From an optimization exercise on the open Yosys and OpenROAD flow, aimed at small area; shortcuts taken in it are not production practice. Function was checked by simulation only, so behaviour that the tests miss may differ from the original. Some runs may be left out. An edit can pass the tests and still lose a function that they never use. The flow treats the clock pin as an ideal source, which a real chip does not have. No activity file was given, so power comes from the tool's default toggle rates.

Fig. 1: run 1, PDN straps and rails
Pins as bars on the die edge.
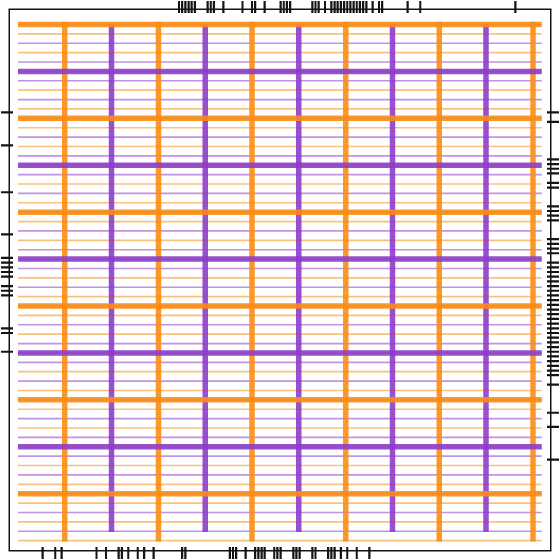
Fig. 2: run 1, nets reached from selected ports
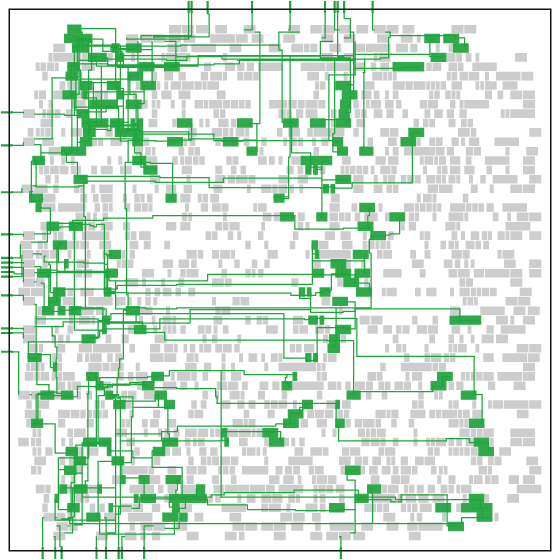
Fig. 3: run 1, close-up of the layout
Bar = 10 µm. Region (27, 27) to (52, 52) µm. Cells in grey, sequential cells in the stronger grey; small squares are vias.
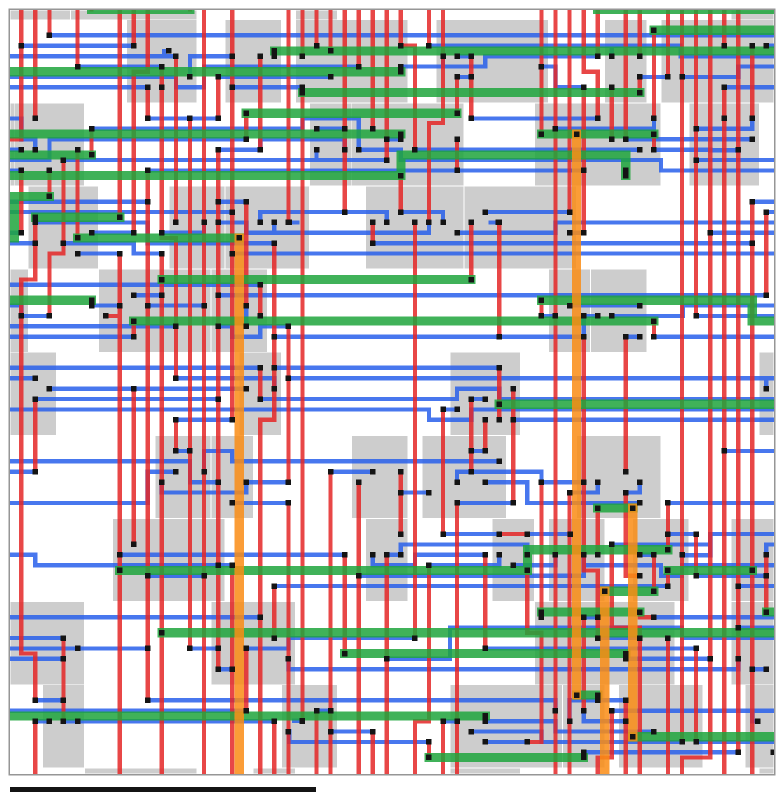
Fig. 4: run 1, IR drop map
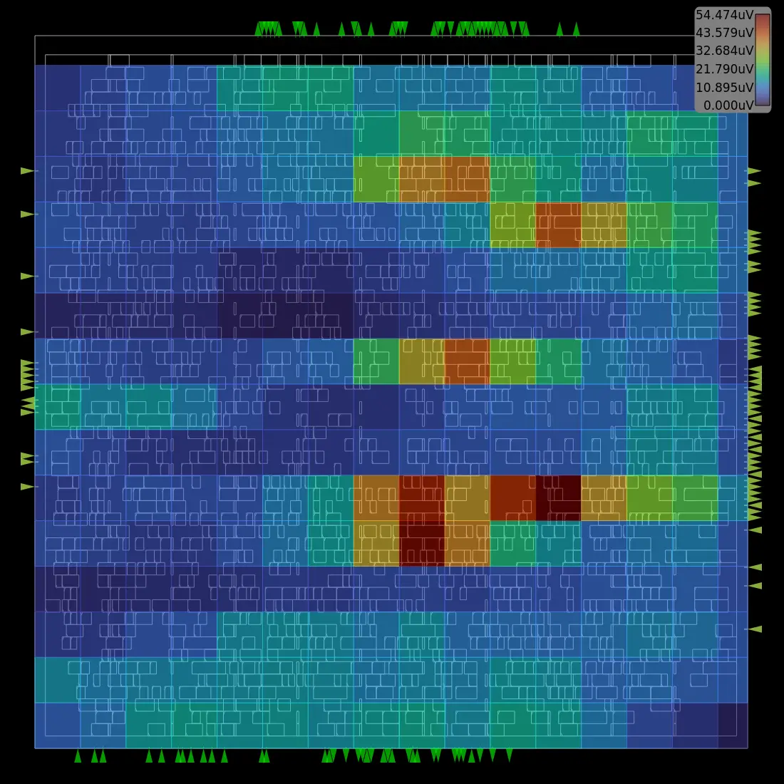
$ cat flow/run.sh
#!/bin/bash
# synth_recipe.tcl (not shown) runs the flow's synth.tcl, then flattens the netlist and writes it again
# the make line also repeats each setting of config.mk as NAME=value (left out here)
make -C /OpenROAD-flow-scripts/flow DESIGN_CONFIG=/design/flow/config.mk WORK_HOME=/design/flow/orfs CLKGATE_MAP_FILE= SYNTH_SCRIPT=/design/flow/synth_recipe.tcl finish
$ cat flow/config.mk
export PLATFORM = sky130hd
export DESIGN_NAME = ALU_P2
export DESIGN_NICKNAME = ALU_P2
export VERILOG_FILES = /design/flow/design.v
export SDC_FILE = /design/flow/constraint.sdc
export NUM_CORES = 4
export LEC_CHECK = 0
export CAP_MARGIN = 20
export CORE_MARGIN = 2
export CORE_UTILIZATION = 40
export SLEW_MARGIN = 20
$ cat flow/constraint.sdc
create_clock -name core_clock -period 10.0 [get_ports {clock}]
set_input_delay 2.0000 -clock core_clock [delete_from_list [all_inputs] [get_ports {clock}]]
set_output_delay 2.0000 -clock core_clock [all_outputs]
set_load 0.01 [all_outputs]
$ cat flow/design.v
module ALU_P2(RS1,RS2,OPC,ALU_OUT,ALU,Jump,clock);
input [31:0]RS1;
input [31:0]RS2;
input [5:0]OPC;
input clock;
output [31:0]ALU_OUT;
output [31:0]ALU;
output Jump;
reg [31:0]ALU_OUT;
reg [31:0]ALU;
reg Jump;
parameter NOP = 6'b0;
parameter ADD = 6'b1;
parameter SUB = 6'b10;
parameter STORE = 6'b11;
parameter LOAD= 6'b100;
parameter MOVE = 6'b101;
parameter SGE = 6'b110;
parameter SLE = 6'b111;
parameter SGT = 6'b1000;
parameter SLT = 6'b1001;
parameter SEQ = 6'b1010;
parameter SNE = 6'b1011;
parameter AND = 6'b1100;
parameter OR = 6'b1101;
parameter XOR= 6'b1110;
parameter NOT = 6'b1111;
parameter MOVEI = 6'b10000;
parameter SLI = 6'b10001;
parameter SRI = 6'b10010;
parameter ADDI = 6'b10011;
parameter SUBI = 6'b10100;
parameter JUMP = 6'b10101;
parameter BRA = 6'b10110;
parameter ADDF = 6'b10111;
parameter MULF = 6'b 11000; 
always @(*)
begin
case(OPC)
NOP : ALU_OUT = ALU;  
ADD : ALU_OUT = RS1 + RS2;
SUB : ALU_OUT =  RS1 - RS2;
STORE : ALU_OUT = RS1 + RS2;  
LOAD : ALU_OUT = RS1 + RS2;  
MOVE : ALU_OUT = RS1;
SGE : ALU_OUT = RS1>=RS2;
SLE : ALU_OUT = RS1<=RS2;
SGT : ALU_OUT = RS1>RS2;
SLT : ALU_OUT = RS1<RS2;
SEQ : ALU_OUT = RS1==RS2;
SNE : ALU_OUT = RS1!=RS2;
AND : ALU_OUT = RS1 & RS2;
OR : ALU_OUT =RS1||RS2;
XOR : ALU_OUT = RS1 ^ RS2;
NOT : ALU_OUT = ~RS1;
MOVEI : ALU_OUT = RS1;
SLI : ALU_OUT = RS1 <<RS2; 
SRI : ALU_OUT = RS1>>RS2; 
ADDI: ALU_OUT = RS1+RS2; 
SUBI : ALU_OUT = RS1-RS2;  
default : ALU_OUT = ALU;  
endcase
Jump = (OPC==JUMP);
end
always @(posedge clock)
begin
ALU<=ALU_OUT;
end
endmodule
==> results by group, run 1 <==
Setup path
  – Buf+Inv Stages, Crit Path: 4
  – Crit Path Max Fanout: 24
  – Worst r2r src: ALU[31]
  – Crit Path Category: in2out
  – CP required: 8.00 ns
  – RR Endpoint: ALU[31]
  – Arrival time worst endpoint: 6.43 ns
  – CP Launch Point: RS2[4]
  – Setup crit end: ALU_OUT[29]

GRT
  – Total track usage: 38.57%
  – Largest net degree at the start of global routing: 79
  – Remaining Overflow, GRT: 0
  – Initial antenna violation count: 2
  – M3 GR Usage: 8.363%
  – First-pass GRT wire length: 71480 µm
  – Grt peak-use layer: met2
  – Number of global-route vias before repair: 11090
  – GRT met2 Usage: 60.83%

Finish
  – Largest class: multi-input combinational cells
  – Design area: 10920 µm²
  – Register Area: 640.6 µm²
  – Non-clk buf share: 14.28%
  – Ant. Diodes: 1
  – Number of clock buffers in the layout: 6
  – Flip-flop and latch count: 32
  – Nets@finish: 1617
  – Area Growth Syn to Fin: 17.33%
  – Largest register by flop count: ALU
  – Fraction of layout cells with a size suffix above 1: 6.887%
  – ClkCell Share: 1.501%
  – Multi-input gate count: 1210
  – Invs w/o clock: 66
  – Multi-input logic area: 7948 µm²
  – Multi-input combinational area share: 72.79%

Synthesis
  – Post-Syn Area: 9305 µm²
  – Post-Synth XOR/XNOR Area: 1.224%
  – Syn Area/Cell: 6.530 µm²
  – Most common cell in the netlist: nor2_1
  – Post-synth EDFFs: 0
  – Largest family of logic cells by synthesized area: compound AO/OA/AOI/OAI gates
  – Cells after synthesis: 1425
  – Mux cell area share after synthesis: 13.82%
  – Commonest cells post-synth: 166 x nor2_1, 165 x a21oi_1, 128 x nand2_1
  – Post-Synthesis Net Count: 1562
  – Complex-gate fraction of the synthesized area: 36.17%
  – Top post-synthesis cells by area: a21oi_1 8.9%, ha_1 8.6%, mux2i_1 8.5%, dfxtp_1 6.9%, nor2_1 6.7%
  – Synth top area share: 8.875%

Route
  – Avg WL per Cell: 27.28 µm
  – Wirelength, routed: 48210 µm
  – Met3 WL post-DR: 5712 µm
  – Vias per std cell: 6.778
  – Vias after detailed routing: 11980
  – Initial DRC Count: 1617
  – DR DRC count: 0
  – Met1 WL: 19930 µm
  – Highest routed layer: met4
  – Final ANT Viol Nets: 0
  – DR pass1 iterations: 6

Clocking
  – CTS tree: yes
  – Cts hold-fix bufs: 0
  – Root Driver: clkbuf_16
  – Post-CTS Setup Bufs: 0
  – Post-CTS sizing: 0
  – Clk latency of the worst-skew pair: 0.31 ns
  – Clock Pin Slew Worst Setup and Hold Paths: 0.06 ns
  – Clock sink count: 32

Floorplanning
  – Die Ht: 156.5 µm
  – # rows: 55

Min path
  – Worst hold path startpoint: ALU[15]
  – Hold Path End: ALU[15]
  – Tightest Hold Check Type: reg2reg
  – Hold depth: 2

Run status
  – Run status: timing/DRC/antenna clean

Timing
  – Setup TNS Final: 0 ns
  – Slew Viols, Final: 0
  – Highest clock rate: 118.7 MHz
  – Final period utilization: 84.25%
  – Slew @ Worst Pin: 1.029 ns
  – Final number of hold-violating endpoints: 0
  – Skew final: 0 ns
  – Worst setup margin: 1.575 ns

Place
  – Port buffer count: 135
  – Final HPWL DP: 37190 µm
  – Routability Congestion: 1.032
  – Post-place instance area: 10750 µm²

Power and ir drop
  – Peak VDD IR: 0.05517 mV
  – Leakage: 4.203 nW

Run
  – Max Cap Viol: 0
## Picture notes: Fig. 1
net	colour
VSS	orange
VDD	purple
met4 straps	11
met5 straps	11

## Picture notes: Fig. 2
port	colour	bits	direction	end cells	buffers	wire
RS1	green	32	input	207	38	5210 µm

## Picture notes: Fig. 3
layer	colour
met2	red
met4	orange
met1	blue
met3	green
most frequent	mux2i_1 (8), a21oi_1 (6), nor2_1 (5)
cells with their middle in the window	43
sequential cells in the window	0

## Picture notes: Fig. 4
sw power: 0.0004501 W
Power Total: 0.0009723 W
PwrDens: 89.06 nW/µm²
Internal: 0.0005222 W

run 1: placed cells by master, fill, tap and decap left out, drive strengths merged, types with 13 or more instances in the layout:
| master | count |
|---|---|
| a221oi | 16 |
| nand3 | 35 |
| nor2 | 166 |
| buf | 34 |
| a2111oi | 13 |
| a31oi | 22 |
| clkdlybuf4s50 | 131 |
| nand2b | 23 |
| nor4 | 24 |
| inv | 64 |
| and3 | 13 |
| mux2i | 79 |
| a211oi | 37 |
| nor3 | 48 |
| a21oi | 165 |
| o22ai | 19 |
| nand2 | 128 |
| ha | 64 |
| dfxtp | 32 |
| nand4 | 14 |
| o211ai | 24 |
| o221ai | 15 |
| o31ai | 14 |
| mux2 | 32 |
| o21ai | 97 |
run 1: power by group:
part           switching (W)  internal (W)  total [W]
combinational       0.000363      0.000254   0.000617
clock              0.0000739      0.000118   0.000192
sequential         0.0000127      0.000151   0.000163
total               0.000450      0.000522   0.000972
run 1: stage by stage:
step / utilization, % / std cells / hold slack, ns
floorplan: - / 1425 / 0.5586
global placement: 47.34 / 1758 / 0.4868
detailed placement: 47.34 / 1758 / 0.4923
CTS: 48.07 / 1766 / 0.5004
global route: 48.07 / 1766 / 0.5358
finish: 48.08 / 1767 / 0.4980
==> run 2: changes to the inputs <==
==> flow/design.v (replaced) <==
module ALU_P2(RS1,RS2,OPC,ALU_OUT,ALU,Jump,clock);
input [31:0]RS1;
input [31:0]RS2;
input [5:0]OPC;
input clock;
output [31:0]ALU_OUT;
output [31:0]ALU;
output Jump;
reg [31:0]ALU;
wire op_add  = (OPC==6'd1) | (OPC==6'd3) | (OPC==6'd4) | (OPC==6'd19);
wire op_sub  = (OPC==6'd2) | (OPC==6'd20);
wire op_cmp  = (OPC>=6'd6) & (OPC<=6'd11);
wire op_mov  = (OPC==6'd5) | (OPC==6'd16);
wire op_and  = (OPC==6'd12);
wire op_or   = (OPC==6'd13);
wire op_xor  = (OPC==6'd14);
wire op_not  = (OPC==6'd15);
wire op_shl  = (OPC==6'd17);
wire op_shr  = (OPC==6'd18);
wire op_hold = (OPC==6'd0) | (OPC>=6'd21);
wire sub = op_sub | op_cmp;
wire [31:0] b = RS2 ^ {32{sub}};
wire [31:0] p = RS1 ^ b;
wire [31:0] g = RS1 & b;
genvar i;
wire [32:0] c;
assign c[0] = sub;
generate for (i = 0; i < 8; i = i + 1) begin : grp
  wire [3:0] gp = p[4*i+3:4*i];
  wire [3:0] gg = g[4*i+3:4*i];
  wire G = gg[3] | (gp[3] & gg[2]) | (gp[3] & gp[2] & gg[1]) | (gp[3] & gp[2] & gp[1] & gg[0]);
  wire P = &gp;
  assign c[4*i+1] = gg[0] | (gp[0] & c[4*i]);
  assign c[4*i+2] = gg[1] | (gp[1] & c[4*i+1]);
  assign c[4*i+3] = gg[2] | (gp[2] & c[4*i+2]);
  assign c[4*i+4] = G | (P & c[4*i]);
end endgenerate
wire [31:0] sum = p ^ c[31:0];
wire geu = c[32];
wire eq  = &p;
reg cmp;
always @(*) begin
  case (OPC[2:0])
    3'd6: cmp = geu;           
    3'd7: cmp = ~geu | eq;     
    3'd0: cmp = geu & ~eq;     
    3'd1: cmp = ~geu;          
    3'd2: cmp = eq;            
    default: cmp = ~eq;        
  endcase
end
wire lor = (|RS1) | (|RS2);
wire big = |RS2[31:5];
wire [31:0] rrev;
generate for (i = 0; i < 32; i = i + 1) begin : rv
  assign rrev[i] = RS1[31-i];
end endgenerate
wire [31:0] s0 = op_shr ? rrev : RS1;
wire [31:0] s1 = RS2[0] ? {s0[30:0], 1'b0} : s0;
wire [31:0] s2 = RS2[1] ? {s1[29:0], 2'b0} : s1;
wire [31:0] s3 = RS2[2] ? {s2[27:0], 4'b0} : s2;
wire [31:0] s4 = RS2[3] ? {s3[23:0], 8'b0} : s3;
wire [31:0] s5 = RS2[4] ? {s4[15:0], 16'b0} : s4;
wire [31:0] shl = s5;
wire [31:0] shr;
generate for (i = 0; i < 32; i = i + 1) begin : ro
  assign shr[i] = s5[31-i];
end endgenerate
wire sel_l = op_shl & ~big;
wire sel_r = op_shr & ~big;
assign ALU_OUT = ({32{op_add | op_sub}} & sum)
               | ({32{op_and}} & g)
               | ({32{op_xor}} & p)
               | ({32{op_mov}} & RS1)
               | ({32{op_not}} & ~RS1)
               | ({32{sel_l}} & shl)
               | ({32{sel_r}} & shr)
               | ({32{op_hold}} & ALU)
               | {31'b0, (op_cmp & cmp) | (op_or & lor)};
assign Jump = (OPC==6'd21);
always @(posedge clock)
  ALU <= ALU_OUT;
endmodule
==> results by group, run 2 <==
Clocking
  – Cts hold-fix bufs: 0
  – Post-CTS sizing: 0
  – CTS tree: yes

Finish
  – Invs w/o clock: 29
  – Non-clk buf share: 19.34%
  – Multi-input logic area: 5266 µm²
  – Largest register by flop count: ALU
  – Fraction of layout cells with a size suffix above 1: 10.31%
  – Number of clock buffers in the layout: 6
  – Area Growth Syn to Fin: 27.86%
  – Largest class: multi-input combinational cells
  – Finished Layout Cells: 1033
  – Nets@finish: 970

GRT
  – Initial antenna violation count: 0
  – Total track usage: 35.14%
  – Remaining Overflow, GRT: 0
  – Largest net degree at the start of global routing: 41

Synthesis
  – Syn Area/Cell: 8.484 µm²
  – Top post-synthesis cells by area: mux4_2 12%, mux2i_1 11%, dfxtp_1 10%, fa_1 7.4%, ha_1 6.5%
  – Commonest cells post-synth: 65 x mux2i_1, 59 x nand2_1, 48 x nor2_1
  – Post-Synthesis Net Count: 856
  – Most common cell in the netlist: mux2i_1
  – Cells after synthesis: 730
  – Post-synth EDFFs: 0

Timing
  – Skew final: 0 ns
  – Highest clock rate: 103.6 MHz
  – Slew @ Worst Pin: 0.9936 ns

Route
  – DR pass1 iterations: 6
  – Vias after detailed routing: 7176
  – Wirelength, routed: 29140 µm
  – Final ANT Viol Nets: 0
  – Vias per std cell: 6.947
  – Avg WL per Cell: 28.21 µm
  – DR DRC count: 0

Floorplanning
  – Die Ht: 128.4 µm
  – # rows: 45

Power and ir drop
  – Reg power frac: 19.6%
  – Comb power: 0.000588 W
  – Switching part of the total: 43.19%
  – Leakage: 3.072 nW
  – Clock power frac: 17.0%
  – Sw power: 0.0004002 W

Place
  – Dpl cells: 1025
  – Post-place instance area: 7771 µm²
  – Port buffer count: 135
  – Final HPWL DP: 22630 µm

Min path
  – Hold Path End: ALU[5]
  – Worst hold path startpoint: ALU[5]

Setup path
  – RR Endpoint: ALU[13]
  – Buf+Inv Stages, Crit Path: 5

Run
  – Max Cap Viol: 0

Run status
  – Run status: timing/DRC/antenna clean
[run 2: cell count changes after synthesis, moves of 23 or more]
cell / before / now
mux4_2: 6 / 33
ha_1: 64 / 32
nor3_1: 48 / 12
xnor2_1: 11 / 36
o21ai_0: 82 / 32
buf_2: 30 / 5
nand3_1: 35 / 12
clkbuf_1: 75 / 42
a211oi_1: 36 / 2
inv_1: 61 / 28
nand2_1: 128 / 59
mux2_2: 32 / 5
a21oi_1: 165 / 46
nor2_1: 166 / 48
[run 2: cell families after synthesis]
kind of cell / share of synthesized area [%]
and+or+nand+nor: 15.98
adders and majority gates: 13.90
xor gates and xnor gates: 5.515
DFF: 10.34
buffers and inverters: 5.192
AOI/OAI and AO/OA: 25.66
muxes: 23.41
[run 2: through the flow]
stage	hold slack, ns	setup slack, ns	util, %
after floorplan	0.6220	1.279	-
after global placement	0.5399	0.3845	51.31
after detailed placement	0.5464	0.2831	51.31
after CTS	0.5607	0.2706	52.19
after global routing	0.5960	0.04933	52.27
final	0.5514	0.3440	52.28
[run 2: per-layer routing]
layer	global-route usage [%]	vias up	share of wire, %
met3	8.482	86	11
li1	-	3100	-
met2	53.94	498	45
met4	15.13	0	4.5
met5	0	-	0
met1	47.23	3492	40
Fig. 5: run 2, PDN straps and rails
Pins as bars on the die edge.
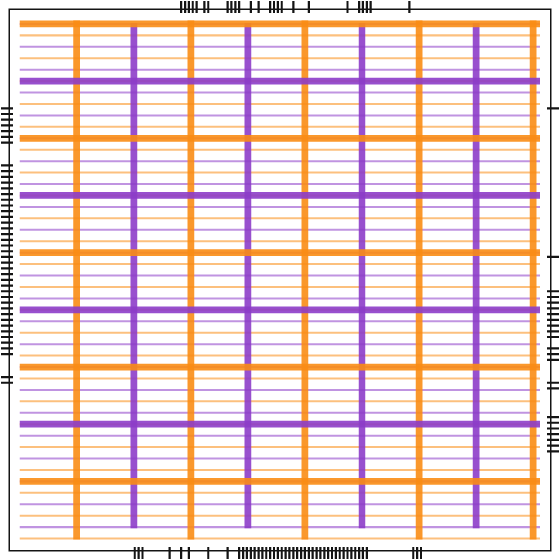
net	colour
VDD	purple
VSS	orange
met5 straps	9
met1 rails	46
rows	45

Fig. 6: run 2, clock tree after CTS
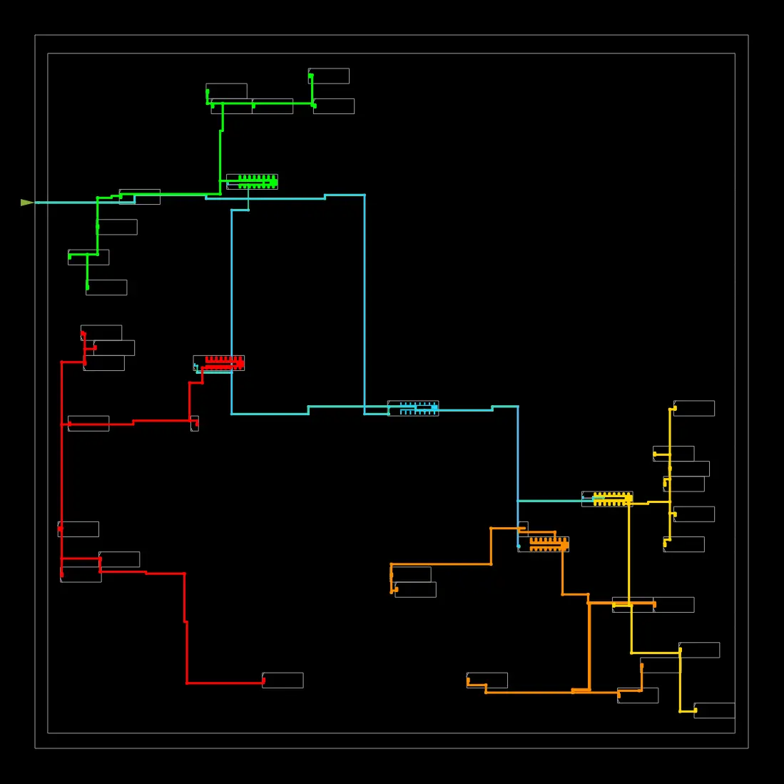
flip-flop and latch count: 32
clock sink count: 32
total CTS buffers: 5
H-tree depth: 2
Root Driver: clkbuf_16

Fig. 7: run 2, close-up of the layout
Bar = 10 µm. Region (20, 20) to (45, 45) µm. Cells in grey, sequential cells in the stronger grey; small squares are vias.
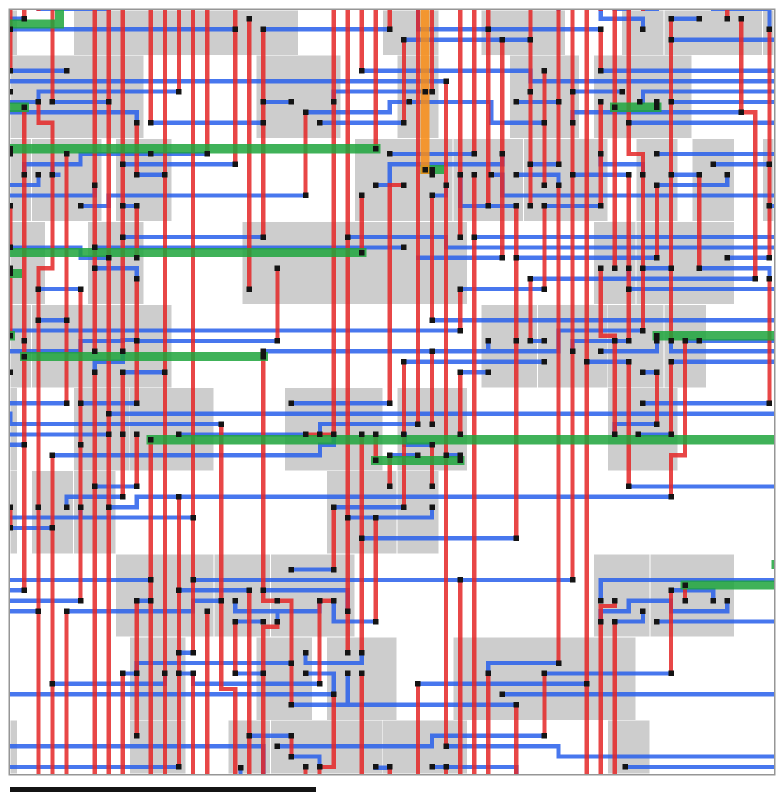
layer	colour
met3	green
met4	orange
met1	blue
met2	red
cells with their middle in the window	51
sequential cells in the window	0
most frequent	a21oi_1 (5), nor2_1 (5), nand2_1 (5)

Fig. 8: run 2, nets reached from selected ports
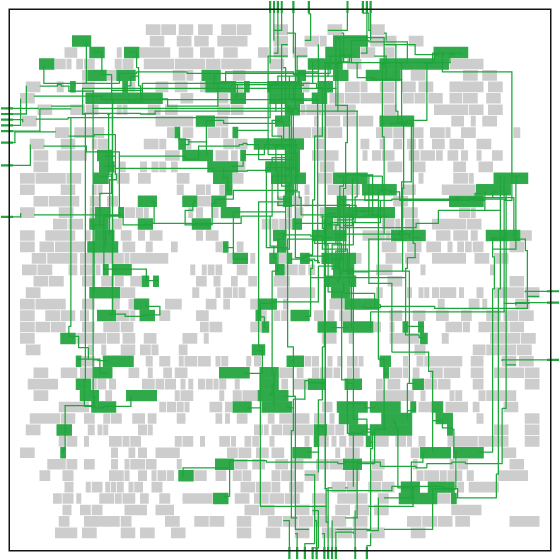
port	colour	bits	direction	end cells	buffers	wire
RS1	green	32	input	166	35	4760 µm

--- run 3: outline of the changes from run 2 ---
flow/design.v: 83 -> 555 lines; modules unchanged: 0
  ALU_P2: edited, 83 -> 530 lines
  m_mux2: new, 1 lines
  m_ha: new, 1 lines
  m_xor2: new, 1 lines
  m_xnor2: new, 1 lines
  m_nand2: new, 1 lines
  m_nand3: new, 1 lines
  m_a21oi: new, 1 lines
  m_o21ai: new, 1 lines
  m_a22oi: new, 1 lines
  m_o22ai: new, 1 lines
  m_a221oi: new, 1 lines
  m_a21o: new, 1 lines
  m_bgp: new, 6 lines
  m_bgpn: new, 6 lines
  m_a222oi: new, 1 lines
==> module m_o21ai as of run 3 <==
module m_o21ai (output y, input a1, input a2, input b1); assign y = ~((a1 | a2) & b1); endmodule
==> module m_xnor2 as of run 3 <==
module m_xnor2 (output y, input a, input b); assign y = ~(a ^ b); endmodule
==> module m_bgp as of run 3 <==
module m_bgp #(parameter K = 4, parameter [K-1:0] INV = 0) (output G, output P, input [K-1:0] p, input [K-1:0] g);
  wire [K-1:0] tp = p ^ INV, tg = g ^ INV;
  integer j; reg t;
  always @(*) begin t = tg[0]; for (j = 1; j < K; j = j + 1) t = tg[j] | (tp[j] & t); end
  assign G = t; assign P = &tp;
endmodule
==> module m_a22oi as of run 3 <==
module m_a22oi (output y, input a1, input a2, input b1, input b2); assign y = ~((a1 & a2) | (b1 & b2)); endmodule
==> module m_a222oi as of run 3 <==
module m_a222oi (output y, input a1, input a2, input b1, input b2, input c1, input c2); assign y = ~((a1 & a2) | (b1 & b2) | (c1 & c2)); endmodule
==> module m_xor2 as of run 3 <==
module m_xor2 (output y, input a, input b); assign y = a ^ b; endmodule
==> module m_a221oi as of run 3 <==
module m_a221oi (output y, input a1, input a2, input b1, input b2, input c1); assign y = ~((a1 & a2) | (b1 & b2) | c1); endmodule
==> module m_a21o as of run 3 <==
module m_a21o (output x, input a1, input a2, input b1); assign x = (a1 & a2) | b1; endmodule
==> module m_mux2 as of run 3 <==
module m_mux2 (output x, input a0, input a1, input s); assign x = s ? a1 : a0; endmodule
==> module m_nand3 as of run 3 <==
module m_nand3 (output y, input a, input b, input c); assign y = ~(a & b & c); endmodule
==> module m_bgpn as of run 3 <==
module m_bgpn #(parameter K = 4, parameter [K-1:0] INV = 0) (output GN, output PN, input [K-1:0] p, input [K-1:0] g);
  wire [K-1:0] tp = p ^ INV, tg = g ^ INV;
  integer j; reg t;
  always @(*) begin t = tg[0]; for (j = 1; j < K; j = j + 1) t = tg[j] | (tp[j] & t); end
  assign GN = ~t; assign PN = ~&tp;
endmodule
==> module m_a21oi as of run 3 <==
module m_a21oi (output y, input a1, input a2, input b1); assign y = ~((a1 & a2) | b1); endmodule
==> module m_o22ai as of run 3 <==
module m_o22ai (output y, input a1, input a2, input b1, input b2); assign y = ~((a1 | a2) & (b1 | b2)); endmodule
==> module m_ha as of run 3 <==
module m_ha (output s, output co, input a, input b); assign s = a ^ b; assign co = a & b; endmodule
==> module m_nand2 as of run 3 <==
module m_nand2 (output y, input a, input b); assign y = ~(a & b); endmodule
==> flow/flow/run.sh (new file) <==
#!/bin/bash
# Own layout flow: the standard flow (standard.sh) with two changes:
#  - the port buffers are buf_1, the smallest buffer, rather than the resizer's default choice;
#  - before floorplanning, every cell gets its smallest-area variant (area recovery); the
#    standard repair steps then resize wherever timing, slew or load need it.
# make's full output goes to standard_flow.log; ORFS's per-step logs stay under orfs/logs/.
set -euo pipefail
cd "$(dirname "$0")/.."
here=$(pwd)
bash standard.sh \
  "PRE_FLOORPLAN_TCL=$here/flow/downsize.tcl" \
  "BUFFER_PORTS_ARGS=-buffer_cell sky130_fd_sc_hd__buf_1" \
  finish > "$here/standard_flow.log" 2>&1
==> flow/flow/downsize.tcl (new file) <==
# Area recovery before floorplanning: give every cell with a smaller-area variant of the same
set_dont_use $::env(DONT_USE_CELLS)
# function that variant. Later repair steps (floorplan repair_timing, placement repair_design,
# post-CTS/post-route timing repair) upsize again wherever timing, slew or load needs it.
set n 0
foreach inst [get_cells *] {
  set lc [get_lib_cells -of_objects $inst]
  set name [get_name $lc]
  if {![regexp {^(sky130_fd_sc_hd__[a-z0-9]+)_[0-9]+$} $name -> base]} { continue }
  if {[regexp {df|dl|conb|tap|fill|decap|clk} $base]} { continue }
  set best $name
  set best_area [get_property $lc area]
  foreach cand [get_lib_cells ${base}_*] {
    set cn [get_name $cand]
    if {![regexp "^${base}_\[0-9\]+\$" $cn]} { continue }
    if {[get_property $cand dont_use]} { continue }
    set a [get_property $cand area]
    if {$a < $best_area - 1e-6} { set best $cn; set best_area $a }
  }
  if {$best ne $name} {
    replace_cell $inst $best
    incr n
  }
}
puts "downsize: replaced $n cells with smaller variants"
==> flow/standard.sh (new file) <==
#!/bin/bash
# synth_recipe.tcl (not shown) runs the flow's synth.tcl, then flattens the netlist and writes it again
# the make line also repeats each setting of config.mk as NAME=value (left out here)
make -C /OpenROAD-flow-scripts/flow DESIGN_CONFIG=/design/flow/config.mk WORK_HOME=/design/flow/orfs CLKGATE_MAP_FILE= SYNTH_SCRIPT=/design/flow/synth_recipe.tcl "${@:-finish}"
--- a/flow/config.mk
+++ b/flow/config.mk
@@ -10,2 +10,3 @@
 export CORE_UTILIZATION = 40
 export SLEW_MARGIN = 20
+export SYNTH_HIERARCHICAL = 1
removed: flow/run.sh
==> results by group, run 3 <==
Place
  – Port buffer count: 135
  – Dpl cells: 895
  – Routability Congestion: 1.019
  – Post-place instance area: 5635 µm²
  – Setup WS pre-CTS: 0.2983 ns
  – Final HPWL DP: 17570 µm

Setup path
  – Startpoint Class: input pin
  – CP top delay family: compound AO/OA/AOI/OAI gates
  – Worst setup EP type: output pin
  – Crit Path Max Fanout: 11
  – CP max stage delay: 0.42 ns
  – CP required: 8.00 ns
  – Most numerous cell on the critical path: o21ai_1
  – Worst path slowest cell: xnor2_1
  – Arrival time worst endpoint: 7.47 ns
  – Buf+Inv Stages, Crit Path: 3
  – Crit Path Category: in2out

Route
  – Met3 WL post-DR: 2532 µm
  – Avg WL per Cell: 25.32 µm
  – Wirelength, routed: 22870 µm
  – Met1 WL: 9769 µm
  – Vias after detailed routing: 6663
  – Final ANT Viol Nets: 0
  – DR pass1 iterations: 13
  – Vias per std cell: 7.379
  – Met2 wire length: 10010 µm
  – DR DRC count: 0
  – Initial DRC Count: 1347
  – Highest routed layer: met4

GRT
  – Grt met1 use: 47.01%
  – Initial antenna violation count: 0
  – Largest net degree at the start of global routing: 35
  – Total track usage: 33.20%
  – M3 GR Usage: 6.935%
  – Grt peak-use layer: met2
  – First-pass GRT wire length: 33350 µm
  – GRT met2 Usage: 50.36%
  – Number of global-route vias before repair: 5841
  – Remaining Overflow, GRT: 0

Clocking
  – Cts hold-fix bufs: 0
  – CTS tree: yes
  – Clock sink count: 32
  – H-tree depth: 2
  – Clock Tree Buf Depth: 2
  – Clk latency of the worst-skew pair: 0.30 ns
  – Total CTS buffers: 5
  – Root Driver: clkbuf_16
  – Clock Pin Slew Worst Setup and Hold Paths: 0.06 ns

Finish
  – Ant. Diodes: 0
  – Most frequent cells in the layout: 134 x buf_1, 114 x a222oi_1, 56 x a22oi_1
  – Max reg flops: 32
  – Core Util, Final: 48.61%
  – Nets@finish: 842
  – Commonest non-fill, non-tap cell in the layout: buf_1
  – Design area: 5791 µm²
  – Largest register by flop count: ALU
  – Biggest registers after layout: ALU: 32 flops
  – Finished Layout Cells: 903
  – Fraction of layout cells with a size suffix above 1: 4.233%

Run
  – Max Cap Viol: 0

Power and ir drop
  – Power Total: 0.0007167 W
  – Leakage: 1.999 nW
  – PwrDens: 123.8 nW/µm²
  – Peak VDD IR: 0.05765 mV

Synthesis
  – Cells after synthesis: 606
  – Post-Synthesis Net Count: 693
  – Yosys warns: 9

Timing
  – Worst setup margin: 0.5272 ns
  – Setup TNS Final: 0 ns
  – Highest clock rate: 105.6 MHz
  – Final period utilization: 94.73%
  – Final period demand of the worst path: 9.473 ns
  – Unrepaired setup endpoints after global routing: false
  – Slew @ Worst Pin: 1.090 ns
  – Slew Viols, Final: 0
  – Max_slew headroom: 27.13%
  – Final setup violating endpoints: 0
  – Worst hold slack: 0.4839 ns
  – Final number of hold-violating endpoints: 0
  – Skew final: 0 ns

Floorplanning
  – Full die area: 13040 µm²
  – Io pins: 136
  – Die Wd: 114.2 µm
  – Core area: 11910 µm²
  – # rows: 40
  – Starting Density: 40.78%
  – Die Ht: 114.2 µm

Min path
  – Tightest Hold Check Type: reg2reg

Run status
  – Run status: timing/DRC/antenna clean
[run 3: where the power goes]
group	switching [W]	internal [W]	total, W
Clock	0.0000694	0.0000920	0.000161
Sequential	0.0000152	0.000155	0.000170
Combinational	0.000250	0.000135	0.000385
Total	0.000335	0.000382	0.000717
[run 3: final timing paths]
check / from / end / slack (ns) / cells past startpoint
worst max-delay path: OPC[1] / ALU_OUT[0] / 0.53 / 25
worst min-delay path: ALU[31] / ALU[31] / 0.48 / 2
worst max register to register: ALU[20] / ALU[20] / 9.11 / 2
worst min register to register: ALU[31] / ALU[31] / 0.48 / 2
[run 3: area by class of cell]
class                           instances  area (µm²)
Clock buffer                            5       125.1
Tap cell                              147       183.9
Fill cell                            1233        6121
Multi-Input combinational cell        536        4096
Inverter                               32       120.1
Clock inverter                          3       18.77
Timing Repair Buffer                  148       605.6
Sequential cell                        32       640.6
[run 3: what timing repair did]
item | in CTS | in global routing
setup endpoints to repair | 0 | 4
buffers inserted | 0 | 0
gates resized for setup | 0 | 3
[run 3: tightest hold or removal path: stages, from the launching register on]
cell     delay, ns
dfxtp_1       0.33
nand2_1       0.05
nand3_1       0.07
Fig. 9: run 3, close-up of the layout
Bar = 10 µm. Region (16, 16) to (41, 41) µm. Cells in grey, sequential cells in the stronger grey; small squares are vias.
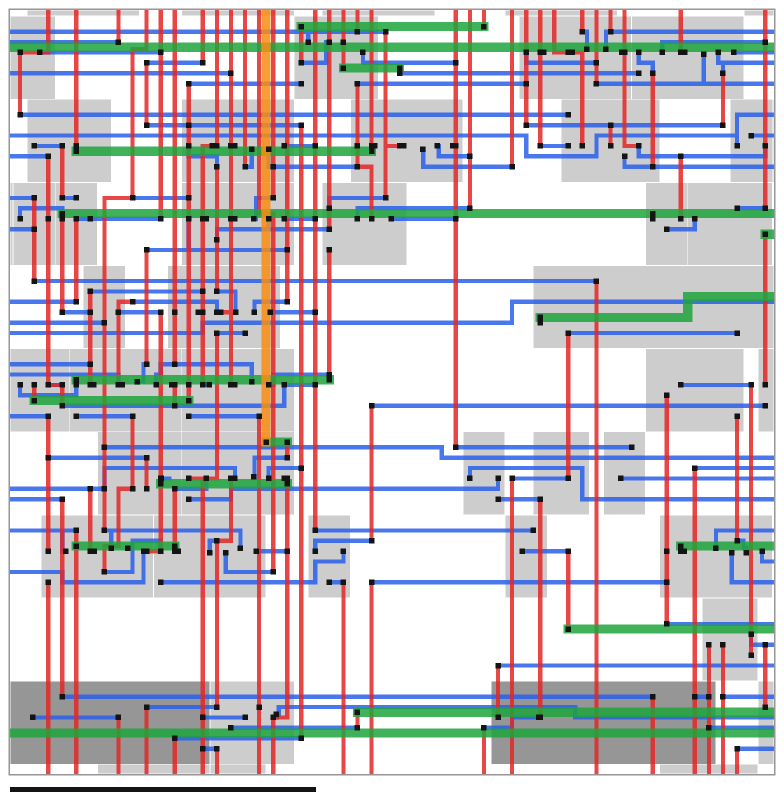
layer	colour
met4	orange
met1	blue
met2	red
met3	green
most frequent	a222oi_1 (12), nor2_1 (5), a22oi_1 (5)
sequential cells in the window	2
netlist names of flops here include	ALU (2)
cells with their middle in the window	36

Fig. 10: run 3, nets reached from selected ports
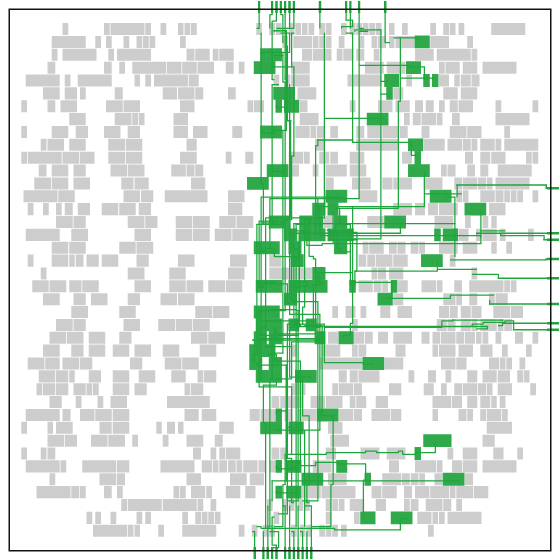
port	colour	bits	direction	end cells	buffers	wire
RS1	green	32	input	90	32	2600 µm

Fig. 11: run 3, PDN straps and rails
Pins as bars on the die edge.
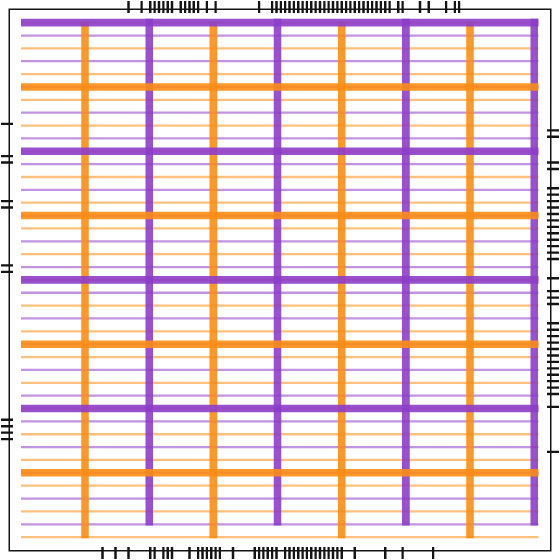
net	colour
VSS	orange
VDD	purple
met5 straps	8
met4 straps	8

Fig. 12: run 3, clock tree after CTS
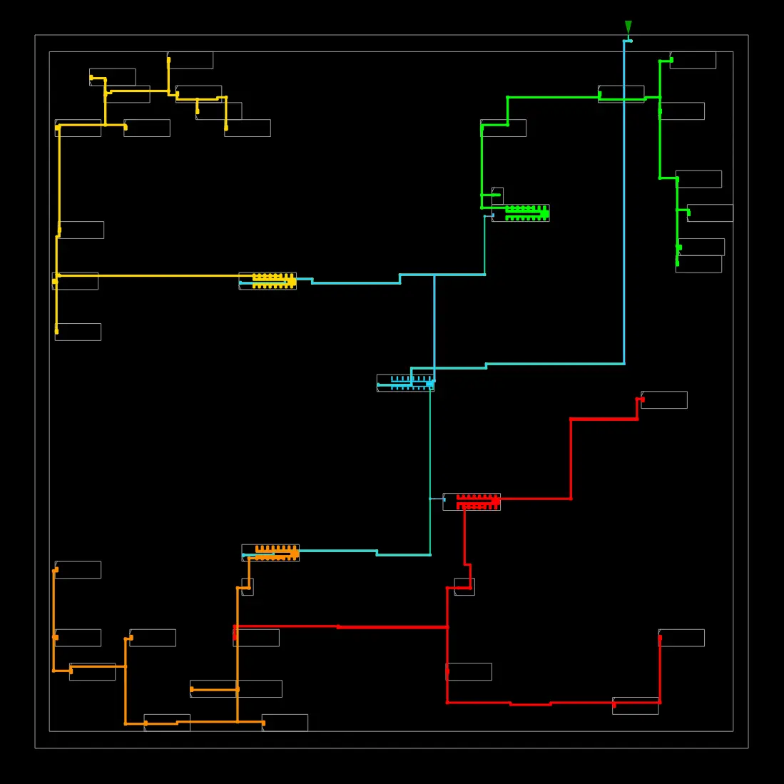

==> run 4: too many edits to list; what changed since run 3 <==
flow/design.v: 555 -> 579 lines; modules unchanged: 15
  ALU_P2: edited, 530 -> 542 lines
  m_decu: new, 4 lines
  m_decv: new, 4 lines
  m_inv: new, 1 lines
  m_and4bb: new, 1 lines
  m_nand4bb: new, 1 lines
  m_mux2i: new, 1 lines
==> module m_decv as of run 4 <==
module m_decv (output V, output NV, input [4:0] o);
  assign V = (~o[4] & ~o[2] & ~o[0]) | (o[4] & o[2]) | (~o[3] & o[2] & o[1]) | (o[3] & o[0]);
  assign NV = ~V;
endmodule
==> module m_decu as of run 4 <==
module m_decu (output U, output NU, input [4:0] o);
  assign U = (~o[4] & ~o[3] & ~o[1] & ~o[0]) | (~o[3] & ~o[2] & o[0]) | (o[3] & o[2]);
  assign NU = ~U;
endmodule
==> module m_inv as of run 4 <==
module m_inv (output y, input a); assign y = ~a; endmodule
==> module m_nand4bb as of run 4 <==
module m_nand4bb (output y, input a_n, input b_n, input c, input d); assign y = ~(~a_n & ~b_n & c & d); endmodule
==> module m_and4bb as of run 4 <==
module m_and4bb (output x, input a_n, input b_n, input c, input d); assign x = ~a_n & ~b_n & c & d; endmodule
==> module m_mux2i as of run 4 <==
module m_mux2i (output y, input a0, input a1, input s); assign y = ~(s ? a1 : a0); endmodule
--- a/flow/config.mk
+++ b/flow/config.mk
@@ -9,4 +9,6 @@
 export CORE_MARGIN = 2
 export CORE_UTILIZATION = 40
+export CTS_BUF_LIST = sky130_fd_sc_hd__clkbuf_4
+export PLACE_DENSITY = 0.45
 export SLEW_MARGIN = 20
 export SYNTH_HIERARCHICAL = 1
==> results by group, run 4 <==
Synthesis
  – Syn Area/Cell: 8.251 µm²
  – Yosys warns: 7
  – Post-Synthesis Net Count: 649
  – Post-Syn Area: 4637 µm²
  – Cells after synthesis: 562

Timing
  – Setup TNS Final: 0 ns
  – Skew final: 0.01637 ns
  – Final period utilization: 92.56%
  – Worst hold slack: 1.632 ns
  – Slew @ Worst Pin: 0.8183 ns
  – Final period demand of the worst path: 9.256 ns
  – Slew Viols, Final: 0
  – Final number of hold-violating endpoints: 0
  – Worst setup margin: 0.7444 ns

Finish
  – Fraction of layout cells with a size suffix above 1: 5.387%
  – Most frequent cells in the layout: 146 x a222oi_1, 135 x buf_1, 60 x nand2_1
  – Largest register by flop count: ALU
  – Fillers: 1203
  – Core Util, Final: 49.04%
  – Finished Layout Cells: 867
  – Nets@finish: 811
  – Area Growth Syn to Fin: 20.24%
  – Max reg flops: 32
  – Biggest registers after layout: ALU: 32 flops
  – Commonest non-fill, non-tap cell in the layout: a222oi_1

Floorplanning
  – Die Ht: 111.7 µm
  – # rows: 39
  – Die Wd: 111.7 µm
  – Io pins: 136
  – Core area: 11370 µm²
  – Full die area: 12470 µm²

Route
  – DR pass1 iterations: 13
  – Wirelength, routed: 23860 µm
  – Vias per std cell: 7.799
  – Vias after detailed routing: 6762
  – Initial DRC Count: 1745
  – Met1 WL: 9295 µm
  – Final ANT Viol Nets: 0
  – Met3 WL post-DR: 2579 µm
  – DR DRC count: 0
  – Avg WL per Cell: 27.52 µm

GRT
  – M3 GR Usage: 5.171%
  – Remaining Overflow, GRT: 0
  – Grt met1 use: 47.51%
  – Number of global-route vias before repair: 5947
  – Initial antenna violation count: 0
  – Largest net degree at the start of global routing: 35
  – First-pass GRT wire length: 35390 µm

Place
  – Port buffer count: 135
  – Final HPWL DP: 18690 µm
  – Dpl cells: 860
  – Setup WS pre-CTS: 0.8429 ns

Setup path
  – CP required: 8.00 ns
  – CP max stage delay: 0.48 ns
  – Worst path slowest cell: o311a_1
  – Worst setup EP type: output pin
  – Crit Path Max Fanout: 13
  – Arrival time worst endpoint: 7.26 ns
  – CP top delay family: compound AO/OA/AOI/OAI gates

Clocking
  – Post-CTS sizing: 0
  – Clock Tree Buf Depth: 2
  – Post-CTS Setup Bufs: 0
  – CTS tree: yes

Power and ir drop
  – Switching part of the total: 53.45%
  – Gate power share: 69.1%
  – Clock power frac: 8.8%

Run status
  – Run status: timing/DRC/antenna clean

Min path
  – Tightest Hold Check Type: reg2reg

Run
  – Max Cap Viol: 0
==> run 4: path summary, 6_finish.rpt <==
path / from / end / slack (ns) / cells after the start
worst max-delay path: OPC[1] / ALU_OUT[0] / 0.74 / 23
worst min-delay path: ALU[1] / ALU[4] / 1.63 / 6
worst max register to register: ALU[15] / ALU[0] / 6.74 / 11
worst min register to register: ALU[1] / ALU[4] / 1.63 / 6
==> run 4: power by group through the flow <==
stage                     Sequential [W]  Clock [W]  Combinational [W]
after floorplan                 0.000201          0           0.000354
after detailed placement        0.000191          0           0.000572
after global placement          0.000191          0           0.000570
after global routing            0.000192  0.0000812           0.000628
final                           0.000191  0.0000753           0.000594
after CTS                       0.000189  0.0000762           0.000574
==> run 4: layout make-up <==
class	instances	area, µm²	share of cell area (%)
clock buffer	5	37.54	0.6732
clock inverter	2	7.507	0.1346
inverter	10	37.54	0.6732
multi-input combinational	515	3979	71.36
sequential	32	640.6	11.49
tap	143	178.9	3.209
timing repair buffer	160	694.4	12.46
Fig. 13: run 4, IR drop map
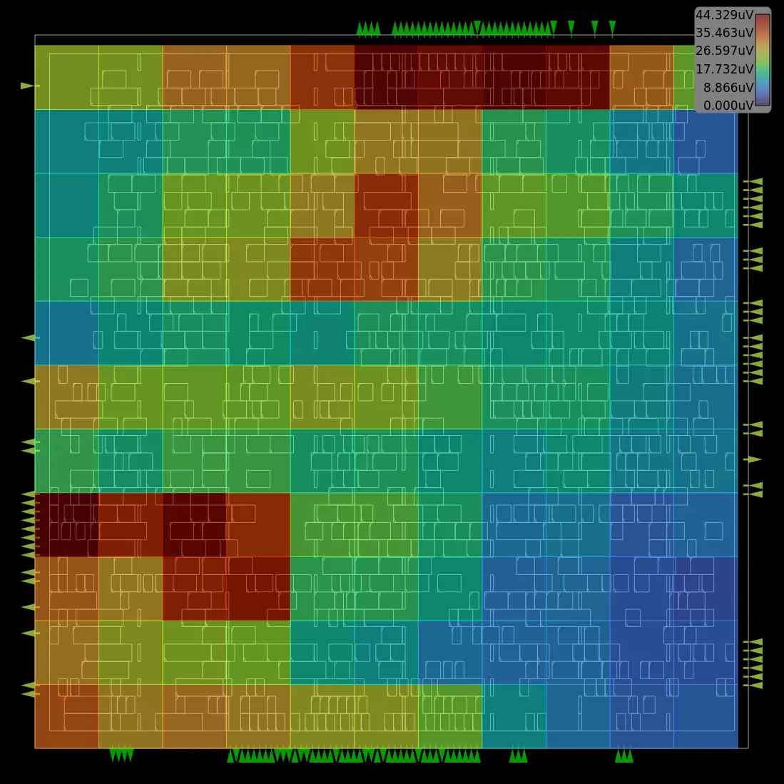
sw power: 0.0004595 W
Power Total: 0.0008597 W
PwrDens: 154.2 nW/µm²
Internal: 0.0004002 W

Fig. 14: run 4, close-up of the layout
Bar = 10 µm. Region (15, 15) to (40, 40) µm. Cells in grey, sequential cells in the stronger grey; small squares are vias.
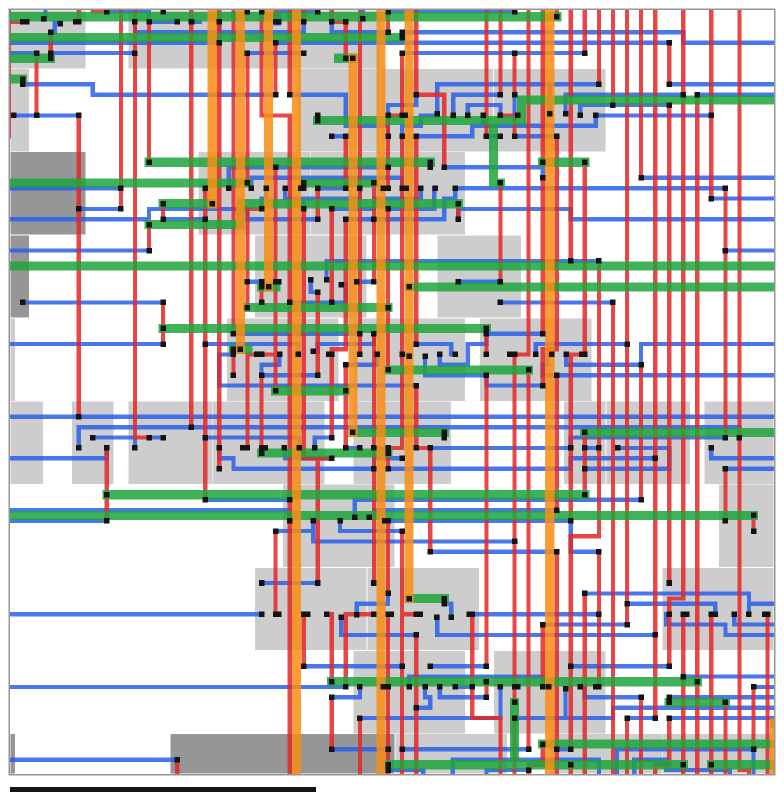
layer	colour
met1	blue
met4	orange
met3	green
met2	red
sequential cells in the window	0
cells with their middle in the window	29
most frequent	a222oi_1 (16), buf_4 (4), a22oi_1 (3)

Fig. 15: run 4, PDN straps and rails
Pins as bars on the die edge.
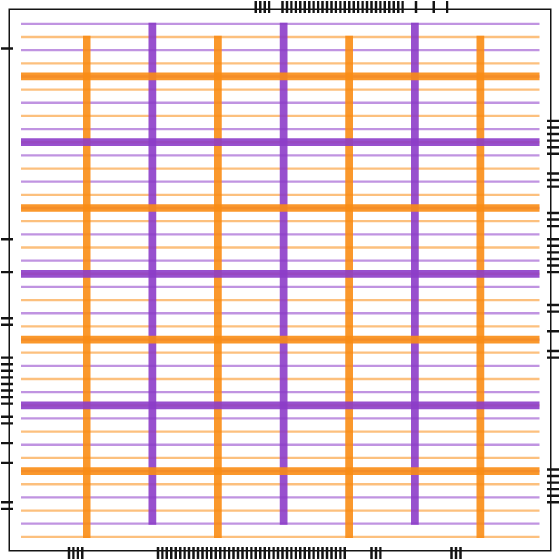
net	colour
VSS	orange
VDD	purple
met1 rails	40
signal pins	136
met4 straps	7

Fig. 16: run 4, M2 wires
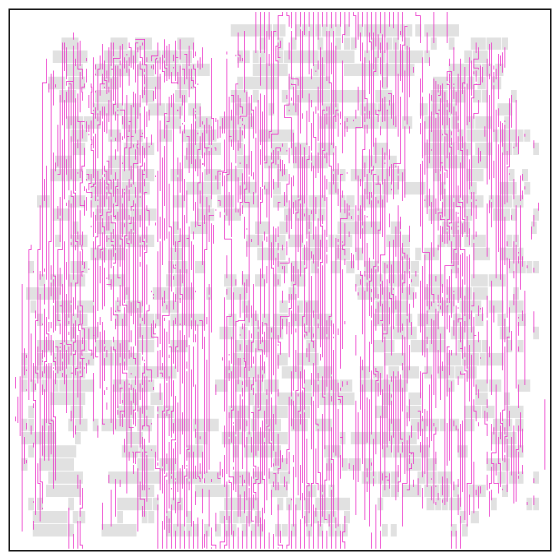
nets with wire on the layer	748
main direction	vertical
wire length on this layer	11200 µm

==> run 5: changes to the inputs <==
--- a/flow/design.v
+++ b/flow/design.v
@@ -216,28 +216,25 @@
 m_a21oi uc28 (.y(c[29]), .a1(pp[28]), .a2(c[28]), .b1(gg[28]));
 m_o21ai uc29 (.y(c[30]), .a1(pp[29]), .a2(c[29]), .b1(gg[29]));
 m_a21oi uc30 (.y(c[31]), .a1(pp[30]), .a2(c[30]), .b1(gg[30]));
-wire bg7_0, bg7_1, bg7_2, bg7, bp7;
-m_inv   ulg7_0 (.y(bg7_0), .a(gg[28]));
-m_o21ai ulg7_1 (.y(bg7_1), .a1(pp[29]), .a2(bg7_0), .b1(gg[29]));
-m_a21oi ulg7_2 (.y(bg7_2), .a1(pp[30]), .a2(bg7_1), .b1(gg[30]));
-m_o21ai ulg7_3 (.y(bg7), .a1(pp[31]), .a2(bg7_2), .b1(gg[31]));
-m_and4bb ulp7 (.x(bp7), .a_n(pp[29]), .b_n(pp[31]), .c(pp[28]), .d(pp[30]));
-m_a21oi ucb7 (.y(c[32]), .a1(bp7), .a2(c[28]), .b1(bg7));
-wire geu = ~c[32];      
+m_o21ai uc31 (.y(c[32]), .a1(pp[31]), .a2(c[31]), .b1(gg[31]));
+wire geu = c[32];      
 wire eq = (&{pp[0],pp[2],pp[4],pp[6],pp[9],pp[11],pp[12],pp[14],pp[17],pp[19],pp[20],pp[22],pp[25],pp[27],pp[28],pp[30]}) & ~(|{pp[1],pp[3],pp[5],pp[7],pp[8],pp[10],pp[13],pp[15],pp[16],pp[18],pp[21],pp[23],pp[24],pp[26],pp[29],pp[31]});
 wire lor = (|RS1) | (|RS2[4:0]) | big;
-reg cmp;
+reg cmpa, cmpb;
 always @(*) begin
   case (OPC[2:0])
-    3'd6: cmp = geu;           
-    3'd7: cmp = ~geu | eq;     
-    3'd0: cmp = geu & ~eq;     
-    3'd1: cmp = ~geu;          
-    3'd2: cmp = eq;            
-    default: cmp = ~eq;        
+    3'd6: begin cmpa = 1'b1; cmpb = 1'b0; end    
+    3'd7: begin cmpa = eq;   cmpb = 1'b1; end    
+    3'd0: begin cmpa = ~eq;  cmpb = 1'b0; end    
+    3'd1: begin cmpa = 1'b0; cmpb = 1'b1; end    
+    3'd2: begin cmpa = eq;   cmpb = eq;   end    
+    default: begin cmpa = ~eq; cmpb = ~eq; end   
   endcase
 end
-wire x0 = (op_cmp & cmp) | (op_or & lor);
+wire xa = (op_cmp & cmpa) | (op_or & lor);
+wire xb = (op_cmp & cmpb) | (op_or & lor);
+wire nx0;
+m_mux2i ux0 (.y(nx0), .a0(xb), .a1(xa), .s(c[32]));
 wire [31:0] sd0 = RS1;
 wire sN0 = en & ~RS2[4];
 wire sL0 = en & RS2[4] & ~op_shr;
@@ -422,10 +419,9 @@
 m_a22oi uk4_31 (.y(sd5[31]), .a1(sN4), .a2(sd4[31]), .b1(sL4), .b2(sd4[27]));
 wire [31:0] shn = sd5;    
 wire [31:0] res;
-wire shx0 = shn[0] & ~x0;
 wire t1_0, t2_0;
 m_a222oi uo0 (.y(t1_0), .a1(s_sum), .a2(sum[0]), .b1(s_p), .b2(pp[0]), .c1(s_g), .c2(gg[0]));
-m_nand2  ur0 (.y(res[0]), .a(t1_0), .b(shx0));
+m_nand3  ur0 (.y(res[0]), .a(t1_0), .b(shn[0]), .c(nx0));
 wire t1_1, t2_1;
 m_o22ai  uo1 (.y(t1_1), .a1(ns_p), .a2(pp[1]), .b1(ns_g), .b2(gg[1]));
 m_a21oi  uq1 (.y(t2_1), .a1(s_sum), .a2(sum[1]), .b1(t1_1));
==> flow/flow/run.sh (replaced) <==
#!/bin/bash
# Own layout flow: the standard flow (standard.sh) with these changes:
#  - the port buffers are buf_1, the smallest buffer, rather than the resizer's default choice;
#  - before floorplanning, every cell gets its smallest-area variant (area recovery); the
#    standard repair steps then resize wherever timing, slew or load need it;
#  - clock tree synthesis with clkbuf_4 buffers and without dummy loads.
# make's full output goes to standard_flow.log; ORFS's per-step logs stay under orfs/logs/.
set -euo pipefail
cd "$(dirname "$0")/.."
here=$(pwd)
bash standard.sh \
  "PRE_FLOORPLAN_TCL=$here/flow/downsize.tcl" \
  "BUFFER_PORTS_ARGS=-buffer_cell sky130_fd_sc_hd__buf_1" \
  "CTS_ARGS=-sink_clustering_enable -repair_clock_nets -buf_list sky130_fd_sc_hd__clkbuf_4 -dont_use_dummy_load" \
  finish > "$here/standard_flow.log" 2>&1
==> results by group, run 5 <==
Run status
  – Run status: timing/DRC/antenna clean

Timing
  – Max_slew headroom: 22.46%
  – Worst hold slack: 1.572 ns
  – Slew @ Worst Pin: 1.163 ns
  – Setup TNS Final: 0 ns
  – Worst setup margin: 0.7405 ns
  – Final number of hold-violating endpoints: 0
  – Unrepaired setup endpoints after global routing: false
  – Highest clock rate: 108.0 MHz
  – Slew Viols, Final: 0
  – Final period demand of the worst path: 9.259 ns
  – Final setup violating endpoints: 0
  – Final period utilization: 92.59%
  – Skew final: 0.02800 ns

Clocking
  – Post-CTS Setup Bufs: 0
  – H-tree depth: 2
  – CTS tree: yes
  – Clk latency of the worst-skew pair: 0.36 ns
  – Clock sink count: 32
  – Root Driver: clkbuf_4
  – Clock Pin Slew Worst Setup and Hold Paths: 0.10 ns
  – Total CTS buffers: 5
  – Post-CTS sizing: 0

Finish
  – Commonest non-fill, non-tap cell in the layout: a222oi_1
  – Max reg flops: 32
  – Most frequent cells in the layout: 146 x a222oi_1, 135 x buf_1, 56 x nand2_1
  – Multi-input logic area: 3928 µm²
  – Area Growth Syn to Fin: 18.86%
  – Fillers: 1215
  – Largest register by flop count: ALU
  – Core Util, Final: 48.20%
  – Biggest registers after layout: ALU: 32 flops
  – Register Area: 640.6 µm²
  – Finished Layout Cells: 852
  – Ant. Diodes: 0
  – Nets@finish: 798

Place
  – Setup WS pre-CTS: 0.9888 ns
  – Post-place instance area: 5409 µm²
  – Port buffer count: 135

Power and ir drop
  – Leakage: 1.923 nW
  – Clock group: 0.0000662 W
  – Peak VDD IR: 0.1076 mV
  – PwrDens: 155.1 nW/µm²
  – Switching part of the total: 53.54%
  – Internal: 0.0003932 W
  – P_seq: 0.000195 W
  – Gate power share: 69.2%
  – Comb power: 0.000586 W
  – Largest power group: combinational logic
  – Reg power frac: 23.0%
  – Clock power frac: 7.8%

Synthesis
  – Post-Synthesis Net Count: 643
  – Yosys warns: 7
  – Syn Area/Cell: 8.257 µm²

Setup path
  – CP max stage delay: 0.80 ns
  – Startpoint Class: input pin
  – Buf+Inv Stages, Crit Path: 3
  – CP top delay family: compound AO/OA/AOI/OAI gates
  – RR Endpoint: ALU[18]
  – Crit Path Max Fanout: 32
  – Worst path slowest cell: a222oi_1
  – Worst r2r src: ALU[21]
  – FF-to-FF setup slack: 6.80 ns
  – Arrival time worst endpoint: 7.26 ns
  – R2r worst-path depth: 6
  – Crit Path Category: in2out

GRT
  – Initial antenna violation count: 0
  – Remaining Overflow, GRT: 0
  – Largest net degree at the start of global routing: 35
  – Total track usage: 37.71%
  – First-pass GRT wire length: 36720 µm

Floorplanning
  – Starting Density: 40.55%
  – Die Ht: 111.1 µm
  – Full die area: 12350 µm²
  – # rows: 39
  – Die Wd: 111.1 µm
  – Io pins: 136

Route
  – DR DRC count: 0
  – Vias per std cell: 7.991
  – Avg WL per Cell: 28.81 µm
  – Wirelength, routed: 24540 µm
  – Vias after detailed routing: 6808

Min path
  – Hold depth: 6
  – Worst hold path startpoint: ALU[31]

Run
  – Max Cap Viol: 0
## run 5: worst register-to-register path, stage by stage (launching register included)
cell and delay [ns]:
dfxtp_1 0.34, a222oi_1 0.57, a222oi_1 0.33, a222oi_1 0.65
a222oi_1 0.26, a222oi_1 0.69, nand2_1 0.20
## run 5: worst max-delay path by stage
stage                     startpoint           to  depth (start not counted)
after floorplan               OPC[0]  ALU_OUT[31]                         20
after global placement        OPC[3]  ALU_OUT[27]                         22
after detailed placement      OPC[2]  ALU_OUT[27]                         21
after CTS                     OPC[2]  ALU_OUT[27]                         21
after global routing          OPC[2]   ALU_OUT[0]                         22
final                         OPC[2]  ALU_OUT[18]                         12
## run 5: routing by layer
layer	track usage (%)	up-vias	wire [µm]	share of wire (%)
li1	-	2902	-	-
met1	53.92	3144	9807	40
met2	54.72	659	9788	40
met3	8.201	103	3440	14
met4	15.39	0	1505	6.1
met5	0	-	0	0
## run 5: layout make-up
cell class / count / area share, %
inverters: 10 / 0.6879
well taps: 143 / 3.279
multi-input cells: 510 / 71.98
clock buffers: 5 / 0.6879
flip-flops and latches: 32 / 11.74
repair buffers: 152 / 11.63
Fig. 17: run 5, PDN straps and rails
Pins as bars on the die edge.
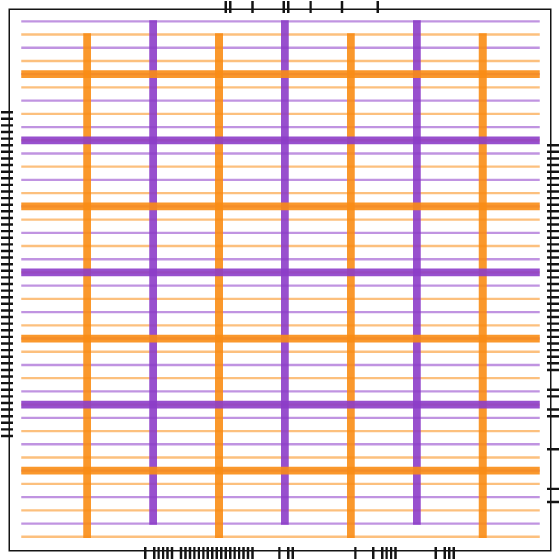
net	colour
VSS	orange
VDD	purple
signal pins	136
met5 straps	7

Fig. 18: run 5, IR drop map
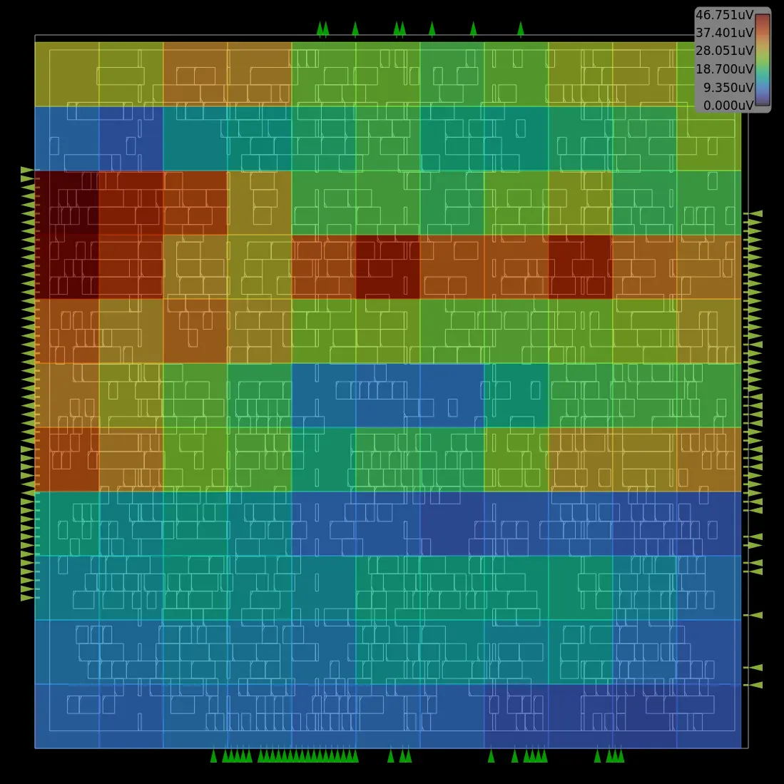
sw power: 0.0004532 W
Power Total: 0.0008464 W

Fig. 19: run 5, M2 wires
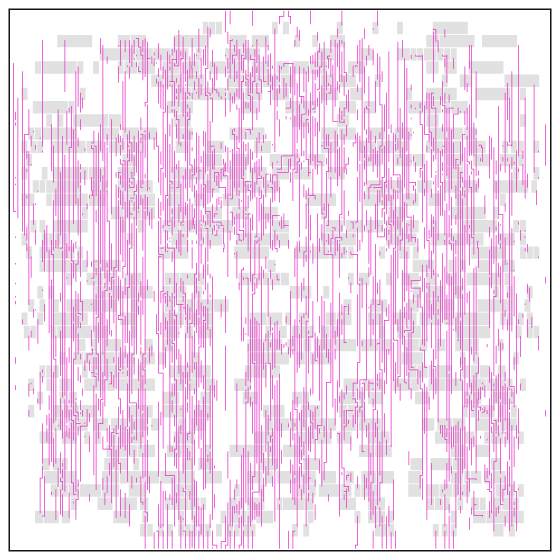
main direction	vertical
nets with wire on the layer	729

Fig. 20: run 5, close-up of the layout
Bar = 10 µm. Region (15, 15) to (40, 40) µm. Cells in grey, sequential cells in the stronger grey; small squares are vias.
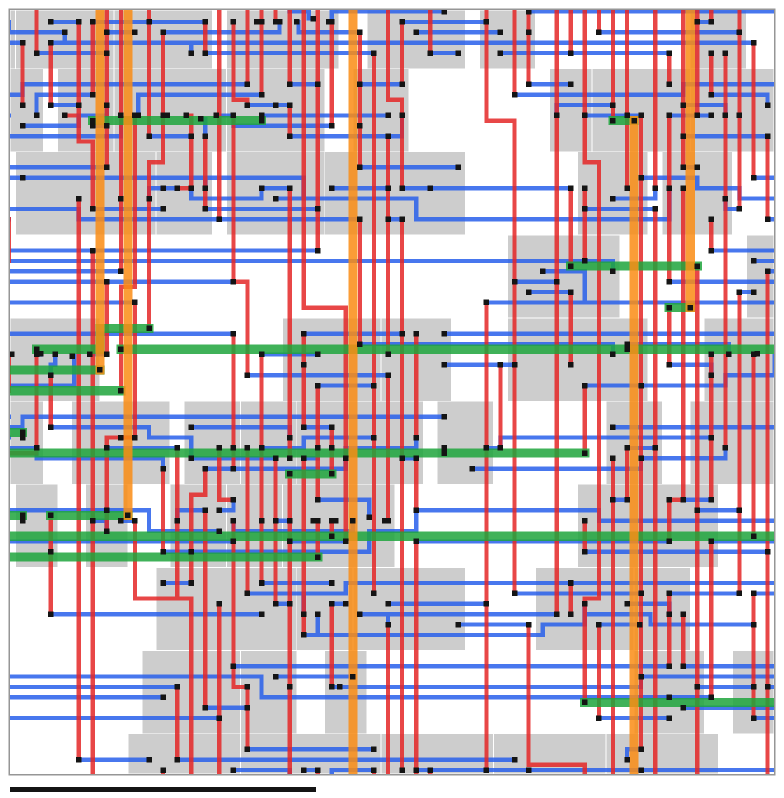
layer	colour
met4	orange
met2	red
met1	blue
met3	green
most frequent	a21oi_1 (8), xor2_1 (7), o21ai_1 (6)
sequential cells in the window	0
cells with their middle in the window	48

==> run 6: changes to the inputs <==
--- a/flow/config.mk
+++ b/flow/config.mk
@@ -5,10 +5,10 @@
 export SDC_FILE = /design/flow/constraint.sdc
 export NUM_CORES = 4
 export LEC_CHECK = 0
-export CAP_MARGIN = 20
+export CAP_MARGIN = 10
 export CORE_MARGIN = 2
 export CORE_UTILIZATION = 40
 export CTS_BUF_LIST = sky130_fd_sc_hd__clkbuf_4
 export PLACE_DENSITY = 0.45
-export SLEW_MARGIN = 20
+export SLEW_MARGIN = 10
 export SYNTH_HIERARCHICAL = 1
==> results by group, run 6 <==
Run status
  – Run status: timing/DRC/antenna clean

Clocking
  – Clk latency of the worst-skew pair: 0.36 ns
  – Total CTS buffers: 5
  – Cts hold-fix bufs: 0
  – H-tree depth: 2
  – Clock Pin Slew Worst Setup and Hold Paths: 0.08 ns
  – Post-CTS Setup Bufs: 0
  – CTS tree: yes
  – Clock Tree Buf Depth: 2

Finish
  – Fillers: 1218
  – Ant. Diodes: 0
  – Invs w/o clock: 10
  – Nets@finish: 798
  – Max reg flops: 32
  – Biggest registers after layout: ALU: 32 flops
  – Non-clk buf share: 11.65%
  – ClkCell Share: 0.6892%
  – Multi-input gate count: 510
  – Area Growth Syn to Fin: 18.64%
  – Largest class: multi-input combinational cells
  – Bufs w/o clock: 152
  – Fraction of layout cells with a size suffix above 1: 3.949%
  – Seq/total area: 11.76%
  – Commonest non-fill, non-tap cell in the layout: a222oi_1
  – Multi-input combinational area share: 71.93%
  – Core Util, Final: 48.11%
  – Multi-input logic area: 3918 µm²
  – Most frequent cells in the layout: 146 x a222oi_1, 135 x buf_1, 59 x nand2_1
  – Flip-flop and latch count: 32

Route
  – Met3 WL post-DR: 3328 µm
  – Vias per std cell: 7.982
  – Highest routed layer: met4
  – Met1 WL: 9877 µm
  – Met2 wire length: 9903 µm
  – Avg WL per Cell: 28.68 µm
  – Wirelength, routed: 24440 µm
  – DR DRC count: 0

Power and ir drop
  – P_seq: 0.000195 W
  – Largest power group: combinational logic
  – Comb power: 0.000585 W
  – Power Total: 0.0008471 W
  – Peak VDD IR: 0.1077 mV
  – Leakage: 1.922 nW
  – Reg power frac: 23.1%
  – Clock power frac: 7.9%

GRT
  – Initial antenna violation count: 0
  – First-pass GRT wire length: 36720 µm
  – Largest net degree at the start of global routing: 35
  – Total track usage: 37.71%
  – Remaining Overflow, GRT: 0

Timing
  – Slew @ Worst Pin: 1.204 ns
  – Final setup violating endpoints: 0
  – Max_slew headroom: 19.51%
  – Skew final: 0.02866 ns
  – Highest clock rate: 108.3 MHz
  – Final period demand of the worst path: 9.231 ns
  – Unrepaired setup endpoints after global routing: false
  – Final period utilization: 92.31%
  – Slew Viols, Final: 0
  – Setup TNS Final: 0 ns
  – Final number of hold-violating endpoints: 0

Setup path
  – Buf+Inv Stages, Crit Path: 3
  – CP top delay family: compound AO/OA/AOI/OAI gates
  – Crit Path Category: in2out
  – Arrival time worst endpoint: 7.23 ns
  – R2r worst-path depth: 6
  – RR Endpoint: ALU[18]
  – Worst setup EP type: output pin
  – FF-to-FF setup slack: 6.86 ns
  – Worst r2r src: ALU[12]
  – Most numerous cell on the critical path: o21ai_1
  – Worst path slowest cell: xnor2_1
  – CP required: 8.00 ns
  – Crit Path Max Fanout: 30
  – CP max stage delay: 0.53 ns

Min path
  – Hold depth: 6
  – Worst hold path startpoint: ALU[0]
  – Tightest Hold Check Type: reg2reg

Place
  – Routability Congestion: 0.9755
  – Port buffer count: 135
  – Final HPWL DP: 18450 µm

Floorplanning
  – # Taps: 143
  – Full die area: 12350 µm²
  – Core area: 11320 µm²
  – Die Ht: 111.1 µm
  – # rows: 39
  – Die Wd: 111.1 µm
  – Io pins: 136

Synthesis
  – Post-Synthesis Net Count: 643
  – Cells after synthesis: 556
  – Post-Syn Area: 4591 µm²
  – Yosys warns: 7

Run
  – Max Cap Viol: 0
[run 6: changes by cell type in the layout (fill, tap and decap cells not counted)]
cell | previous run | this run
nand2_1 | 56 | 59
nand2_2 | 3 | 0
nor2_1 | 19 | 20
nor2_2 | 1 | 0
[run 6: how the worst max path moves through the flow]
stage	startpoint	depth (start not counted)	slack [ns]	end
after floorplan	OPC[0]	20	0.79	ALU_OUT[31]
after global placement	OPC[3]	22	1.09	ALU_OUT[27]
after detailed placement	OPC[2]	21	0.99	ALU_OUT[27]
after CTS	OPC[2]	21	0.96	ALU_OUT[27]
after global routing	OPC[2]	22	0.38	ALU_OUT[0]
final	OPC[3]	20	0.77	ALU_OUT[27]
[run 6: stage by stage]
step | instances | worst slack, ns | instance area, µm²
2_1_floorplan | 556 | 0.7923 | 4591
3_3_place_gp | 847 | 1.091 | 5409
3_5_place_dp | 847 | 0.9888 | 5409
4_1_cts | 852 | 0.9605 | 5446
5_1_grt | 852 | 0.3767 | 5446
6_report | 852 | 0.7693 | 5446
[run 6: routing by layer]
metal  GRT usage [%]  up-vias
li1                -     2887
met1           53.92     3163
met2           54.72      659
met3           8.201       92
met4           15.39        0
met5               0        -
Fig. 21: run 6, M2 wires
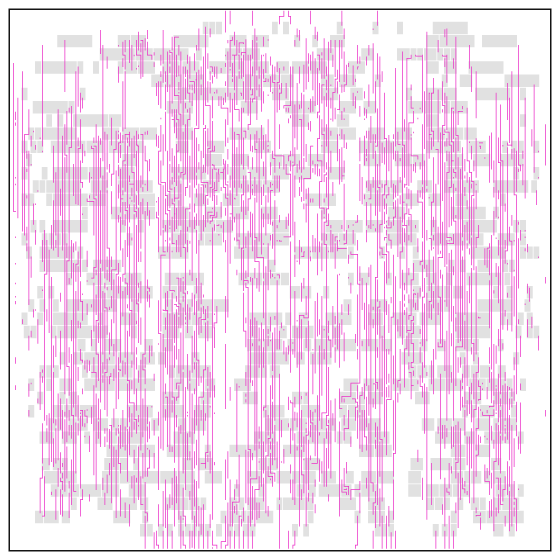
longest straight run	60.0 µm
wire length on this layer	9900 µm

Fig. 22: run 6, nets reached from selected ports
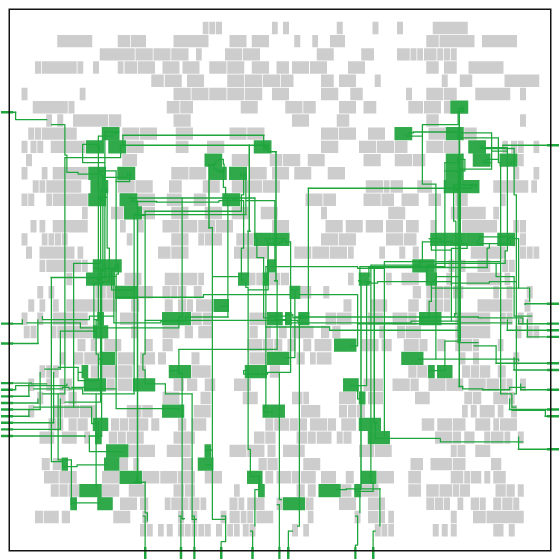
port	colour	bits	direction	end cells	buffers	wire
RS1	green	32	input	89	32	3380 µm

Fig. 23: run 6, close-up of the layout
Bar = 10 µm. Region (15, 15) to (40, 40) µm. Cells in grey, sequential cells in the stronger grey; small squares are vias.
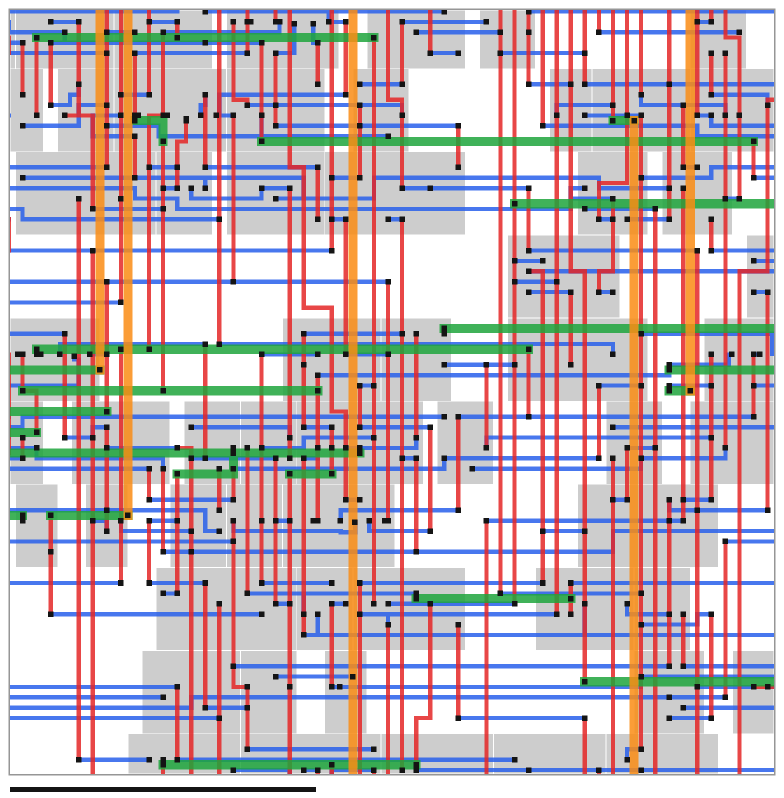
layer	colour
met4	orange
met2	red
met3	green
met1	blue
most frequent	a21oi_1 (8), xor2_1 (7), o21ai_1 (6)
cells with their middle in the window	48
sequential cells in the window	0

Fig. 24: run 6, IR drop map
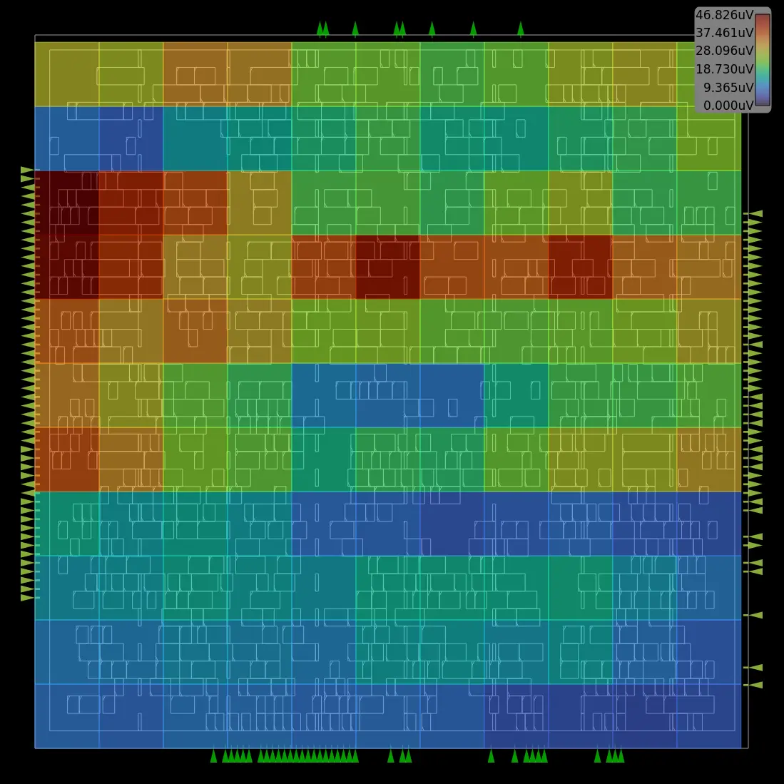
Internal: 0.0003930 W
sw power: 0.0004541 W
PwrDens: 155.5 nW/µm²

==> run 7: changes to the inputs <==
--- a/flow/flow/run.sh
+++ b/flow/flow/run.sh
@@ -3,13 +3,16 @@
 #  - the port buffers are buf_1, the smallest buffer, rather than the resizer's default choice;
 #  - before floorplanning, every cell gets its smallest-area variant (area recovery); the
 #    standard repair steps then resize wherever timing, slew or load need it;
+#  - placement, resizing, CTS and global-route repairs buffer with buf_1/buf_2 only;
 #  - clock tree synthesis with clkbuf_4 buffers and without dummy loads.
 # make's full output goes to standard_flow.log; ORFS's per-step logs stay under orfs/logs/.
 set -euo pipefail
 cd "$(dirname "$0")/.."
 here=$(pwd)
+sb=$here/flow/smallbuf.tcl
 bash standard.sh \
   "PRE_FLOORPLAN_TCL=$here/flow/downsize.tcl" \
   "BUFFER_PORTS_ARGS=-buffer_cell sky130_fd_sc_hd__buf_1" \
+  "PRE_GLOBAL_PLACE_TCL=$sb" "PRE_RESIZE_TCL=$sb" "PRE_CTS_TCL=$sb" "PRE_GLOBAL_ROUTE_TCL=$sb" \
   "CTS_ARGS=-sink_clustering_enable -repair_clock_nets -buf_list sky130_fd_sc_hd__clkbuf_4 -dont_use_dummy_load" \
   finish > "$here/standard_flow.log" 2>&1
==> flow/flow/smallbuf.tcl (new file) <==
set_dont_use [get_lib_cells {sky130_fd_sc_hd__buf_4 sky130_fd_sc_hd__buf_6 sky130_fd_sc_hd__buf_8 sky130_fd_sc_hd__buf_12 sky130_fd_sc_hd__buf_16 sky130_fd_sc_hd__bufbuf_8 sky130_fd_sc_hd__bufbuf_16}]
==> results by group, run 7 <==
Setup path
  – Worst r2r src: ALU[25]
  – Startpoint Class: input pin
  – RR Endpoint: ALU[12]
  – Crit path depth: 23
  – Setup crit end: ALU_OUT[0]
  – CP Launch Point: OPC[3]
  – FF-to-FF setup slack: 6.74 ns
  – CP required: 8.00 ns
  – Crit Path Max Fanout: 15
  – Worst setup EP type: output pin
  – R2r worst-path depth: 6
  – Arrival time worst endpoint: 7.31 ns
  – Buf+Inv Stages, Crit Path: 2
  – CP max stage delay: 0.49 ns
  – Crit Path Category: in2out
  – Worst path slowest cell: buf_1

Power and ir drop
  – Reg power frac: 22.7%
  – Clock power frac: 8.2%
  – Sw power: 0.0004539 W
  – Peak VDD IR: 0.09432 mV
  – Gate power share: 69.1%
  – Internal: 0.0003929 W
  – Leakage: 1.909 nW
  – Switching part of the total: 53.60%
  – PwrDens: 156.1 nW/µm²
  – Power Total: 0.0008469 W

Route
  – DR DRC count: 0
  – Wirelength, routed: 23710 µm
  – Initial DRC Count: 2189
  – Vias after detailed routing: 6789
  – Final ANT Viol Nets: 0
  – Vias per std cell: 7.903
  – Met2 wire length: 9778 µm
  – DR pass1 iterations: 17
  – Met3 WL post-DR: 3214 µm
  – Met1 WL: 9719 µm
  – Highest routed layer: met4

Finish
  – Max reg flops: 32
  – Fraction of layout cells with a size suffix above 1: 3.212%
  – Commonest non-fill, non-tap cell in the layout: buf_1
  – Design area: 5424 µm²
  – Area Growth Syn to Fin: 18.15%
  – Largest register by flop count: ALU
  – Nets@finish: 805
  – Ant. Diodes: 0
  – Biggest registers after layout: ALU: 32 flops
  – Most frequent cells in the layout: 147 x buf_1, 146 x a222oi_1, 59 x nand2_1
  – Core Util, Final: 47.91%

Floorplanning
  – Die Wd: 111.1 µm
  – Core area: 11320 µm²
  – # rows: 39
  – Die Ht: 111.1 µm
  – Io pins: 136
  – Full die area: 12350 µm²
  – Starting Density: 40.55%

Clocking
  – Total CTS buffers: 5
  – Post-CTS sizing: 0
  – Clock Pin Slew Worst Setup and Hold Paths: 0.10 ns
  – CTS tree: yes
  – Clock sink count: 32
  – Clk latency of the worst-skew pair: 0.36 ns
  – Post-CTS Setup Bufs: 0

Synthesis
  – Syn Area/Cell: 8.257 µm²
  – Yosys warns: 7
  – Post-Syn Area: 4591 µm²
  – Cells after synthesis: 556
  – Post-Synthesis Net Count: 643

Min path
  – Hold depth: 6
  – Worst hold path startpoint: ALU[1]
  – Hold Path End: ALU[2]
  – Tightest Hold Check Type: reg2reg

Place
  – Routability Congestion: 1.001
  – Final HPWL DP: 18330 µm
  – Post-place instance area: 5385 µm²

Timing
  – Final period demand of the worst path: 9.311 ns
  – Final number of hold-violating endpoints: 0
  – Highest clock rate: 107.4 MHz
  – Skew final: 0.02157 ns
  – Slew @ Worst Pin: 1.022 ns
  – Final period utilization: 93.11%
  – Setup TNS Final: 0 ns
  – Max_slew headroom: 31.90%
  – Slew Viols, Final: 0
  – Unrepaired setup endpoints after global routing: false

GRT
  – Largest net degree at the start of global routing: 33
  – M3 GR Usage: 6.288%
  – Total track usage: 35.88%
  – Grt met1 use: 51.95%
  – Initial antenna violation count: 0
  – Grt peak-use layer: met2
  – Remaining Overflow, GRT: 0
  – First-pass GRT wire length: 34800 µm
  – GRT met2 Usage: 53.37%
  – Number of global-route vias before repair: 5882

Run
  – Max Cap Viol: 0

Run status
  – Run status: timing/DRC/antenna clean
==> run 7: changes by cell type in the layout (fill, tap and decap cells not counted) <==
cell,previous run,this run
buf_4,17,0
buf_2,0,11
buf_1,135,147
clkbuf_2,0,1
==> run 7: final cells by class <==
type	count	area, µm²
Tap cell	143	178.9
Sequential cell	32	640.6
Multi-Input combinational cell	510	3918
Clock buffer	5	37.54
Fill cell	1207	5897
Inverter	10	37.54
Timing Repair Buffer	159	611.8
==> run 7: power groups by stage <==
stage          clock network (W)  logic [W]  registers (W)
2_1_floorplan                  0   0.000350       0.000202
3_3_place_gp                   0   0.000559       0.000193
3_5_place_dp                   0   0.000558       0.000193
4_1_cts                0.0000699   0.000562       0.000190
5_1_grt                0.0000761   0.000618       0.000194
6_report               0.0000696   0.000585       0.000192
==> run 7: stage by stage <==
| step | instances | hold WS (ns) | setup WS [ns] |
|---|---|---|---|
| after CTS | 859 | 1.533 | 0.8364 |
| final | 859 | 1.605 | 0.6889 |
| after global placement | 854 | 1.518 | 1.159 |
| after global routing | 859 | 1.708 | 0.1270 |
| after floorplan | 556 | 1.387 | 0.7923 |
| after detailed placement | 854 | 1.501 | 0.8583 |
Fig. 25: run 7, clock tree after CTS
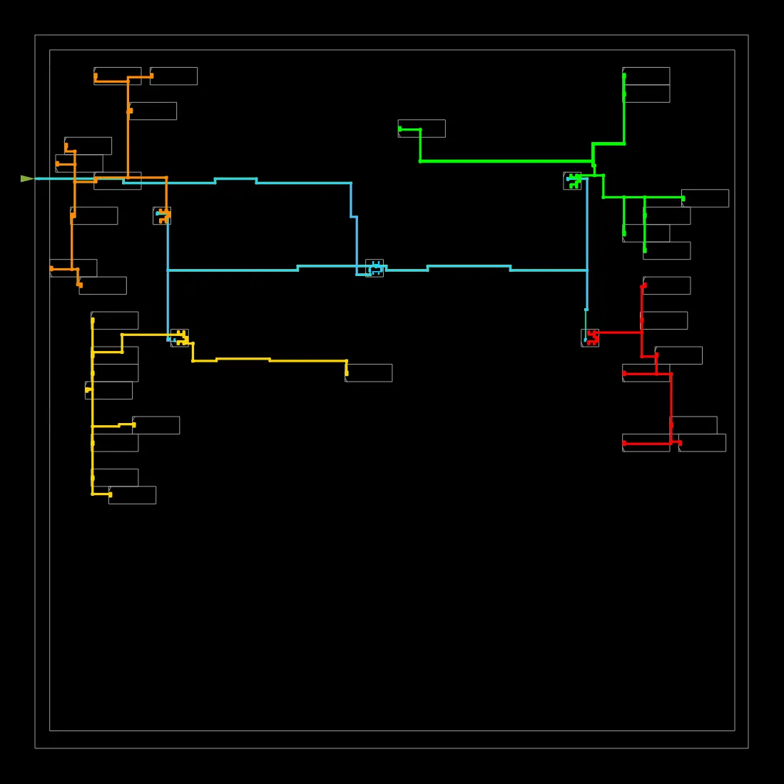

Fig. 26: run 7, M2 wires
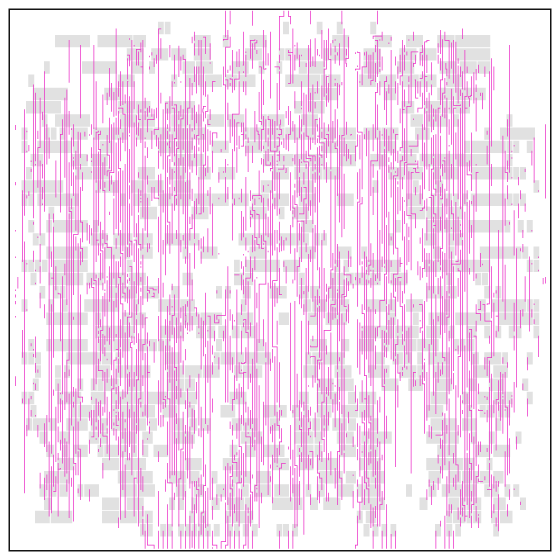
share of all routed wire	41%
main direction	vertical

Fig. 27: run 7, close-up of the layout
Bar = 10 µm. Region (15, 15) to (40, 40) µm. Cells in grey, sequential cells in the stronger grey; small squares are vias.
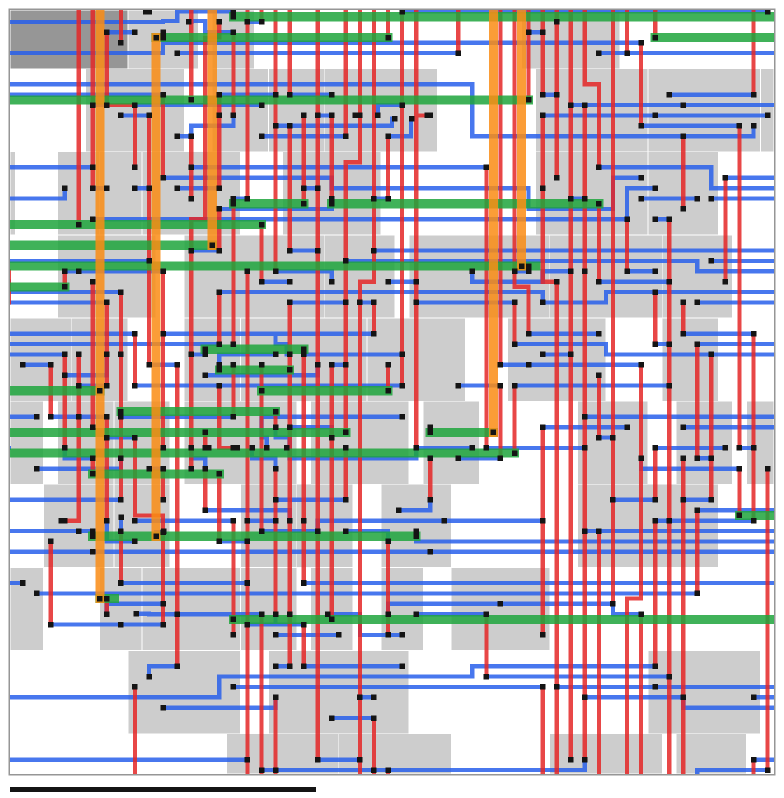
layer	colour
met3	green
met1	blue
met4	orange
met2	red
netlist names of flops here include	ALU (1)
cells with their middle in the window	51
sequential cells in the window	1
most frequent	a21oi_1 (8), mux2i_1 (6), xor2_1 (6)

Fig. 28: run 7, nets reached from selected ports
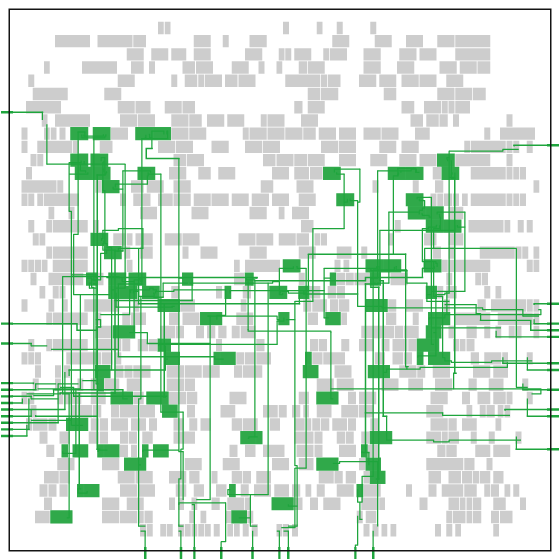
port	colour	bits	direction	end cells	buffers	wire
RS1	green	32	input	89	32	3020 µm

==> run 8: changes to the inputs <==
--- a/flow/config.mk
+++ b/flow/config.mk
@@ -9,6 +9,6 @@
 export CORE_MARGIN = 2
 export CORE_UTILIZATION = 40
 export CTS_BUF_LIST = sky130_fd_sc_hd__clkbuf_4
-export PLACE_DENSITY = 0.45
+export PLACE_DENSITY = 0.6
 export SLEW_MARGIN = 10
 export SYNTH_HIERARCHICAL = 1
==> results by group, run 8 <==
Run status
  – Run status: timing/DRC/antenna clean

Floorplanning
  – Io pins: 136
  – # rows: 39
  – Starting Density: 40.55%
  – Die Wd: 111.1 µm

GRT
  – First-pass GRT wire length: 34450 µm
  – Initial antenna violation count: 0
  – Grt peak-use layer: met2
  – M3 GR Usage: 7.381%
  – Grt met1 use: 50.70%
  – Number of global-route vias before repair: 5796
  – Remaining Overflow, GRT: 0

Route
  – Vias per std cell: 7.928
  – DR pass1 iterations: 19
  – Vias after detailed routing: 6786
  – DR DRC count: 0
  – Wirelength, routed: 23380 µm
  – Met3 WL post-DR: 3256 µm

Timing
  – Skew final: 0.01902 ns
  – Slew Viols, Final: 0
  – Final setup violating endpoints: 0
  – Highest clock rate: 107.6 MHz
  – Unrepaired setup endpoints after global routing: false
  – Worst setup margin: 0.7073 ns
  – Final period utilization: 92.93%
  – Final period demand of the worst path: 9.293 ns
  – Worst hold slack: 1.619 ns
  – Slew @ Worst Pin: 1.280 ns
  – Setup TNS Final: 0 ns

Finish
  – Max reg flops: 32
  – Design area: 5410 µm²
  – Most frequent cells in the layout: 146 x a222oi_1, 146 x buf_1, 59 x nand2_1
  – Nets@finish: 802
  – Finished Layout Cells: 856
  – Largest register by flop count: ALU
  – Fillers: 1237
  – Area Growth Syn to Fin: 17.85%
  – Biggest registers after layout: ALU: 32 flops
  – Core Util, Final: 47.79%
  – Ant. Diodes: 0

Power and ir drop
  – Leakage: 1.897 nW
  – Peak VDD IR: 0.1062 mV

Min path
  – Hold Path End: ALU[29]
  – Hold depth: 6
  – Tightest Hold Check Type: reg2reg
  – Worst hold path startpoint: ALU[31]

Clocking
  – Clock sink count: 32
  – Clock Pin Slew Worst Setup and Hold Paths: 0.10 ns
  – Post-CTS sizing: 0
  – Clk latency of the worst-skew pair: 0.36 ns
  – Post-CTS Setup Bufs: 0

Setup path
  – Arrival time worst endpoint: 7.29 ns
  – Worst setup EP type: output pin
  – CP required: 8.00 ns
  – R2r worst-path depth: 6
  – CP Launch Point: OPC[3]
  – Worst r2r src: ALU[16]
  – FF-to-FF setup slack: 6.71 ns

Place
  – Port buffer count: 135
  – Final HPWL DP: 17750 µm
  – Post-place instance area: 5373 µm²
  – Dpl cells: 851
  – Routability Congestion: 1.018
  – Setup WS pre-CTS: 0.8845 ns

Synthesis
  – Syn Area/Cell: 8.257 µm²
  – Cells after synthesis: 556
  – Post-Synthesis Net Count: 643
[run 8: worst max-delay path: stages]
cell and delay [ns]:
buf_1 0.49, nor2b_1 0.10, o21ai_0 0.22, o311a_1 0.40, mux2i_1 0.12, ha_1 0.35, a21oi_1 0.24, o21ai_1 0.14
a21oi_1 0.22, o21ai_1 0.16, a21oi_1 0.33, o21ai_1 0.19, a21oi_1 0.32, o21ai_1 0.19, a21oi_1 0.36, o21ai_1 0.18
a21oi_1 0.22, o21ai_1 0.13, a21oi_1 0.22, o21ai_1 0.20, mux2i_1 0.20, nand3_1 0.11, buf_1 0.16
[run 8: power by group]
part,switching (W),total (W),internal [W]
Sequential,0.0000247,0.000189,0.000164
Clock,0.0000470,0.0000705,0.0000235
Combinational,0.000378,0.000583,0.000204
[run 8: layout make-up]
class / count / area, µm² / share of cell area (%)
inverters: 10 / 37.54 / 0.6938
flip-flops and latches: 32 / 640.6 / 11.84
multi-input cells: 510 / 3918 / 72.41
clock buffers: 5 / 37.54 / 0.6938
repair buffers: 156 / 598.1 / 11.05
well taps: 143 / 178.9 / 3.307
Fig. 29: run 8, close-up of the layout
Bar = 10 µm. Region (15, 15) to (40, 40) µm. Cells in grey, sequential cells in the stronger grey; small squares are vias.
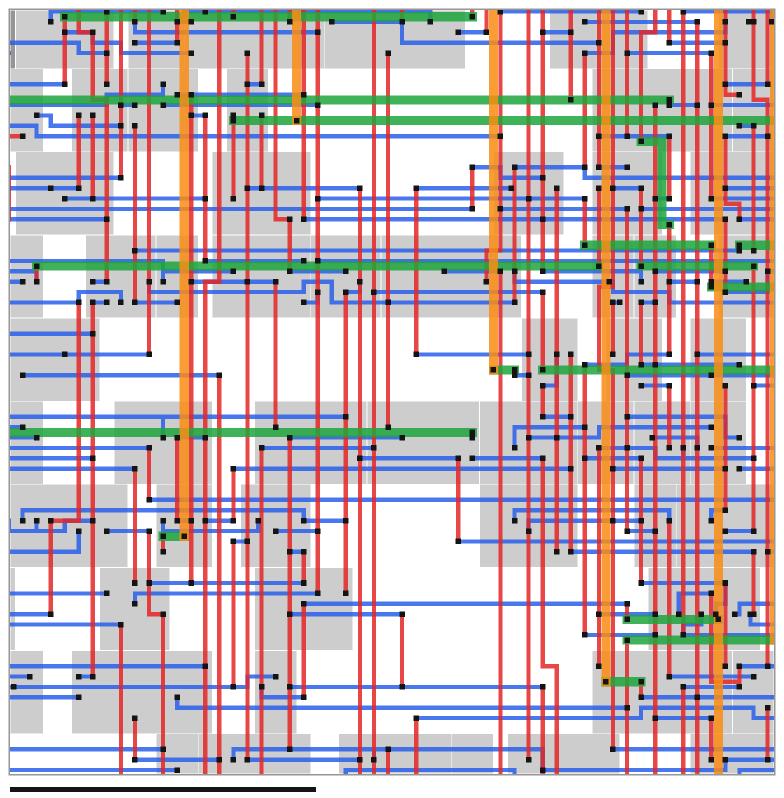
layer	colour
met2	red
met4	orange
met1	blue
met3	green
cells with their middle in the window	50
sequential cells in the window	0
most frequent	a21oi_1 (8), ha_1 (7), xor2_1 (6)

Fig. 30: run 8, PDN straps and rails
Pins as bars on the die edge.
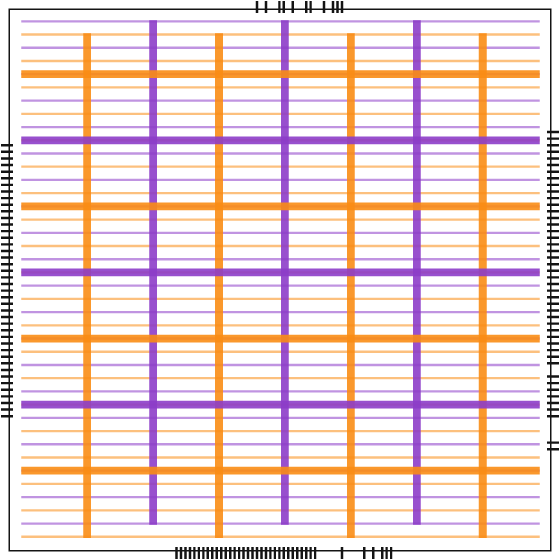
net	colour
VSS	orange
VDD	purple
signal pins	136
met4 straps	7
rows	39

Fig. 31: run 8, M2 wires
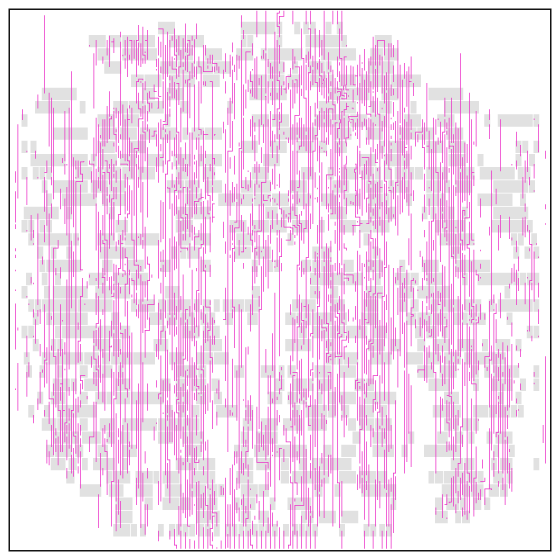
nets with wire on the layer	746
main direction	vertical

Fig. 32: run 8, IR drop map
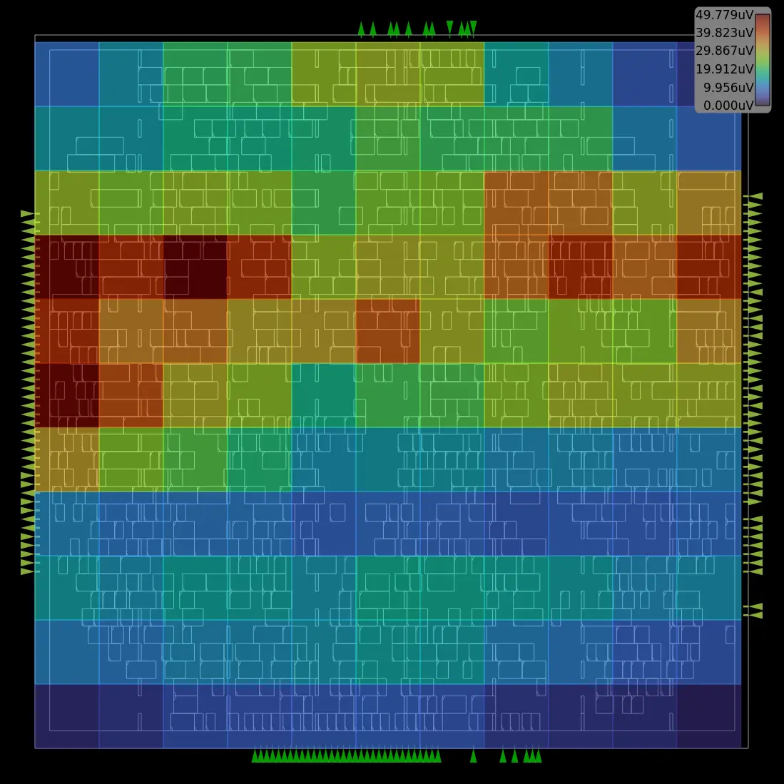
sw power: 0.0004502 W
Internal: 0.0003923 W
Power Total: 0.0008425 W
PwrDens: 155.7 nW/µm²


==> notes/layouts.md <==
Pictures saved along the way, in no particular order.

Clock tree after CTS.
picture 1
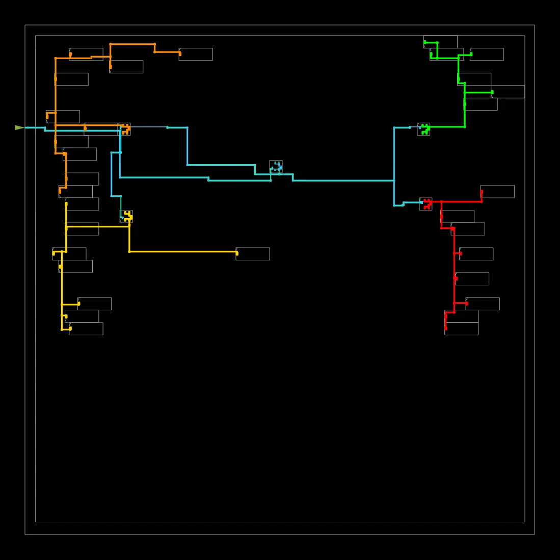
picture 2
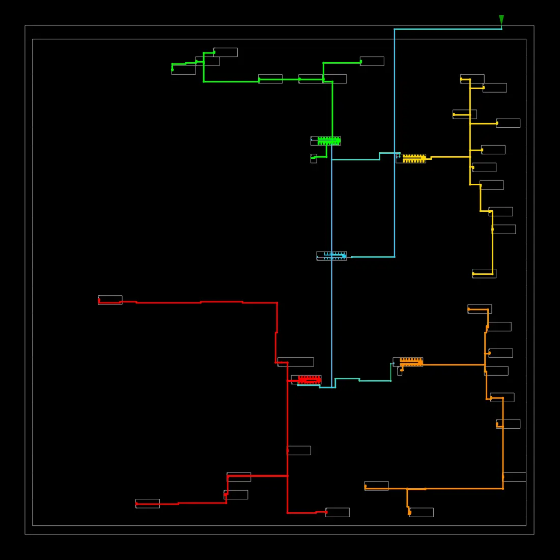
picture 3
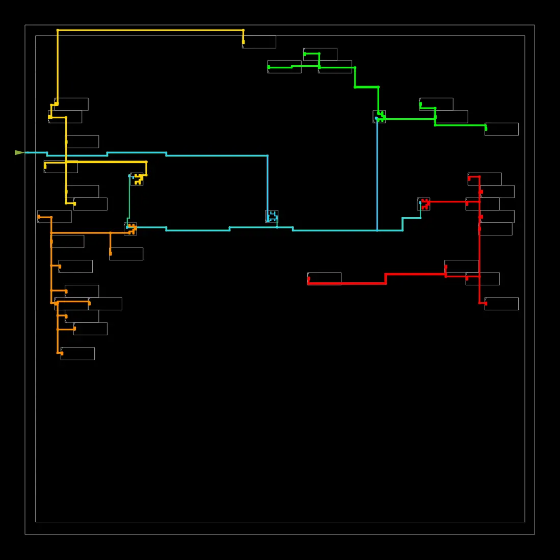
picture 4
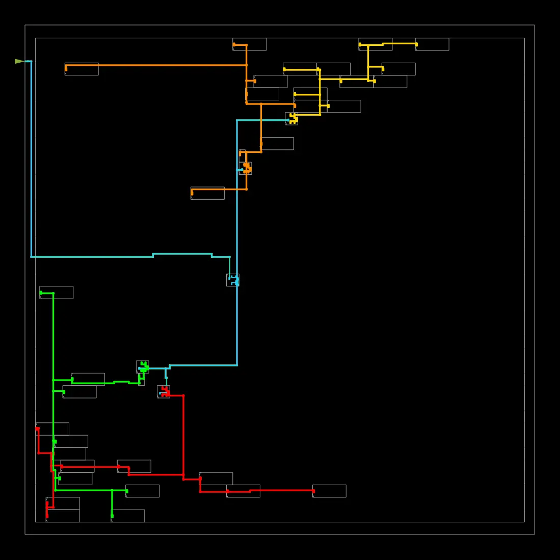
Picture 2 comes from run 1.
Picture 3 comes from run 8.
Picture 1 comes from run 6.
Picture 4 comes from run 4.

-- afterwards: timing with drivers on the ports --
The results above use ideal ports. As a check the final layouts listed here were re-extracted and re-timed, cells and wires unchanged.
Step 1: set_driving_cell puts a clkbuf_16 on clock and a buf_2 on each other input, an assumption about the parent block.
Step 2 times the ports against the registers' clock, not the clock port: input delays grow and output delays shrink by t, the midpoint of the rising clock arrivals with the driver on.
a / b / c = ideal ports / drivers / drivers and shift; a / b = the first two.
| run | shift t [ns] | setup slack, ns | latest minus earliest clock arrival (ns) | worst slew at a driven data input, ns | cell pins on the clock port's net |
|---|---|---|---|---|---|
| run 1 | 0.343 | 1.575 / 1.544 / 1.544 | 0.013 / 0.014 | 0.05 | 1 |
| run 2 | 0.340 | 0.344 / 0.321 / 0.321 | 0.009 / 0.009 | 0.05 | 1 |
| run 3 | 0.332 | 0.527 / 0.504 / 0.504 | 0.012 / 0.012 | 0.04 | 1 |
| run 4 | 0.381 | 0.744 / 0.723 / 0.723 | 0.016 / 0.017 | 0.04 | 1 |
| run 5 | 0.374 | 0.741 / 0.721 / 0.721 | 0.028 / 0.028 | 0.04 | 1 |
| run 6 | 0.380 | 0.769 / 0.743 / 0.743 | 0.029 / 0.029 | 0.04 | 1 |
| run 7 | 0.383 | 0.689 / 0.665 / 0.665 | 0.021 / 0.021 | 0.04 | 1 |
| run 8 | 0.380 | 0.707 / 0.679 / 0.679 | 0.019 / 0.019 | 0.04 | 1 |
After both steps every run listed still meets setup and hold. For run 1, which loses most, drivers alone change the setup slack by -0.031 ns; drivers and shift together by -0.031 ns.
